Context: an optimization exercise on an open-source flow, tuned for small area, a short achievable clock period and few clock cycles per item. The choices shown serve that exercise and are no tape-out recipe. Only simulation tests tie the RTL to the original design; equivalence was not proved. Some runs may be left out. An edit can pass the tests and still lose a function that they never use.

Run 1, clock network drawn from the DEF:
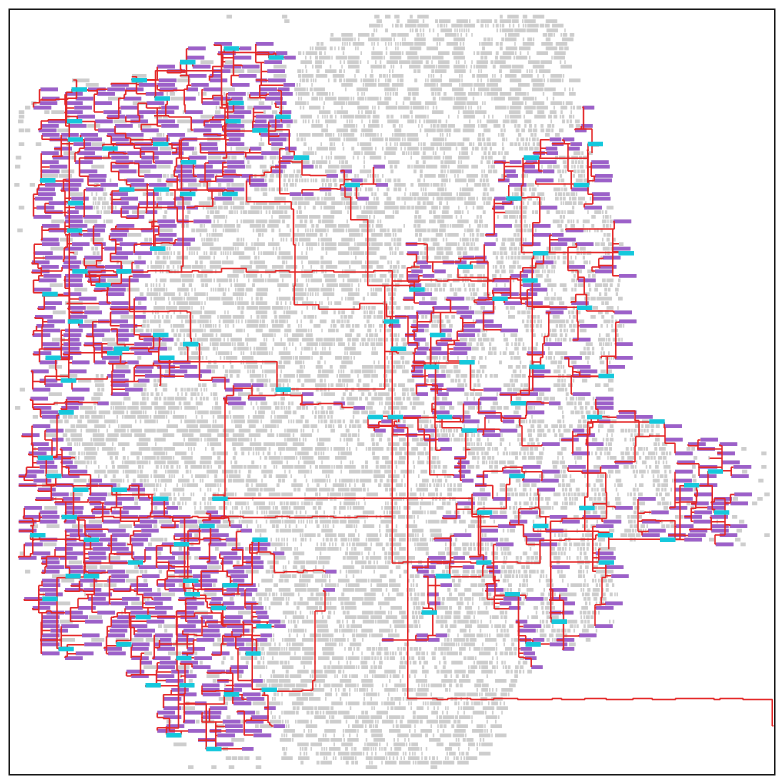
Run 1, cell outlines without signal wires:
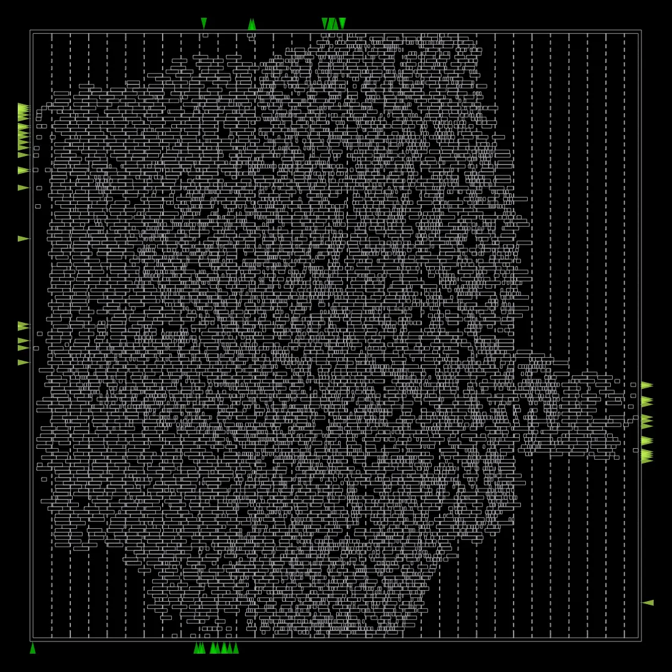
Run 1, local utilization:
Scale bar: 100 um. The die is cut into 23 by 23 equal tiles; white is low, dark blue is high, 0 to 100% covered.
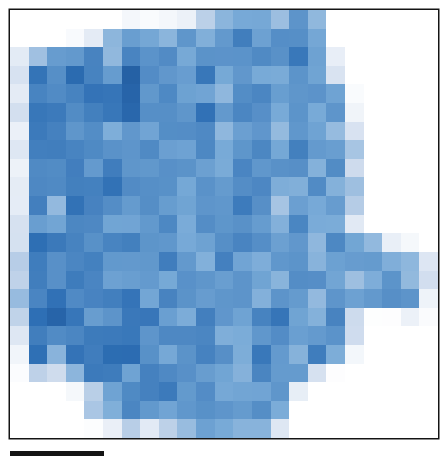
==> flow/design.v <==
module configurable_fir
#(
  parameter int G_NUM_STAGES_LOG2 = 2,
  parameter int G_STAGE_DEPTH_LOG2 = 2,
  parameter int G_DATA_WIDTH = 16,
  parameter int G_TAP_WIDTH = 16,
  parameter int G_OUTPUT_UNSCALED = 0,
  localparam int N_LOG2 = G_NUM_STAGES_LOG2,
  localparam int M_LOG2 = G_STAGE_DEPTH_LOG2
)
(
  input  logic clk,
  input  logic reset,
  input  logic enable,
  input  logic bypass,
  input  logic [G_TAP_WIDTH-1:0]  tap_din,
  input  logic                    tap_din_valid,
  output logic                    tap_din_ready,
  output logic                    tap_din_done,
  input  logic [G_DATA_WIDTH-1:0] din,
  input  logic                    din_valid,
  output logic                    din_ready,
  output logic [G_DATA_WIDTH+(M_LOG2+N_LOG2+G_TAP_WIDTH)*G_OUTPUT_UNSCALED-1:0] dout,
  output logic                    dout_valid,
  input  logic                    dout_ready
);
  localparam int N = 2**G_NUM_STAGES_LOG2;
  localparam int M = 2**G_STAGE_DEPTH_LOG2;
  typedef enum
  {
    SM_INIT,
    SM_PROGRAM_TAPS,
    SM_GET_INPUT,
    SM_CALC,
    SM_ADD2,
    SM_RESIZE2,
    SM_OUTPUT
  } state_t;
  state_t state;
  logic [G_DATA_WIDTH-1:0] brm_din;
  logic                     brm_din_rd_din_valid_gate;
  logic [M_LOG2-1:0]        brm_din_wr_din_addr;
  logic [G_DATA_WIDTH-1:0]  brm_din_wr_din_value  [0:N-1];
  logic                     brm_din_wr_din_valid;
  logic [M_LOG2-1:0]        brm_din_rd_din_addr;
  logic                     brm_din_rd_din_valid;
  logic [G_DATA_WIDTH-1:0]  brm_din_rd_dout_value [0:N-1];
  logic                     brm_din_rd_dout_valid [0:N-1];
  logic [N_LOG2-1:0]        brm_taps_wr_din_bank_counter;
  logic [M_LOG2-1:0]        brm_taps_wr_din_addr;
  logic [G_TAP_WIDTH-1:0]   brm_taps_wr_din_value;
  logic                     brm_taps_wr_din_valid  [0:N-1];
  logic [M_LOG2-1:0]        brm_taps_rd_din_addr;
  logic                     brm_taps_rd_din_valid  [0:N-1];
  logic [G_DATA_WIDTH-1:0]  brm_taps_rd_dout_value [0:N-1];
  logic                     brm_taps_rd_dout_valid [0:N-1];
  logic unsigned [N_LOG2+M_LOG2-1:0] program_counter;
  logic [G_DATA_WIDTH-1:0] registered_bram_data [0:N-2];
  logic signed [M_LOG2+G_DATA_WIDTH+G_TAP_WIDTH-1:0]  accumulate        [0:N-1];
  logic signed [M_LOG2+G_DATA_WIDTH+G_TAP_WIDTH-1:0]  accumulate_rs     [0:N-1];
  logic signed [G_DATA_WIDTH-1:0]                     accumulate_short  [0:N-1];
  logic unsigned [M_LOG2-1:0]                         accumulate_counter;
  logic signed [M_LOG2+N_LOG2+G_DATA_WIDTH+G_TAP_WIDTH-1:0] accumulate_2;
  logic signed [M_LOG2+N_LOG2+G_DATA_WIDTH+G_TAP_WIDTH-1:0] accumulate_2_rs;
  logic signed [G_DATA_WIDTH-1:0]                           accumulate_2_short;
  logic mult_dout_valid;
  logic signed [G_DATA_WIDTH+G_TAP_WIDTH-1:0] mult [0:N-1];
  always @ (posedge clk) begin
    if (reset == 1 || enable == 0) begin
      brm_din_rd_din_valid        <= 0;
      brm_din_rd_din_valid_gate   <= 0;
      tap_din_ready               <= 0;
      tap_din_done                <= 0;
      din_ready                   <= 0;
      dout_valid                  <= 0;
      state                       <= SM_INIT;
    end
    else begin
      case (state)
        SM_INIT : begin
          for (int i = 0 ; i < N-1 ; i++) begin
            registered_bram_data[i] <= 0;
          end
          brm_din_rd_din_valid_gate   <= 1;
          program_counter <= 0;
          tap_din_ready   <= 1;
          brm_din_wr_din_addr <= 0;
          brm_din_rd_din_addr <= 0;
          state           <= SM_PROGRAM_TAPS;
        end
        SM_PROGRAM_TAPS : begin
          if (tap_din_valid == 1 && tap_din_ready == 1) begin
            if (program_counter == M*N-1) begin
              din_ready                 <= 1;
              tap_din_ready             <= 0;
              brm_din_rd_din_valid_gate <= 0;
              brm_din_wr_din_addr       <= 0;
              tap_din_done              <= 1;
              state                     <= SM_GET_INPUT;
            end
            else begin
              program_counter <= program_counter + 1;
              brm_din_wr_din_addr <= brm_din_wr_din_addr + 1;
            end
          end
        end
        SM_GET_INPUT : begin
          if (din_valid == 1 && din_ready == 1) begin
            din_ready <= 0;
            brm_din_wr_din_addr <= M+1-1;
            brm_din_rd_din_addr <= M-1;
            brm_din_rd_din_valid  <= 1;
            accumulate_counter    <= 0;
            brm_taps_rd_din_addr <= 0;
            for (int i = 0 ; i < N ; i++) begin
              accumulate[i] <= 0;
            end
            state     <= SM_CALC;
          end
        end
        SM_CALC : begin
          if (brm_din_rd_din_valid == 1) begin
            if (brm_din_rd_din_addr == 0) begin
              brm_din_rd_din_valid <= 0;
            end
            else begin
              brm_din_rd_din_addr <= brm_din_rd_din_addr - 1;
            end
          end
          if (brm_din_rd_dout_valid[0] == 1 && brm_din_wr_din_valid == 0) begin
            for (int i = 0 ; i < N-1 ; i++) begin
              registered_bram_data[i] <= brm_din_rd_dout_value[i];
            end
          end
          if (brm_din_rd_dout_valid[0] == 1) begin
            brm_din_wr_din_addr <= brm_din_wr_din_addr - 1;
          end
          if (mult_dout_valid == 1) begin
            if (accumulate_counter == M-1) begin
              accumulate_counter  <= 0;
              accumulate_2        <= 0;
              state               <= SM_ADD2;
            end
            else begin
              accumulate_counter <= accumulate_counter + 1;
            end
            for (int i = 0 ; i < N ; i++) begin
              accumulate[i] <= accumulate[i] + mult[i];
            end
          end
        end
        SM_ADD2 : begin
          if (accumulate_counter == N-1) begin
            state               <= SM_RESIZE2;
          end
          else begin
            accumulate_counter  <= accumulate_counter + 1;
          end
          accumulate_2          <= accumulate_2 + accumulate[accumulate_counter];
        end
        SM_RESIZE2 : begin
          accumulate_2_rs = accumulate_2 >>> (G_TAP_WIDTH-1);
          if (accumulate_2_rs > (2**(G_DATA_WIDTH-1))-1) begin
            accumulate_2_short <= 2**(G_DATA_WIDTH-1)-1;
          end
          else if (accumulate_2_rs < -(2**(G_DATA_WIDTH-1))) begin
            accumulate_2_short <= -2**(G_DATA_WIDTH-1);
          end
          else begin
            accumulate_2_short <= accumulate_2_rs;
          end
          state       <= SM_OUTPUT;
        end
        SM_OUTPUT : begin
          if (dout_valid == 1 && dout_ready == 1) begin
            din_ready   <= 1;
            dout_valid  <= 0;
            state       <= SM_GET_INPUT;
          end
          else begin
            if (G_OUTPUT_UNSCALED == 1) begin
              dout      <= accumulate_2;
            end
            else begin
              dout      <= accumulate_2_short;
            end
            dout_valid  <= 1;
          end
        end
        default : begin
        end
      endcase
    end
  end
  assign brm_taps_wr_din_bank_counter = program_counter[N_LOG2+M_LOG2-1 -: N_LOG2];
  assign brm_taps_wr_din_addr = program_counter[M_LOG2-1 -: M_LOG2];
  assign brm_taps_wr_din_value = tap_din;
  always_comb begin
    case (state)
      SM_PROGRAM_TAPS : begin
        brm_din_wr_din_valid = 1;
        for (int i = 0 ; i < N ; i++) begin
          brm_din_wr_din_value[i] = 0;
        end
      end
      SM_GET_INPUT : begin
        brm_din_wr_din_valid        = din_valid;
        for (int i = 0 ; i < N ; i++) begin
          if (i == 0) begin
            brm_din_wr_din_value[i] = din;
          end
          else begin
            brm_din_wr_din_value[i] = registered_bram_data[i-1];
          end
        end
      end
      SM_CALC : begin
        if (brm_din_wr_din_addr == 0) begin
          brm_din_wr_din_valid      = 0;
        end
        else begin
          brm_din_wr_din_valid      = brm_din_rd_dout_valid[0];
        end
        for (int i = 0 ; i < N ; i++) begin
          brm_din_wr_din_value[i]   = brm_din_rd_dout_value[i];
        end
      end
      default : begin
        brm_din_wr_din_valid = 0;
        for (int i = 0 ; i < N ; i++) begin
          brm_din_wr_din_value[i]   = 0;
        end
      end
    endcase
  end
  generate
    for (genvar i = 0 ; i < N ; i++) begin
      assign brm_taps_wr_din_valid[i] = (brm_taps_wr_din_bank_counter == i) ? tap_din_valid : 0;
      config_fir_bram
      #(
        .G_ADDR_WIDTH   (M_LOG2),
        .G_DATA_WIDTH   (G_DATA_WIDTH)
      )
      u_din_bram
      (
        .clk            (clk),
        .wr_din_addr    (brm_din_wr_din_addr      ),
        .wr_din_value   (brm_din_wr_din_value[i]  ),
        .wr_din_valid   (brm_din_wr_din_valid     ),
        .rd_din_addr    (brm_din_rd_din_addr      ),
        .rd_din_valid   (brm_din_rd_din_valid     ),
        .rd_dout_value  (brm_din_rd_dout_value[i] ),
        .rd_dout_valid  (brm_din_rd_dout_valid[i] )
      );
      config_fir_bram
      #(
        .G_ADDR_WIDTH   (M_LOG2),
        .G_DATA_WIDTH   (G_TAP_WIDTH)
      )
      u_taps_bram
      (
        .clk            (clk),
        .wr_din_addr    (brm_taps_wr_din_addr       ),
        .wr_din_value   (brm_taps_wr_din_value      ),
        .wr_din_valid   (brm_taps_wr_din_valid[i]   ),
        .rd_din_addr    (brm_din_rd_din_addr        ),
        .rd_din_valid   (brm_din_rd_din_valid       ),
        .rd_dout_value  (brm_taps_rd_dout_value[i]  ),
        .rd_dout_valid  (brm_taps_rd_dout_valid[i]  )
      );
    end
  endgenerate
  always @ (posedge clk) begin
    for (int i = 0 ; i < N ; i++) begin
      mult[i]   <= signed'(brm_din_rd_dout_value[i])*signed'(brm_taps_rd_dout_value[i]);
    end
    mult_dout_valid  <= brm_din_rd_dout_valid[0];
  end
endmodule
module config_fir_bram
#(
  parameter int G_ADDR_WIDTH = 4,
  parameter int G_DATA_WIDTH = 4
)
(
  input logic                     clk,
  input logic [G_ADDR_WIDTH-1:0]  wr_din_addr,
  input logic [G_DATA_WIDTH-1:0]  wr_din_value,
  input logic                     wr_din_valid,
  input logic [G_ADDR_WIDTH-1:0]  rd_din_addr,
  input logic                     rd_din_valid,
  output logic [G_DATA_WIDTH-1:0] rd_dout_value,
  output logic                    rd_dout_valid
);
  logic [G_DATA_WIDTH-1:0] bram_memory [0:2**G_ADDR_WIDTH-1];
  always @ (posedge clk) begin
    if (wr_din_valid == 1) begin
      bram_memory[wr_din_addr] <= wr_din_value;
    end
  end
  always @ (posedge clk) begin
    rd_dout_value <= bram_memory[rd_din_addr];
  end
  always @ (posedge clk) begin
    rd_dout_valid <= rd_din_valid;
  end
endmodule
==> flow/run.sh <==
#!/bin/bash
# synth_recipe.tcl (not shown) runs the flow's synth.tcl, then flattens the netlist and writes it again
# the make line also repeats each setting of config.mk as NAME=value (left out here)
make -C /OpenROAD-flow-scripts/flow DESIGN_CONFIG=/design/flow/config.mk WORK_HOME=/design/flow/orfs CLKGATE_MAP_FILE= SYNTH_SCRIPT=/design/flow/synth_recipe.tcl finish
==> flow/config.mk <==
export PLATFORM = sky130hd
export DESIGN_NAME = configurable_fir
export DESIGN_NICKNAME = configurable_fir
export VERILOG_FILES = /design/flow/design.v
export SDC_FILE = /design/flow/constraint.sdc
export NUM_CORES = 4
export LEC_CHECK = 0
export CAP_MARGIN = 20
export CORE_MARGIN = 2
export CORE_UTILIZATION = 40
export SLEW_MARGIN = 20
==> flow/constraint.sdc <==
create_clock -name core_clock -period 8.0 [get_ports {clk}]
set_input_delay 1.6000 -clock core_clock [delete_from_list [all_inputs] [get_ports {clk}]]
set_output_delay 1.6000 -clock core_clock [all_outputs]
set_load 0.01 [all_outputs]
==> reports/qor.yml, run 1 <==
timing:
  min_period_over_period: 0.908
  setup_viol: 0
  final_hold_viol_count: 0
  drv_slew: 0
  worst_clock_skew_ps: 81.3
  worst_slack_ps: 737
  fin_hold_ws_ps: 376
  slew_headroom: 0.276
  rsz0062_at_grt: "no"
  fmax_ghz: 0.138
  worst_pin_slew_ps: 1080
  fin_tns_setup_ps: 0
  fin_crit_ps: 7260
worst_hold_path:
  hp-start: "brm_din_rd_din_valid$_SDFFE_PP0P_"
  hold_depth: 0
  min_path_type: "register to register"
  hold_end: "genblk1[0].u_din_bram.rd_dout_valid$_DFF_P_"
logic_synthesis:
  synth-seq-area-share: 0.348
  synthMuxAreaShare: 0.0420
  synth-simple-area-share: 0.112
  yosys.area.top_type: "edfxtp_1"
  synthAdderAreaFrac: 0.334
  synth_edf_count: 774
  ys_ff_latch: 1040
  synth_cell_types: 80
  avgSynthCellArea_um2: 11.4
  yosys-top-cells-area: "edfxtp_1 (28%), fa_1 (26%), ha_1 (7.7%)"
  synthXorXnorAreaFrac: 0.0271
  yosys.area.top_type_share: 0.283
  dominantRegCellSynth: "edfxtp_1"
  synth_common_cells: "inv_1 (1239), fa_1 (1053), edfxtp_1 (774)"
  yosys_warnings: 16
  syn_inst: 7197
  async_reset_ff_frac: 0
  synth_top_family_by_area: "adder cells"
  synth_compound_area_frac: 0.0695
  synth_most_common_cell: "inv_1"
  syn_area_mm2: 0.0820
finish:
  area_growth_syn_to_layout_pct: 9.41
  final_cell_mix: "inv_1 (1239), fa_1 (1053), edfxtp_1 (774), nand2_1 (596), and2_1 (565)"
  final_nets: 8807
  drive_above_1_share: 0.0594
  final_cell_count_no_fill: 9994
  largest_registers: "genblk1.u_din_bram.bram_memory (256), genblk1.u_taps_bram.bram_memory (256), accumulate (136)"
  final_common_cell: "inv_1"
detailed_routing:
  vias: 52000
  drt_iter0_drc: 3786
  vias_per_cell: 5.20
  wl_per_cell_um: 20.7
  drc_errors: 0
  drtAntennaViolNets: 0
  drt-total-wl_um: 207000
  drtPass1Iterations: 9
clocking:
  clockBufferDepth: 3
  holdBufCountCts: 0
  numCtsBuffers: 112
  cts_resized: 0
  insertion_delay_ps: 790
  post_cts_buffers: 0
  path_clk_slew_ps: 70
  clock_sinks: 1040
  htreeDepth: 3
  root_buffer: "clkbuf_16"
  cts_tree: "built"
floorplanning:
  start_util: 0.402
  die_area_mm2: 0.209
  ioPinCount: 59
  core_mm2: 0.204
  die_x_um: 457
  die_height_um: 457
grt:
  grt_pass1_vias: 55300
  grt_pass1_wl_um: 325000
  antenna_found_initial: 15
  grt_max_degree: 123
  track_usage: 0.201
  grt_overflow_total: 0
critical_path:
  r2r_end: "mult[0][31]$_DFF_P_"
  cp-end-kind: "register"
  cp_slowest_cell: "fa_1"
  crit_fanout: 16
  worstSetupEndpoint: "mult[0][31]$_DFF_P_"
  max_stage_delay_ps: 950
  crit_family: "adder cells"
  startpoint: "genblk1[0].u_taps_bram.rd_dout_value[1]$_DFF_P_"
  worstPathArrival_ps: 7850
  required_ps: 8590
  r2r_start: "genblk1[0].u_taps_bram.rd_dout_value[1]$_DFF_P_"
  cp.depth: 20
  rrSetupSlack_ps: 740
  critPathLaunchType: "register"
  path_buf_inv: 4
  crit_chain: "nand2_1 > inv_1 > fa_1 > fa_1 > fa_1 > fa_1 > fa_1 > inv_1 > fa_1 > inv_1 > ha_1 > inv_1 > nor3_1 > a221o_1 > nor3_1 > a21boi_0 > o311ai_0 > a31o_2 > a21oi_1 > xnor2_1"
  critPathMostFrequentCell: "fa_1"
  path_class: "register to register"
  rr_worst_depth: 20
job:
  drv_cap: 0
run_status:
  outcome: "no timing/DRC/antenna violations"
placement:
  place_congestion: 0.882
  port_buffers: 57
  dpl.hpwl_um: 157000
  place_inst: 9781
  dp_slack_ps: 789
Testbench counts for the RTL of run 1, summed over its fixed seeds: cycles 28,672, items 2,048.
## Picture notes: 'clock network drawn from the DEF'
[clock wires] red | length: 14000 um
[flip-flops] purple | count: 1040
[clock-net drivers] cyan | count: 112
routed clock nets: 113

## Picture notes: 'cell outlines without signal wires'
TAP cells: 2688
fill cell total of the finished layout: 18900
site row count: 166
fraction of area in registers: 0.318
Core Util, Final: 0.440

## Picture notes: 'local utilization'
nearly empty tiles: 22%
mean over tiles: 41%
tiles over 75% full: 1.3%
emptiest ninth of the die: south-east

==> run 1: final cells by class <==
cell class / count / area [um^2] / share of cell area
well taps: 2688 / 3360 / 0.0375
diodes: 1 / 2.50 / 0.0000279
repair buffers: 120 / 1080 / 0.0120
clock inverters: 60 / 753 / 0.00839
flip-flops and latches: 1040 / 28600 / 0.318
inverters: 1239 / 4650 / 0.0518
multi-input cells: 4694 / 48100 / 0.536
clock buffers: 152 / 3200 / 0.0356
==> run 1: stage by stage <==
stage	util	cell area, um^2
detailed placement	0.420	85800
CTS	0.440	89700
global route	0.440	89700
floorplan	-	82000
finish	0.440	89700
global placement	0.420	85800
==> run 1: layer usage <==
layer	part of all wire	GRT usage	routed length [um]	vias up
met4	0.033	0.0626	6830	4
met3	0.058	0.0301	12100	301
met1	0.45	0.280	92700	26600
li1	-	-	-	23600
met2	0.46	0.325	95700	1428
met5	0.000082	0	17	-
Run 1, pin map:
Scale bar: 100 um. Pins as bars across the die edge, other pins in gray.
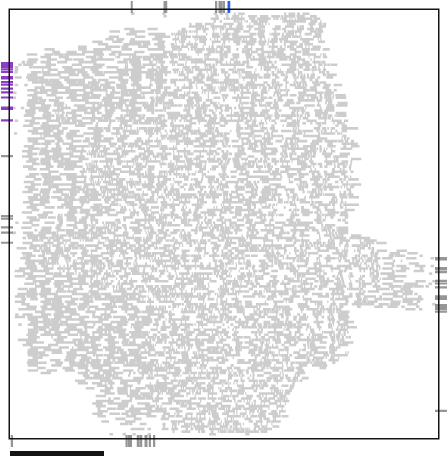

--- run 2: outline of the changes from run 1 ---
flow/design.v: 307 -> 13177 lines; modules unchanged: 0
  configurable_fir: edited, 279 -> 13177 lines
  removed: config_fir_bram
--- a/flow/config.mk
+++ b/flow/config.mk
@@ -6,4 +6,5 @@
 export NUM_CORES = 4
 export LEC_CHECK = 0
+export ABC_AREA = 1
 export CAP_MARGIN = 20
 export CORE_MARGIN = 2
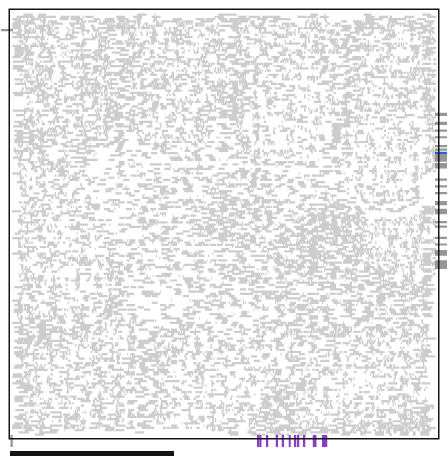
Run 2: pin map
Scale bar: 200 um. Pins as bars across the die edge, other pins in gray.
[`enable`] blue | pins: 1 | direction: input | edge: east
[`tap_din`] purple | pins: 16 | direction: input | edge: south
all pins by edge: 41 east, 17 south, 1 west

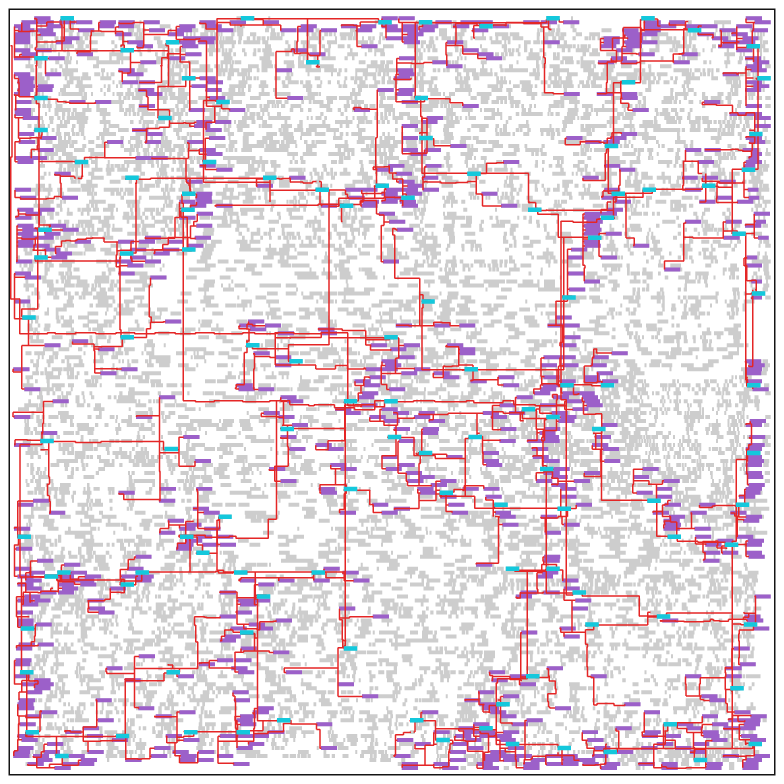
Run 2: clock network drawn from the DEF
[flip-flops] purple | count: 874
[clock-net drivers] cyan | count: 120
[clock wires] red | length: 18000 um
routed clock nets: 121
flops lie: spread over the die

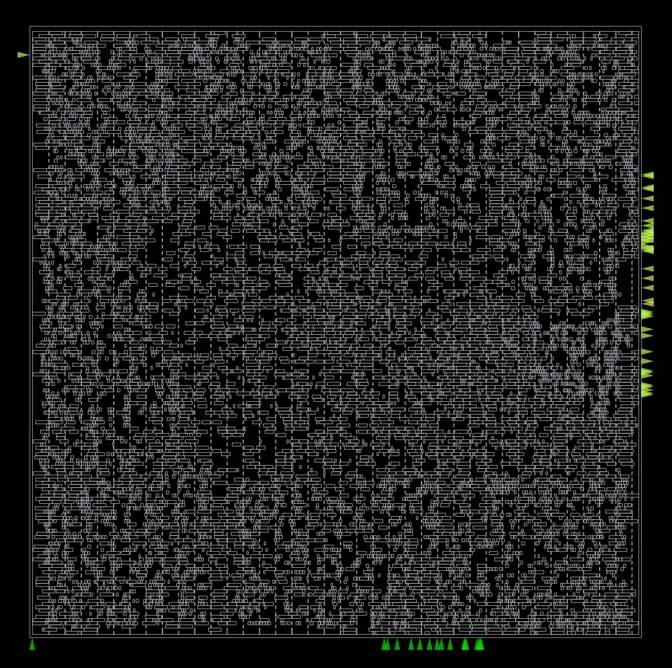
Run 2: cell outlines without signal wires
site row count: 189
FF+latch count: 874
fraction of area in registers: 0.224
fill cell total of the finished layout: 25700
core area: 0.266 mm^2

==> run 2 against run 1 <==
- sequential share of layout area down 9.4 points
- flip-flop and latch count down 166
- die area up 30%
- synthesized cell count up 48%
- fmax up 0.27%
- largest cell class unchanged
- highest routed layer unchanged
==> reports/qor.yml, run 2 <==
timing:
  worst_clock_skew_ps: 87.2  # +5.93 ps
  min_period_over_period: 0.905  # -0.00245
  final_hold_viol_count: 0  # unchanged
  fin_tns_setup_ps: 0  # unchanged
  worst_pin_slew_ps: 1360  # +278 ps
  drv_slew: 0  # unchanged
  setup_viol: 0  # unchanged
  rsz0062_at_grt: "no"
  fmax_ghz: 0.138  # +0.27%
  fin_hold_ws_ps: 447  # +70.4 ps
  slew_headroom: 0.0895  # -0.186
  fin_crit_ps: 7240  # -19.6 ps
detailed_routing:
  wl_per_cell_um: 52.9  # +160%
  vias: 104000  # +99%
  drtAntennaViolNets: 0  # unchanged
  vias_per_cell: 7.33  # +41%
  drt-total-wl_um: 748000  # +260%
  wl_met2_um: 274000  # +190%
  drt_iter0_drc: 23100  # +510%
  drtPass1Iterations: 12  # +3
  drc_errors: 0  # unchanged
  highest_layer: "met5"
  routedLengthMet1_um: 260000  # +180%
  wl_met3_um: 126000  # +950%
placement:
  placed_area_mm2: 0.113  # +31%
  port_buffers: 57  # unchanged
  place_inst: 13900  # +42%
  place_congestion: 1.16  # +31%
  dpl.hpwl_um: 606000  # +290%
grt:
  grt_util_met2: 0.690  # +0.365
  met3_usage: 0.265  # +0.235
  grt_pass1_wl_um: 966000  # +200%
  track_usage: 0.542  # +0.341
  grt_overflow_total: 0  # unchanged
  grtUsageMet1: 0.675  # +0.395
  grt_pass1_vias: 97400  # +76%
  antenna_found_initial: 68  # +53
  grt_max_degree: 114  # -7.3%
  top_usage_layer: "met2"
floorplanning:
  die_area_mm2: 0.272  # +30%
  die_x_um: 521  # +14%
  start_util: 0.403  # +0.00103
  ioPinCount: 59  # unchanged
  die_height_um: 521  # +14%
critical_path:
  critPathLaunchType: "register"
  r2r_start: "PS[4][13]$_DFFE_PP_"
  worstPathArrival_ps: 7950  # +100 ps
  required_ps: 8710  # +120 ps
  crit_fanout: 10  # -6
  rrSetupSlack_ps: 760  # +20 ps
  cp_slowest_cell: "fa_1"
  cp.depth: 15  # -25%
  path_class: "register to register"
  crit_chain: "clkinv_1 > o22ai_1 > a21oi_1 > fa_1 > fa_1 > inv_1 > fa_1 > inv_1 > fa_1 > fa_1 > inv_1 > fa_1 > inv_1 > fa_1 > inv_1"
  path_buf_inv: 6  # +2
  critPathMostFrequentCell: "fa_1"
  r2r_end: "P[84]$_DFFE_PN_"
  crit_family: "adder cells"
  max_stage_delay_ps: 920  # -30 ps
  startpoint: "PS[4][13]$_DFFE_PP_"
  rr_worst_depth: 15  # -25%
  cp-end-kind: "register"
logic_synthesis:
  ys_ff_latch: 874  # -16%
  syn_area_mm2: 0.107  # +30%
  dominantRegCellSynth: "edfxtp_1"
  yosys-top-cells-area: "fa_1 (39%), edfxtp_1 (24%), o22ai_1 (11%)"
  synth_cell_types: 38  # -53%
  synth_common_cells: "fa_1 (2107), a21oi_1 (1875), o22ai_1 (1830)"
  synth-seq-area-share: 0.244  # -0.104
  async_reset_ff_frac: 0  # unchanged
  synth_most_common_cell: "fa_1"
  synth_edf_count: 864  # +12%
  yosys.area.top_type: "fa_1"
  yosys_warnings: 7  # -9
  avgSynthCellArea_um2: 10.0  # -12%
  yosys.area.top_type_share: 0.394  # +0.111
  syn_inst: 10600  # +48%
run_status:
  outcome: "no timing/DRC/antenna violations"
finish:
  final_cell_mix: "fa_1 (2107), a21oi_1 (1875), o22ai_1 (1830), inv_1 (1621), edfxtp_1 (864)"
  drive_above_1_share: 0.0659  # +0.00649
  largest_registers: "H (256), T (256), P (200)"
  final_nets: 12700  # +45%
  area_growth_syn_to_layout_pct: 8.90
  seqCellArea_mm2: 0.0261  # -8.5%
  final_cell_count_no_fill: 14100  # +41%
  final_common_cell: "fa_1"
  multi_input_area_mm2: 0.0718  # +49%
  final_area_mm2: 0.116  # +30%
  post-route-util: 0.439  # -0.000920
job:
  drv_cap: 0  # unchanged
worst_hold_path:
  hp-start: "T[7][15]$_DFFE_PP_"
  hold_depth: 0  # unchanged
  min_path_type: "register to register"
  hold_end: "T[6][15]$_DFFE_PP_"
clocking:
  cts_resized: 0  # unchanged
  holdBufCountCts: 0  # unchanged
  htreeDepth: 3  # unchanged
  cts_tree: "built"
  clockBufferDepth: 4  # +1
  insertion_delay_ps: 970  # +180 ps
  numCtsBuffers: 120  # +7.1%
  clock_sinks: 874  # -16%
  post_cts_buffers: 0  # unchanged
  root_buffer: "clkbuf_16"
  path_clk_slew_ps: 70  # about the same
Testbench counts for the RTL of run 2, summed over its fixed seeds: cycles 2,072, items 2,048.
## run 2: stage by stage
stage          setup WS [ps]
2_1_floorplan           -901
4_1_cts                 1150
3_3_place_gp            1160
5_1_grt                  880
3_5_place_dp            1190
6_report                 757
## run 2: worst max-delay path by stage
stage / end / slack [ps]
after floorplan: tap_cnt[3]$_SDFFE_PP0P_ / -900
after global placement: P[117]$_DFFE_PN_ / 1160
after detailed placement: P[84]$_DFFE_PN_ / 1190
after CTS: P[108]$_DFFE_PN_ / 1150
after global routing: P[84]$_DFFE_PN_ / 880
final: P[84]$_DFFE_PN_ / 760
## run 2: cell type report
cell class | count | area share
Tap cell | 3533 | 0.0379
Antenna cell | 26 | 0.000559
Clock buffer | 134 | 0.0264
Clock inverter | 83 | 0.00688
Timing Repair Buffer | 505 | 0.0347
Sequential cell | 874 | 0.224
Inverter | 1638 | 0.0529
Multi-Input combinational cell | 7342 | 0.616
## run 2: cell families after synthesis
group                      count (synthesis)  synth area share
xor gates and xnor gates                  29           0.00237
buffers and inverters                   2433            0.0856
DFF                                      874             0.244
and+or+nand+nor                          986            0.0364
AOI/OAI and AO/OA                       4109             0.224
adders and majority gates               2218             0.407
Run 2, local utilization:
Scale bar: 200 um. The die is cut into 26 by 26 equal tiles; white is low, dark blue is high, 0 to 100% covered.
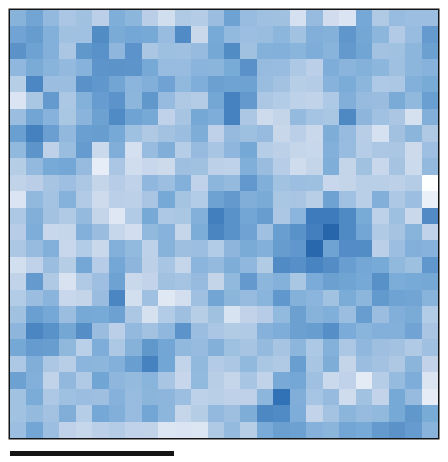

==> run 3: changes to the inputs <==
--- a/flow/config.mk
+++ b/flow/config.mk
@@ -5,7 +5,6 @@
 export SDC_FILE = /design/flow/constraint.sdc
 export NUM_CORES = 4
 export LEC_CHECK = 0
-export ABC_AREA = 1
 export CAP_MARGIN = 20
 export CORE_MARGIN = 2
 export CORE_UTILIZATION = 40
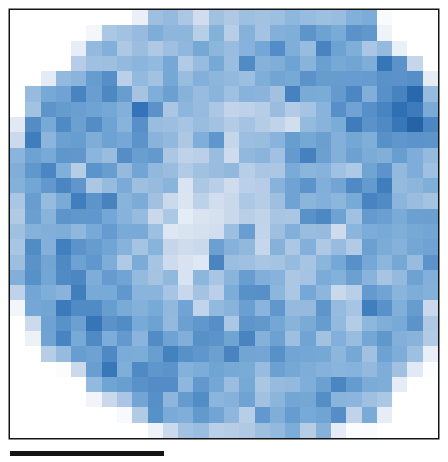
Run 3: local utilization
Scale bar: 200 um. The die is cut into 28 by 28 equal tiles; white is low, dark blue is high, 0 to 100% covered.
tiles over 75% full: 0.30%
fullest tile: 80%
mean over tiles: 41%
nearly empty tiles: 11%

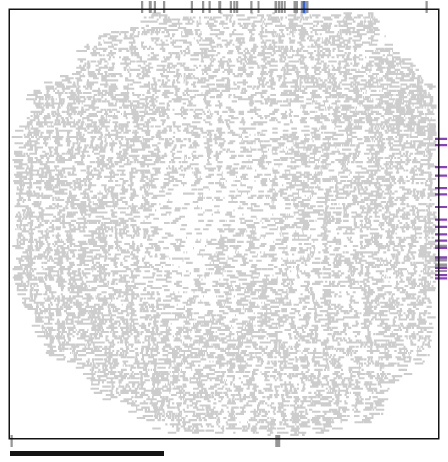
Run 3: pin map
Scale bar: 200 um. Pins as bars across the die edge, other pins in gray.
port bufs: 57
Die Y: 555 um
die width: 555 um

==> run 3 against run 2 <==
- still clean
- register-to-register slack improved by 310 ps
- final cell count decreased by 1.4%
- sequential share of layout area decreased by 2.4 points
- critical endpoint unchanged
==> reports/qor.yml, run 3 <==
critical_path:
  rr_worst_depth: 13  # -2
  path_class: "register to register"
  r2r_end: "P[84]$_DFFE_PN_"
  critPathMostFrequentCell: "fa_1"
  cp.depth: 13  # -2
  r2r_start: "H[7][5]$_DFFE_PP_"
  required_ps: 8690  # -20 ps
  crit_family: "adder cells"
  critPathLaunchType: "register"
  cp-end-kind: "register"
  crit_fanout: 19  # +9
  rrSetupSlack_ps: 1070  # +310 ps
  crit_chain: "nor2b_1 > a22oi_1 > fa_1 > fa_1 > fa_1 > fa_1 > fa_1 > fa_1 > inv_1 > fa_1 > inv_1 > fa_1 > inv_1"
  worstSetupEndpoint: "P[84]$_DFFE_PN_"
  startpoint: "H[7][5]$_DFFE_PP_"
  cp_slowest_cell: "fa_1"
  worstPathArrival_ps: 7620  # -330 ps
  path_buf_inv: 3  # -3
  max_stage_delay_ps: 990  # +70 ps
finish:
  final_cell_count_no_fill: 13900  # -1.4%
  drive_above_1_share: 0.270  # +0.205
  filler_cell_count: 28000  # +8.9%
  largest_registers: "H (256), T (256), P (200)"
  area_growth_syn_to_layout_pct: 7.50
  post-route-util: 0.432  # -0.00712
  multi_input_area_mm2: 0.0872  # +22%
  final_area_mm2: 0.131  # +12%
  seqCellArea_mm2: 0.0261  # unchanged
  final_nets: 12100  # -4.9%
  final_common_cell: "fa_1"
  final_cell_mix: "fa_1 (2107), mux2_2 (1904), a22oi_1 (1870), edfxtp_1 (864), inv_1 (843)"
clocking:
  clock_sinks: 874  # unchanged
  clockBufferDepth: 4  # unchanged
  root_buffer: "clkbuf_16"
  holdBufCountCts: 0  # unchanged
  path_clk_slew_ps: 70  # about the same
  cts_tree: "built"
  cts_resized: 0  # unchanged
  htreeDepth: 3  # unchanged
  insertion_delay_ps: 950  # -20 ps
  post_cts_buffers: 0  # unchanged
  numCtsBuffers: 124  # +3.3%
timing:
  worst_slack_ps: 1070  # +314 ps
  setup_viol: 0  # unchanged
  fin_crit_ps: 6930  # -314 ps
  fin_tns_setup_ps: 0  # unchanged
  rsz0062_at_grt: "no"
  fmax_ghz: 0.144  # +4.5%
  fin_hold_ws_ps: 454  # +7.63 ps
  final_hold_viol_count: 0  # unchanged
  worst_clock_skew_ps: 75.2  # -12.1 ps
  min_period_over_period: 0.866  # -0.0392
  worst_pin_slew_ps: 1330  # -31.3 ps
  slew_headroom: 0.112  # +0.0227
  drv_slew: 0  # unchanged
detailed_routing:
  drtAntennaViolNets: 0  # unchanged
  drt-total-wl_um: 691000  # -7.6%
  wl_per_cell_um: 49.6  # -6.3%
  drc_errors: 0  # unchanged
  drt_iter0_drc: 18700  # -19%
  vias_per_cell: 7.07  # -3.6%
  vias: 98500  # -4.9%
  drtPass1Iterations: 10  # -2
logic_synthesis:
  synth_cell_types: 59  # +55%
  synth_common_cells: "fa_1 (2107), mux2_2 (1904), a22oi_1 (1870)"
  dominantRegCellSynth: "edfxtp_1"
  yosys.area.top_type: "fa_1"
  async_reset_ff_frac: 0  # unchanged
  synth_most_common_cell: "fa_1"
  ys_ff_latch: 874  # unchanged
  syn_inst: 10400  # -2.2%
  syn_area_mm2: 0.121  # +14%
  avgSynthCellArea_um2: 11.7  # +16%
  yosys-top-cells-area: "fa_1 (35%), edfxtp_1 (21%), mux2_2 (18%)"
  yosys_warnings: 7  # unchanged
  synth-seq-area-share: 0.215  # -0.0291
  yosys.area.top_type_share: 0.347  # -0.0470
  synth_edf_count: 864  # unchanged
placement:
  place_inst: 13700  # -1.4%
  placed_area_mm2: 0.127  # +12%
  dpl.hpwl_um: 541000  # -11%
  dp_slack_ps: 1270  # +82.9 ps
  place_congestion: 1.14  # -1.2%
grt:
  antenna_found_initial: 50  # -26%
  grt_overflow_total: 0  # unchanged
  grt_pass1_wl_um: 915000  # -5.2%
  track_usage: 0.442  # -0.101
  grt_max_degree: 118  # +3.5%
  grt_pass1_vias: 96800  # -0.67%
worst_hold_path:
  hold_end: "h_v$_SDFFE_PP0N_"
  hp-start: "h_v$_SDFFE_PP0N_"
  hold_depth: 1  # +1
  min_path_type: "register to register"
floorplanning:
  ioPinCount: 59  # unchanged
  start_util: 0.401  # -0.00137
  fp-row-count: 202  # +6.9%
  core_mm2: 0.303  # +14%
  die_area_mm2: 0.308  # +13%
job:
  drv_cap: 0  # unchanged
run_status:
  outcome: "no timing/DRC/antenna violations"
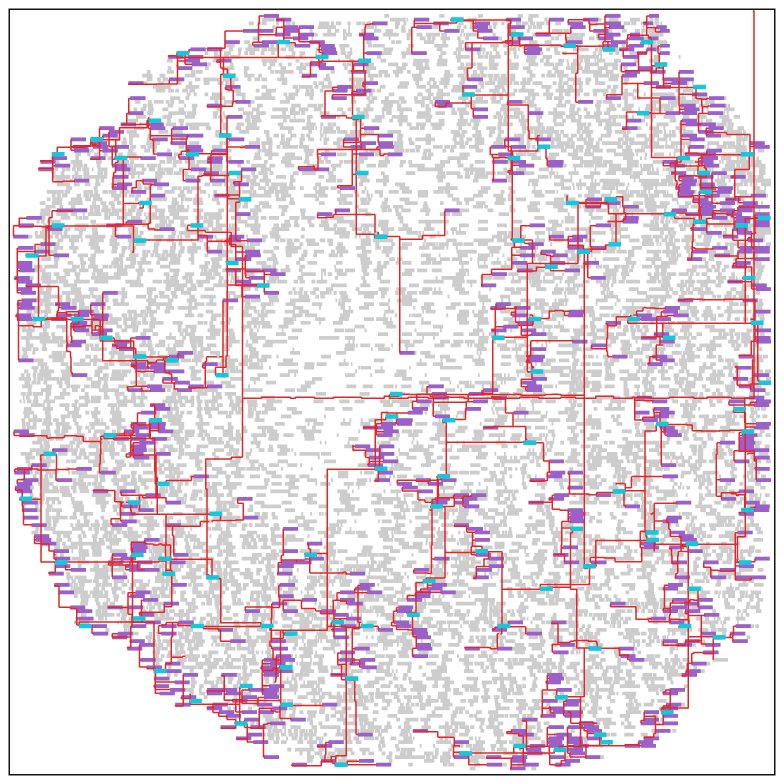
Run 3: clock network drawn from the DEF
[clock-net drivers] cyan | count: 124
[flip-flops] purple | count: 874
[clock wires] red | length: 17600 um
routed clock nets: 125

-- run 3: layout make-up --
| type | count | share of cell area |
|---|---|---|
| Multi-Input combinational cell | 7375 | 0.668 |
| Sequential cell | 874 | 0.200 |
| Timing Repair Buffer | 636 | 0.0387 |
| Tap cell | 3978 | 0.0381 |
| Clock buffer | 143 | 0.0245 |
| Inverter | 843 | 0.0242 |
| Clock inverter | 85 | 0.00612 |
| Antenna cell | 7 | 0.000134 |
-- run 3: kinds of logic after synthesis --
| logic type | synth area share |
|---|---|
| buffers and inverters | 0.0669 |
| AND/OR/NAND/NOR | 0.0349 |
| XOR/XNOR | 0.00231 |
| multiplexers | 0.177 |
| AO/OA/AOI/OAI | 0.145 |
| adder cells (fa/ha/maj) | 0.359 |
| flip-flops | 0.215 |
-- run 3: routing by layer --
metal	track usage	up-vias	share of wire
li1	-	35800	-
met1	0.551	51400	0.36
met2	0.600	9248	0.39
met3	0.215	2034	0.16
met4	0.290	56	0.086
met5	0.0133	-	0.0013
Run 3, cell outlines without signal wires:
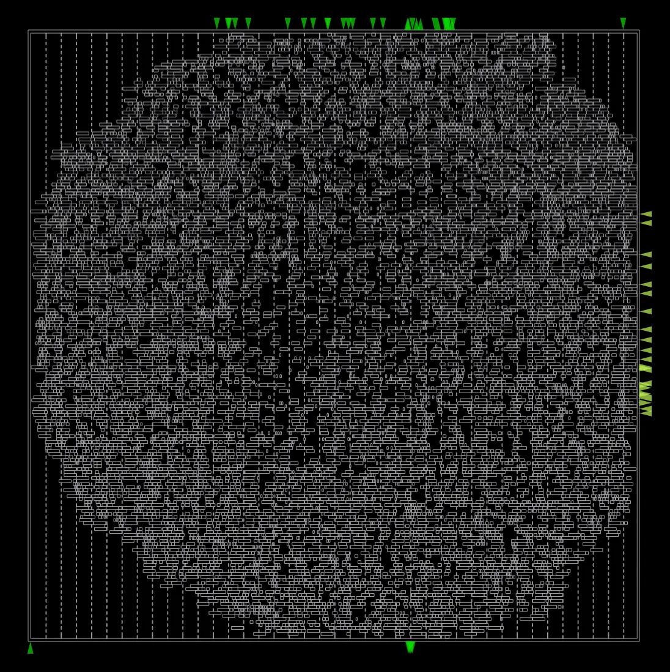

## Run 4: large edit since run 3, in outline
flow/design.v: 13177 -> 10989 lines; modules unchanged: 0
  configurable_fir: edited, 13177 -> 10975 lines
  fir_seln: new, 3 lines
  fir_selp: new, 3 lines
  fir_fa: new, 4 lines
  fir_ha: new, 4 lines
==> module fir_seln as of run 4 <==
module fir_seln (input logic sa, input logic ta, input logic sb, input logic tb, input logic sc, input logic tc, output logic y);
  assign y = ~((sa & ta) | (sb & tb) | (sc & tc));
endmodule
==> module fir_ha as of run 4 <==
module fir_ha (input logic a, input logic b, output logic s, output logic co);
  assign s  = a ^ b;
  assign co = a & b;
endmodule
==> module fir_selp as of run 4 <==
module fir_selp (input logic sa, input logic ta, input logic sb, input logic tb, input logic sc, input logic tc, output logic y);
  assign y = (sa & ta) | (sb & tb) | (sc & tc);
endmodule
==> module fir_fa as of run 4 <==
module fir_fa (input logic a, input logic b, input logic c, output logic s, output logic co);
  assign s  = a ^ b ^ c;
  assign co = (a & b) | (a & c) | (b & c);
endmodule
--- a/flow/config.mk
+++ b/flow/config.mk
@@ -9,3 +9,8 @@
 export CORE_MARGIN = 2
 export CORE_UTILIZATION = 40
+export CTS_CLUSTER_DIAMETER = 100
+export CTS_CLUSTER_SIZE = 30
+export SETUP_SLACK_MARGIN = 4.0
 export SLEW_MARGIN = 20
+export SYNTH_HIERARCHICAL = 1
+export SYNTH_MINIMUM_KEEP_SIZE = 0
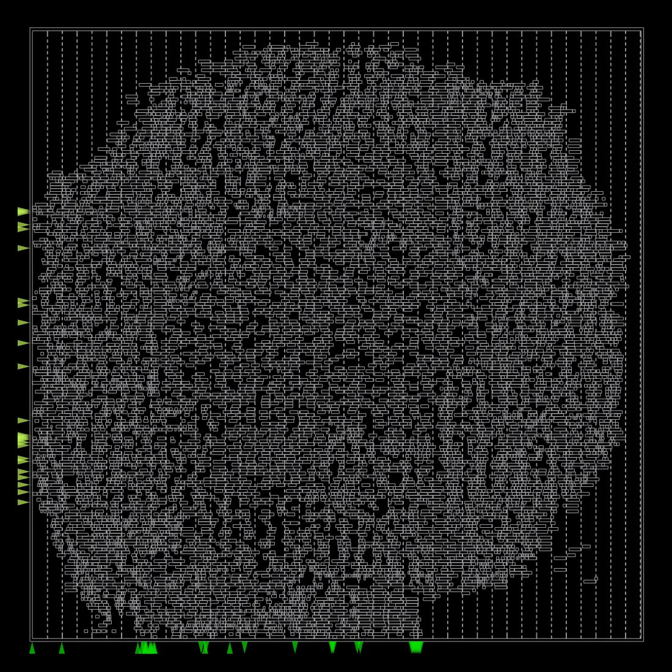
Run 4: cell outlines without signal wires
core area: 0.321 mm^2
Core Util, Final: 0.449
fill cell total of the finished layout: 29200
FF+latch count: 1326

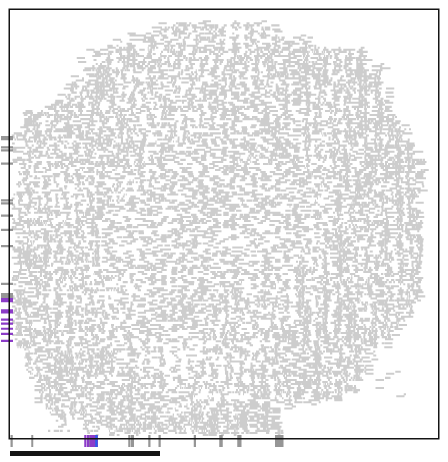
Run 4: pin map
Scale bar: 200 um. Pins as bars across the die edge, other pins in gray.
[`enable`] blue | pins: 1 | direction: input | edge: south
[`tap_din`] purple | pins: 16 | direction: input | edge: 9 west, 7 south
all pins by edge: 34 south, 25 west

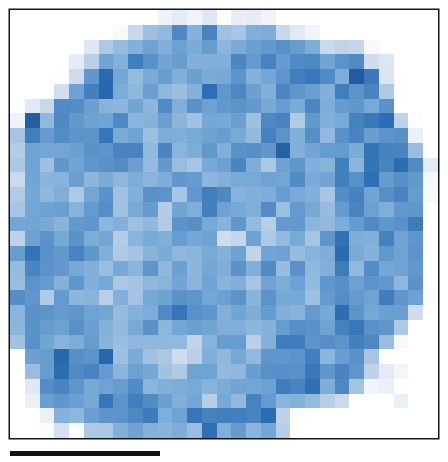
Run 4: local utilization
Scale bar: 200 um. The die is cut into 29 by 29 equal tiles; white is low, dark blue is high, 0 to 100% covered.
fullest tile: 83%
nearly empty tiles: 15%
mean over tiles: 42%

==> run 4 against run 3 <==
- register-to-register slack better by 2600 ps
- final area is 10% higher
- hold slack worse by 120 ps
- worst setup slack better by 2600 ps
- largest cell class unchanged
==> reports/qor.yml, run 4 <==
clocking:
  path_clk_slew_ps: 100  # +30 ps
  holdBufCountCts: 0  # unchanged
  insertion_delay_ps: 980  # +30 ps
  cts_resized: 173  # +173
  numCtsBuffers: 93  # -25%
  post_cts_buffers: 500  # +500
  htreeDepth: 3  # unchanged
  cts_tree: "built"
  clock_sinks: 1326  # +52%
logic_synthesis:
  syn_inst: 10500  # +0.67%
  synth_edf_count: 712  # -18%
  yosys-top-cells-area: "fa_1 (33%), mux2_2 (17%), edfxtp_1 (17%)"
  synth_most_common_cell: "fa_1"
  synth_common_cells: "fa_1 (2140), a22oi_1 (2049), mux2_2 (1904)"
  dominantRegCellSynth: "edfxtp_1"
  ys_ff_latch: 1326  # +52%
  yosys.area.top_type: "fa_1"
  async_reset_ff_frac: 0  # unchanged
  yosys.area.top_type_share: 0.333  # -0.0146
  synth_cell_types: 68  # +15%
grt:
  met3_usage: 0.189  # -0.0262
  grt_pass1_vias: 102000  # +4.9%
  grtUsageMet1: 0.532  # -0.0188
  grt_overflow_total: 0  # unchanged
  antenna_found_initial: 28  # -44%
  track_usage: 0.421  # -0.0209
floorplanning:
  die_height_um: 571  # +2.9%
  start_util: 0.402  # about the same
  fp-row-count: 208  # +3.0%
  ioPinCount: 59  # unchanged
critical_path:
  startpoint: "P2[41]$_DFF_P_"
  rrSetupSlack_ps: 3710  # +2640 ps
  cp-end-kind: "register"
  critPathLaunchType: "register"
  worstPathArrival_ps: 4990  # -2630 ps
  crit_fanout: 7  # -12
  r2r_end: "dout[12]$_DFFE_PP_"
  worstSetupEndpoint: "dout[12]$_DFFE_PP_"
  r2r_start: "P2[41]$_DFF_P_"
  required_ps: 8700  # about the same
  rr_worst_depth: 15  # +2
detailed_routing:
  vias: 104000  # +5.8%
  wl_met3_um: 113000  # +1.6%
  drc_errors: 0  # unchanged
  drtAntennaViolNets: 0  # unchanged
  highest_layer: "met5"
  wl_met2_um: 275000  # +1.4%
  vias_per_cell: 7.11  # +0.52%
  drt_iter0_drc: 19600  # +5.1%
  routedLengthMet1_um: 248000  # -0.34%
  wl_per_cell_um: 47.6  # -4.1%
timing:
  worst_clock_skew_ps: 104  # +29.3 ps
  rsz0062_at_grt: "yes"
  setup_viol: 0  # unchanged
  fin_crit_ps: 4290  # -2640 ps
  min_period_over_period: 0.536  # -0.330
  final_hold_viol_count: 0  # unchanged
  slew_headroom: 0.198  # +0.0853
  drv_slew: 0  # unchanged
  worst_pin_slew_ps: 1200  # -128 ps
  fin_tns_setup_ps: 0  # unchanged
finish:
  largest_registers: "P1 (474), H (256), T (256)"
  final_cell_mix: "fa_1 (2047), a22oi_1 (2033), mux2_2 (1904), buf_4 (800), edfxtp_1 (712)"
  final_cell_count_no_fill: 14700  # +5.3%
  area_growth_syn_to_layout_pct: 11.8
  final_area_mm2: 0.144  # +10%
  drive_above_1_share: 0.321  # +0.0504
placement:
  dpl.hpwl_um: 512000  # -5.4%
  port_buffers: 57  # unchanged
  place_inst: 13800  # +0.71%
  placed_area_mm2: 0.132  # +4.5%
  place_congestion: 1.10  # -4.1%
worst_hold_path:
  hold_end: "P2[99]$_DFF_P_"
  hp-start: "P1[471]$_DFF_P_"
  hold_depth: 0  # -1
job:
  drv_cap: 0  # unchanged
run_status:
  outcome: "no timing/DRC/antenna violations"
Testbench counts for the RTL of run 4, summed over its fixed seeds: cycles 2,080, items 2,048.
==> run 4: final cells by class <==
type                            count  area [um^2]
Multi-Input combinational cell   7724        90900
Clock buffer                       97         2410
Antenna cell                        8         20.0
Fill cell                       29200       177000
Tap cell                         4305         5390
Clock inverter                     68         1170
Timing Repair Buffer             1041         9940
Sequential cell                  1326        33700
Inverter                          104          390
==> run 4: logic make-up (layout without fill, tap and decap cells) <==
family,Yosys count,in the layout,share of synthesized area
compound gates,2471,2472,0.145
fa+ha+maj,2248,2248,0.343
mux,1905,1905,0.167
buf+inv,1445,1310,0.0424
flops,1326,1326,0.262
simple gates,1025,1025,0.0371
xor+xnor,61,61,0.00415
other cells,1,21,0.0000291
==> run 4: modules after synthesis, one instance, submodules excluded <==
module / area, um^2 / cells inside
configurable_fir: 85700 / 8326
fir_fa: 20.0 / 1
fir_ha: 12.5 / 1
==> run 4: critical path, stage by stage (launching register included) <==
cell and delay [ps]:
dfxtp_2 340, fa_1 550, inv_2 50, ha_4 210, a21o_1 200, or4_4 480, o211a_4 320, a41o_4 350
a2111oi_4 390, o21ai_2 130, nor4_4 230, buf_6 140, buf_12 110, o21ai_4 90, clkbuf_16 190, o221a_1 220
Run 4, clock network drawn from the DEF:
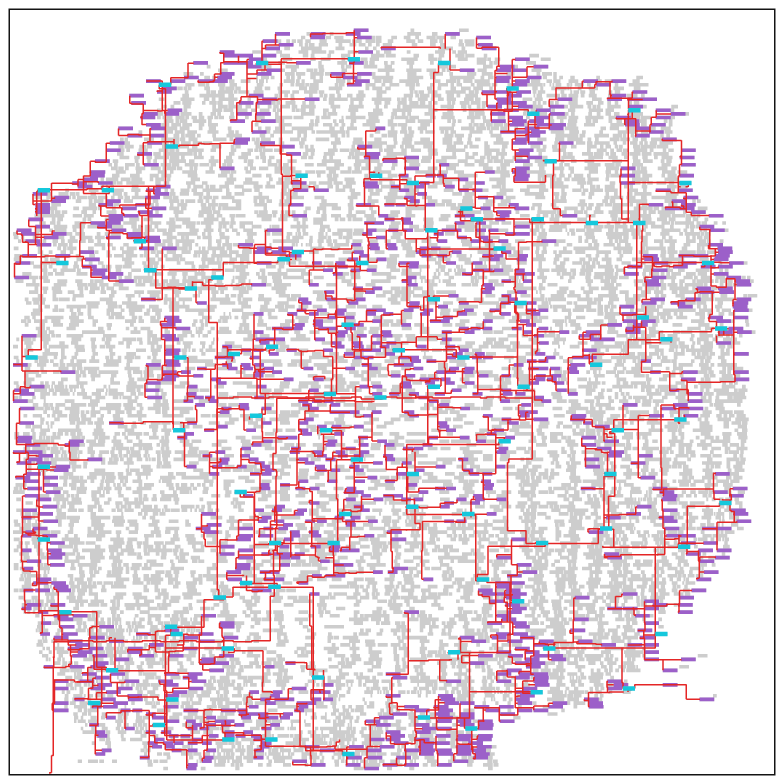

==> run 5: changes to the inputs <==
--- a/flow/config.mk
+++ b/flow/config.mk
@@ -8,8 +8,6 @@
 export CAP_MARGIN = 20
 export CORE_MARGIN = 2
 export CORE_UTILIZATION = 40
-export CTS_CLUSTER_DIAMETER = 100
-export CTS_CLUSTER_SIZE = 30
 export SETUP_SLACK_MARGIN = 4.0
 export SLEW_MARGIN = 20
 export SYNTH_HIERARCHICAL = 1
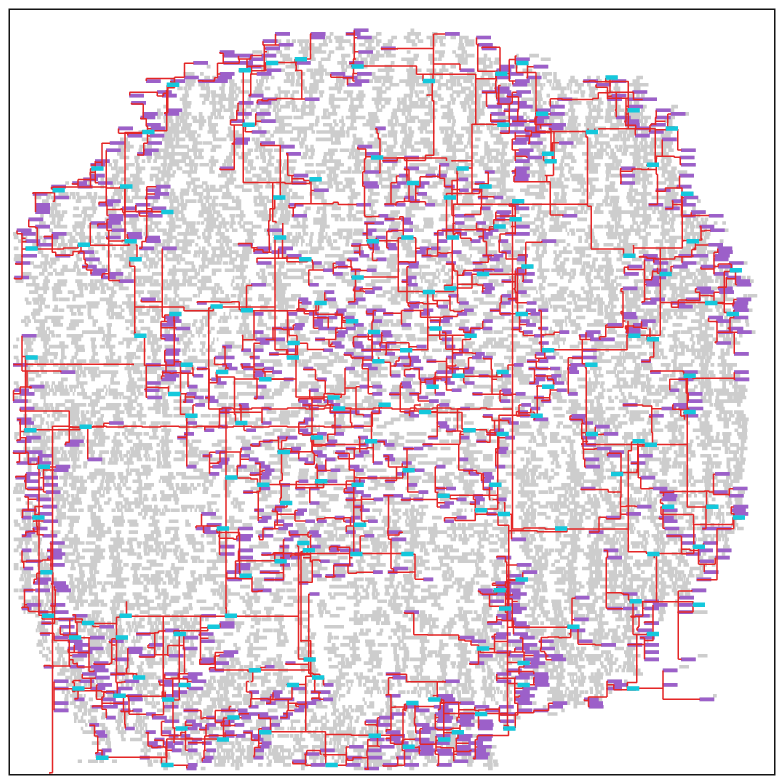
Run 5: clock network drawn from the DEF
[clock-net drivers] cyan | count: 171
[flip-flops] purple | count: 1326
[clock wires] red | length: 22.6 mm
flops lie: spread over the die
routed clock nets: 172

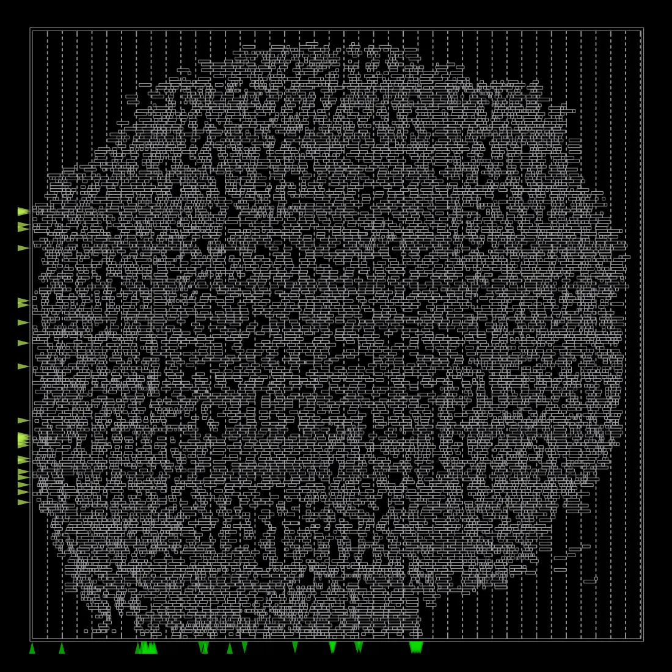
Run 5: cell outlines without signal wires
fill cell total of the finished layout: 29000
TAP cells: 4305
site row count: 208

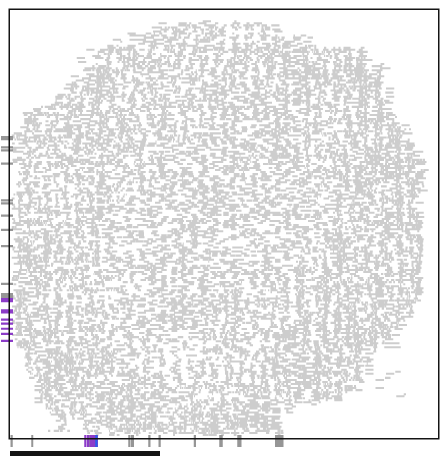
Run 5: pin map
Scale bar: 200 um. Pins as bars across the die edge, other pins in gray.
[`enable`] blue | pins: 1 | direction: input | edge: south
[`tap_din`] purple | pins: 16 | direction: input | edge: 9 west, 7 south

==> run 5 against run 4 <==
- worst setup slack worse by 38 ps
- non-clock buffer count is 59 lower
- clock skew hardly changed
- global-route usage is 0.073 points higher
- largest cell class unchanged
- wire length is 0.24% higher
- hold slack worse by 50 ps
- final cell count is 0.69% higher
==> reports/qor.yml, run 5 <==
placement:
  place_congestion: 1.10  # unchanged
  dpl.hpwl_um: 512000  # unchanged
  port_buffers: 57  # unchanged
  placed_area_mm2: 0.132  # unchanged
  dp_slack_ps: 2640
  place_inst: 13800  # unchanged
job:
  drv_cap: 0  # unchanged
finish:
  final_cell_mix: "fa_1 (2051), a22oi_1 (2029), mux2_2 (1904), buf_4 (769), edfxtp_1 (712)"
  nonClkBufAreaFrac: 0.0635  # -0.00557
  drive_above_1_share: 0.323  # +0.00259
  seq_cells: 1326  # unchanged
  multi_input_area_mm2: 0.0909  # about the same
  multi_input_cells: 7724  # unchanged
  final_common_cell: "fa_1"
  clkbuf_count: 220  # +130%
  final_area_mm2: 0.145  # +1.0%
  sh_seq_area: 0.232  # -0.00237
  n_all_inverters: 104  # unchanged
  largest_cell_class: "multi-input combinational cells"
  diodes: 28  # +20
  largest_reg_flops: 474
  final_nets: 12600
  largest_registers: "P1 (474), H (256), T (256)"
  regMostFlops: "P1"
  clkCellAreaFrac: 0.0391  # +0.0142
  area_growth_syn_to_layout_pct: 12.9
  post-route-util: 0.453  # +0.00458
  multi_input_area_share: 0.626  # -0.00621
  buffers_excl_clock: 982  # -5.7%
  final_cell_count_no_fill: 14800  # +0.69%
  seqCellArea_mm2: 0.0337  # about the same
worst_hold_path:
  min_path_type: "register to register"
  hp-start: "P1[8]$_DFF_P_"
  hold_depth: 0  # unchanged
  hold_end: "P2[6]$_DFF_P_"
floorplanning:
  die_x_um: 571
  ioPinCount: 59  # unchanged
  die_area_mm2: 0.326
  core_mm2: 0.321  # unchanged
  start_util: 0.402  # unchanged
  die_height_um: 571  # unchanged
clocking:
  clock_sinks: 1326  # unchanged
  holdBufCountCts: 0  # unchanged
  insertion_delay_ps: 960  # -20 ps
  numCtsBuffers: 171  # +84%
  root_buffer: "clkbuf_16"
  clockBufferDepth: 4
  cts_tree: "built"
  htreeDepth: 4  # +1
  path_clk_slew_ps: 60  # -40 ps
grt:
  top_usage_layer: "met2"
  grt_pass1_wl_um: 932000
  met3_usage: 0.195  # +0.00621
  grt_overflow_total: 0  # unchanged
  grtUsageMet1: 0.527  # -0.00432
  grt_util_met2: 0.579
  grt_pass1_vias: 102000  # +0.87%
  antenna_found_initial: 35  # +25%
  grt_max_degree: 99
  track_usage: 0.421  # +0.000730
logic_synthesis:
  synth_cell_types: 68  # unchanged
  avgSynthCellArea_um2: 12.3
  yosys_warnings: 14
  dominantRegCellSynth: "edfxtp_1"
  syn_inst: 10500  # unchanged
  synth_edf_count: 712  # unchanged
  syn_area_mm2: 0.129
  ys_ff_latch: 1326  # unchanged
  yosys-top-cells-area: "fa_1 (33%), mux2_2 (17%), edfxtp_1 (17%)"
  synth-seq-area-share: 0.262
  synth_most_common_cell: "fa_1"
  yosys.area.top_type_share: 0.333  # unchanged
  async_reset_ff_frac: 0  # unchanged
  synth_common_cells: "fa_1 (2140), a22oi_1 (2049), mux2_2 (1904)"
  yosys.area.top_type: "fa_1"
critical_path:
  worstPathArrival_ps: 4970  # -20 ps
  crit_fanout: 15  # +8
  r2r_end: "dout[0]$_DFFE_PP_"
  startpoint: "P2[39]$_DFF_P_"
  cp-end-kind: "register"
  critPathLaunchType: "register"
  rr_worst_depth: 15  # unchanged
  path_class: "register to register"
  worstSetupEndpoint: "dout[0]$_DFFE_PP_"
  required_ps: 8640  # -60 ps
  rrSetupSlack_ps: 3670  # -40 ps
  r2r_start: "P2[39]$_DFF_P_"
detailed_routing:
  drtAntennaViolNets: 0  # unchanged
  vias: 105000  # +0.92%
  drt-total-wl_um: 700000
  drt_iter0_drc: 19100  # -2.6%
  routedLengthMet1_um: 246000  # -0.50%
  wl_met3_um: 114000  # +0.89%
  wl_per_cell_um: 47.4  # -0.45%
  wl_met2_um: 276000  # +0.19%
  drtPass1Iterations: 10
  vias_per_cell: 7.12  # +0.23%
  highest_layer: "met5"
  drc_errors: 0  # unchanged
timing:
  min_period_over_period: 0.541  # +0.00476
  fin_tns_setup_ps: 0  # unchanged
  slew_headroom: 0.181  # -0.0162
  fmax_ghz: 0.231
  fin_hold_ws_ps: 283
  drv_slew: 0  # unchanged
  worst_pin_slew_ps: 1230  # +24.3 ps
  setup_viol: 0  # unchanged
  worst_slack_ps: 3670
  worst_clock_skew_ps: 104  # -0.420 ps
  final_hold_viol_count: 0  # unchanged
  fin_crit_ps: 4330  # +38.1 ps
  rsz0062_at_grt: "yes"
run_status:
  outcome: "no timing/DRC/antenna violations"
## run 5: cell counts after synthesis
No cell type changed its count.
## run 5: timing repair
item,CTS,global route
buffers inserted,486,152
resized for setup,159,105
endpoints found under the setup margin,519,261
gates cloned,2,0
pin swaps,23,18
## run 5: kinds of logic (layout without fill, tap and decap cells)
| kind of cell | after synthesis | count (layout) | share of synthesized area |
|---|---|---|---|
| adder cells (fa/ha/maj) | 2248 | 2248 | 0.343 |
| XOR/XNOR | 61 | 61 | 0.00415 |
| AND/OR/NAND/NOR | 1025 | 1026 | 0.0371 |
| AO/OA/AOI/OAI | 2471 | 2471 | 0.145 |
| multiplexers | 1905 | 1905 | 0.167 |
| flip-flops | 1326 | 1326 | 0.262 |
| buffers and inverters | 1445 | 1391 | 0.0424 |
| other | 1 | 41 | 0.0000291 |
## run 5: critical path, cell delays in order (launching register included)
cell and delay [ps]:
dfxtp_2 320, fa_1 550, inv_2 50, ha_4 210, a21o_1 210, or4_4 480, o211a_4 320, a41o_4 370
a2111oi_4 370, o21ai_2 130, nor4_4 240, buf_6 150, buf_4 120, o21ai_4 60, buf_12 160, o221a_2 250
Run 5, local utilization:
Scale bar: 200 um. The die is cut into 29 by 29 equal tiles; white is low, dark blue is high, 0 to 100% covered.
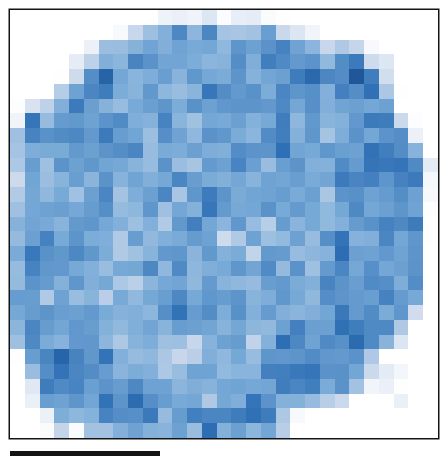

==> run 6: changes to the inputs <==
--- a/flow/config.mk
+++ b/flow/config.mk
@@ -5,6 +5,7 @@
 export SDC_FILE = /design/flow/constraint.sdc
 export NUM_CORES = 4
 export LEC_CHECK = 0
+export ABC_AREA = 1
 export CAP_MARGIN = 20
 export CORE_MARGIN = 2
 export CORE_UTILIZATION = 40
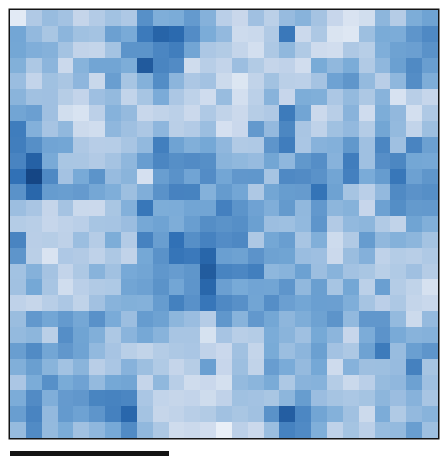
Run 6: local utilization
Scale bar: 200 um. The die is cut into 27 by 27 equal tiles; white is low, dark blue is high, 0 to 100% covered.
Initial Util: 0.401
core area: 0.284 mm^2
Core Util, Final: 0.462

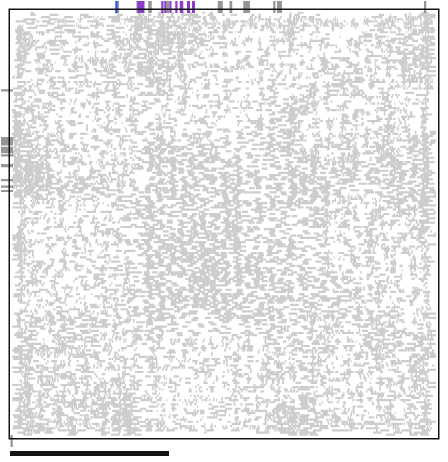
Run 6: pin map
Scale bar: 200 um. Pins as bars across the die edge, other pins in gray.
Die Y: 538 um
die width: 538 um

==> run 6 against run 5 <==
- fmax up 3.2%
- final area fell by 9.6%
- core utilization increased by 0.84 points
- global-route usage up 12 points
- count of clock-buffer cells in the layout decreased by 5
- non-clock buffer count is 170 lower
- clock skew decreased by 35 ps
- wire length is 13% higher
- critical path depth decreased by 6
- register-to-register slack better by 130 ps
- largest cell class unchanged
- highest routed layer unchanged
==> reports/qor.yml, run 6 <==
run_status:
  outcome: "no timing/DRC/antenna violations"
logic_synthesis:
  synth_cell_types: 48  # -29%
  yosys.area.top_type: "fa_1"
  async_reset_ff_frac: 0  # unchanged
  ys_ff_latch: 1326  # unchanged
  syn_inst: 10800  # +2.9%
  synth-seq-area-share: 0.295  # +0.0337
  yosys.area.top_type_share: 0.376  # +0.0429
  synth_common_cells: "fa_1 (2140), a21oi_1 (2106), o22ai_1 (2029)"
  synth_most_common_cell: "fa_1"
  dominantRegCellSynth: "edfxtp_1"
  syn_area_mm2: 0.114  # -11%
  avgSynthCellArea_um2: 10.6  # -14%
  yosys-top-cells-area: "fa_1 (38%), edfxtp_1 (19%), o22ai_1 (11%)"
  synth_edf_count: 712  # unchanged
  yosys_warnings: 14  # unchanged
finish:
  drive_above_1_share: 0.169  # -0.155
  final_nets: 13300  # +5.3%
  area_growth_syn_to_layout_pct: 15.2
  final_cell_count_no_fill: 14900  # +0.85%
  final_common_cell: "a21oi_1"
  largest_reg_flops: 474  # unchanged
  filler_cell_count: 26600  # -8.3%
  regMostFlops: "P1"
  final_area_mm2: 0.131  # -9.6%
  largest_registers: "P1 (474), H (256), T (256)"
  final_cell_mix: "a21oi_1 (2047), o22ai_1 (2023), fa_1 (1906), inv_1 (767), edfxtp_1 (712)"
critical_path:
  crit_family: "adder cells"
  path_class: "register to register"
  max_stage_delay_ps: 970  # +420 ps
  worstPathArrival_ps: 5000  # +30 ps
  cp_slowest_cell: "fa_2"
  worstSetupEndpoint: "P1[29]$_DFF_P_"
  path_buf_inv: 3  # -1
  r2r_end: "P1[29]$_DFF_P_"
  cp-end-kind: "register"
  crit_chain: "clkinvlp_4 > buf_4 > buf_4 > o22ai_1 > a21oi_1 > fa_2 > fa_2 > fa_1 > fa_1"
  cp.depth: 9  # -6
  required_ps: 8810  # +170 ps
  r2r_start: "PS[2][0]$_DFFE_PP_"
  startpoint: "PS[2][0]$_DFFE_PP_"
  crit_fanout: 5  # -10
  critPathLaunchType: "register"
  rr_worst_depth: 9  # -6
  rrSetupSlack_ps: 3800  # +130 ps
timing:
  final_hold_viol_count: 0  # unchanged
  min_period_over_period: 0.524  # -0.0167
  worst_pin_slew_ps: 1300  # +74.5 ps
  slew_headroom: 0.131  # -0.0507
  fin_crit_ps: 4200  # -134 ps
  rsz0062_at_grt: "yes"
  worst_slack_ps: 3800  # +134 ps
  setup_viol: 0  # unchanged
  drv_slew: 0  # unchanged
  fin_tns_setup_ps: 0  # unchanged
  fmax_ghz: 0.238  # +3.2%
  fin_hold_ws_ps: 328  # +44.6 ps
detailed_routing:
  wl_per_cell_um: 53.1  # +12%
  wl_met2_um: 299000  # +8.5%
  vias: 109000  # +3.4%
  drtAntennaViolNets: 0  # unchanged
  drc_errors: 0  # unchanged
  highest_layer: "met5"
  drt-total-wl_um: 791000  # +13%
  vias_per_cell: 7.31  # +2.6%
  wl_met3_um: 132000  # +16%
  drtPass1Iterations: 13  # +3
  drt_iter0_drc: 21100  # +11%
  routedLengthMet1_um: 274000  # +11%
clocking:
  numCtsBuffers: 166  # -2.9%
  htreeDepth: 4  # unchanged
  root_buffer: "clkbuf_16"
  cts_tree: "built"
  path_clk_slew_ps: 80  # +20 ps
  clock_sinks: 1326  # unchanged
  clockBufferDepth: 4  # unchanged
grt:
  grt_util_met2: 0.707  # +0.128
  grt_overflow_total: 0  # unchanged
  grt_pass1_vias: 103000  # +0.91%
  antenna_found_initial: 55  # +57%
  met3_usage: 0.288  # +0.0929
  grt_pass1_wl_um: 1020000  # +9.3%
  grt_max_degree: 108  # +9.1%
  grtUsageMet1: 0.653  # +0.126
  top_usage_layer: "met2"
  track_usage: 0.539  # +0.118
worst_hold_path:
  hold_depth: 0  # unchanged
  hp-start: "P1[2]$_DFF_P_"
  min_path_type: "register to register"
  hold_end: "P2[2]$_DFF_P_"
job:
  drv_cap: 0  # unchanged
placement:
  dpl.hpwl_um: 612000  # +20%
  dp_slack_ps: 1950  # -683 ps
  placed_area_mm2: 0.118  # -11%
  port_buffers: 57  # unchanged
  place_congestion: 1.15  # +5.0%
  place_inst: 14000  # +1.8%
floorplanning:
  fp-row-count: 196  # -5.8%
  die_area_mm2: 0.289  # -11%
  ioPinCount: 59  # unchanged
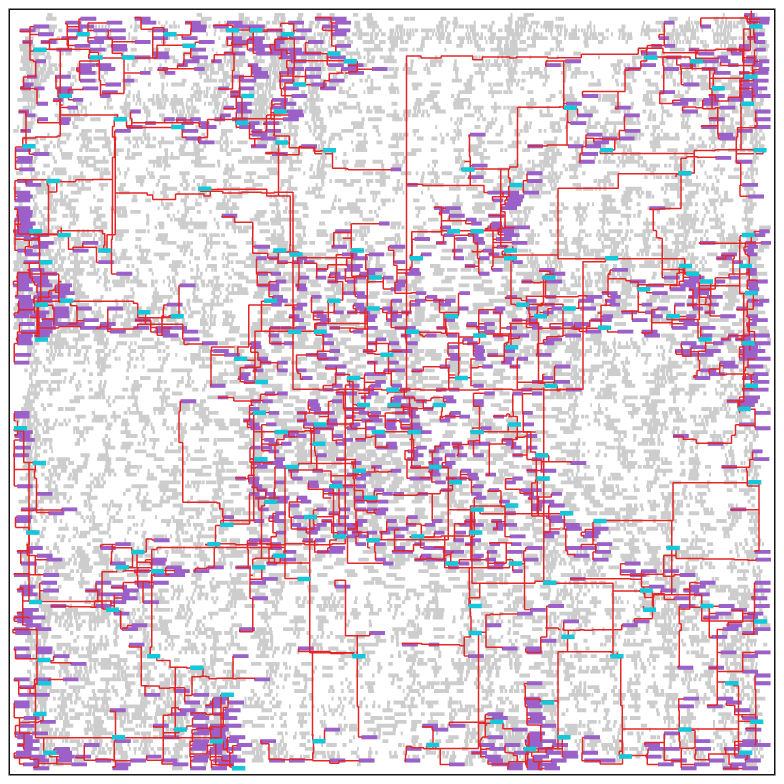
Run 6: clock network drawn from the DEF
Skew-Pair Late Insertion Delay: 960 ps
clock skew: 68.9 ps

run 6: logic make-up after synthesis:
family / synth area share
xor gates and xnor gates: 0.00361
other: 0.0000329
adders and majority gates: 0.388
buffers and inverters: 0.0583
DFF: 0.295
AOI/OAI and AO/OA: 0.219
and+or+nand+nor: 0.0362
run 6: layout make-up:
cell class                      instances  area (um^2)  area share
Antenna cell                           29         72.6    0.000552
Clock buffer                          215         4660      0.0355
Clock inverter                         86          866     0.00659
Inverter                              960         4260      0.0324
Multi-Input combinational cell       7709        76000       0.579
Sequential cell                      1326        33700       0.256
Tap cell                             3762         4710      0.0358
Timing Repair Buffer                  812         7100      0.0541
run 6: repair_timing:
item | CTS | global route
cloned | 2 | 0
buffers inserted | 345 | 179
endpoints found under the setup margin | 891 | 500
hold buffers | 0 | 0
pin swaps | 24 | 54
resized for setup | 563 | 336
run 6: modules after synthesis, one instance, submodules excluded:
module | area, um^2 | flops+latches | times used
configurable_fir | 71000 | 1326 | 1
fir_fa | 20.0 | 0 | 2138
fir_ha | 12.5 | 0 | 18

## static timing again, ports no longer ideal
How much do the figures lean on ideal ports? The routed layouts below were timed once more, with nothing changed but the port constraints.
Step 1: set_driving_cell puts a clkbuf_16 on clk and a buf_2 on each other input, an assumption about the parent block.
Step 2 also shifts input and output timing later by t, the mid clock arrival at the registers, as if the neighbouring blocks saw the same clock.
a / b / c = no drivers / after step 1 / after step 2; a / b = the first two.
run | t, ns | slack for setup (ns) | hold WS [ns] | cell pins on the clock port's net
run 1 | 0.835 | 0.737 / 0.737 / 0.737 | 0.376 / 0.376 / 0.376 | 1
run 2 | 1.040 | 0.757 / 0.757 / 0.757 | 0.447 / 0.447 / 0.447 | 1
run 3 | 1.038 | 1.071 / 1.071 / 1.071 | 0.454 / 0.454 / 0.454 | 1
run 4 | 1.029 | 3.708 / 3.708 / 2.922 | 0.333 / 0.333 / 0.333 | 1
run 5 | 1.036 | 3.670 / 3.670 / 2.915 | 0.283 / 0.283 / 0.283 | 1
run 6 | 1.030 | 3.804 / 3.804 / 3.141 | 0.328 / 0.328 / 0.328 | 1
After both steps every run listed still meets setup and hold. For run 4, which loses most, drivers alone change the setup slack by 0.000 ns; drivers and shift together by -0.786 ns.
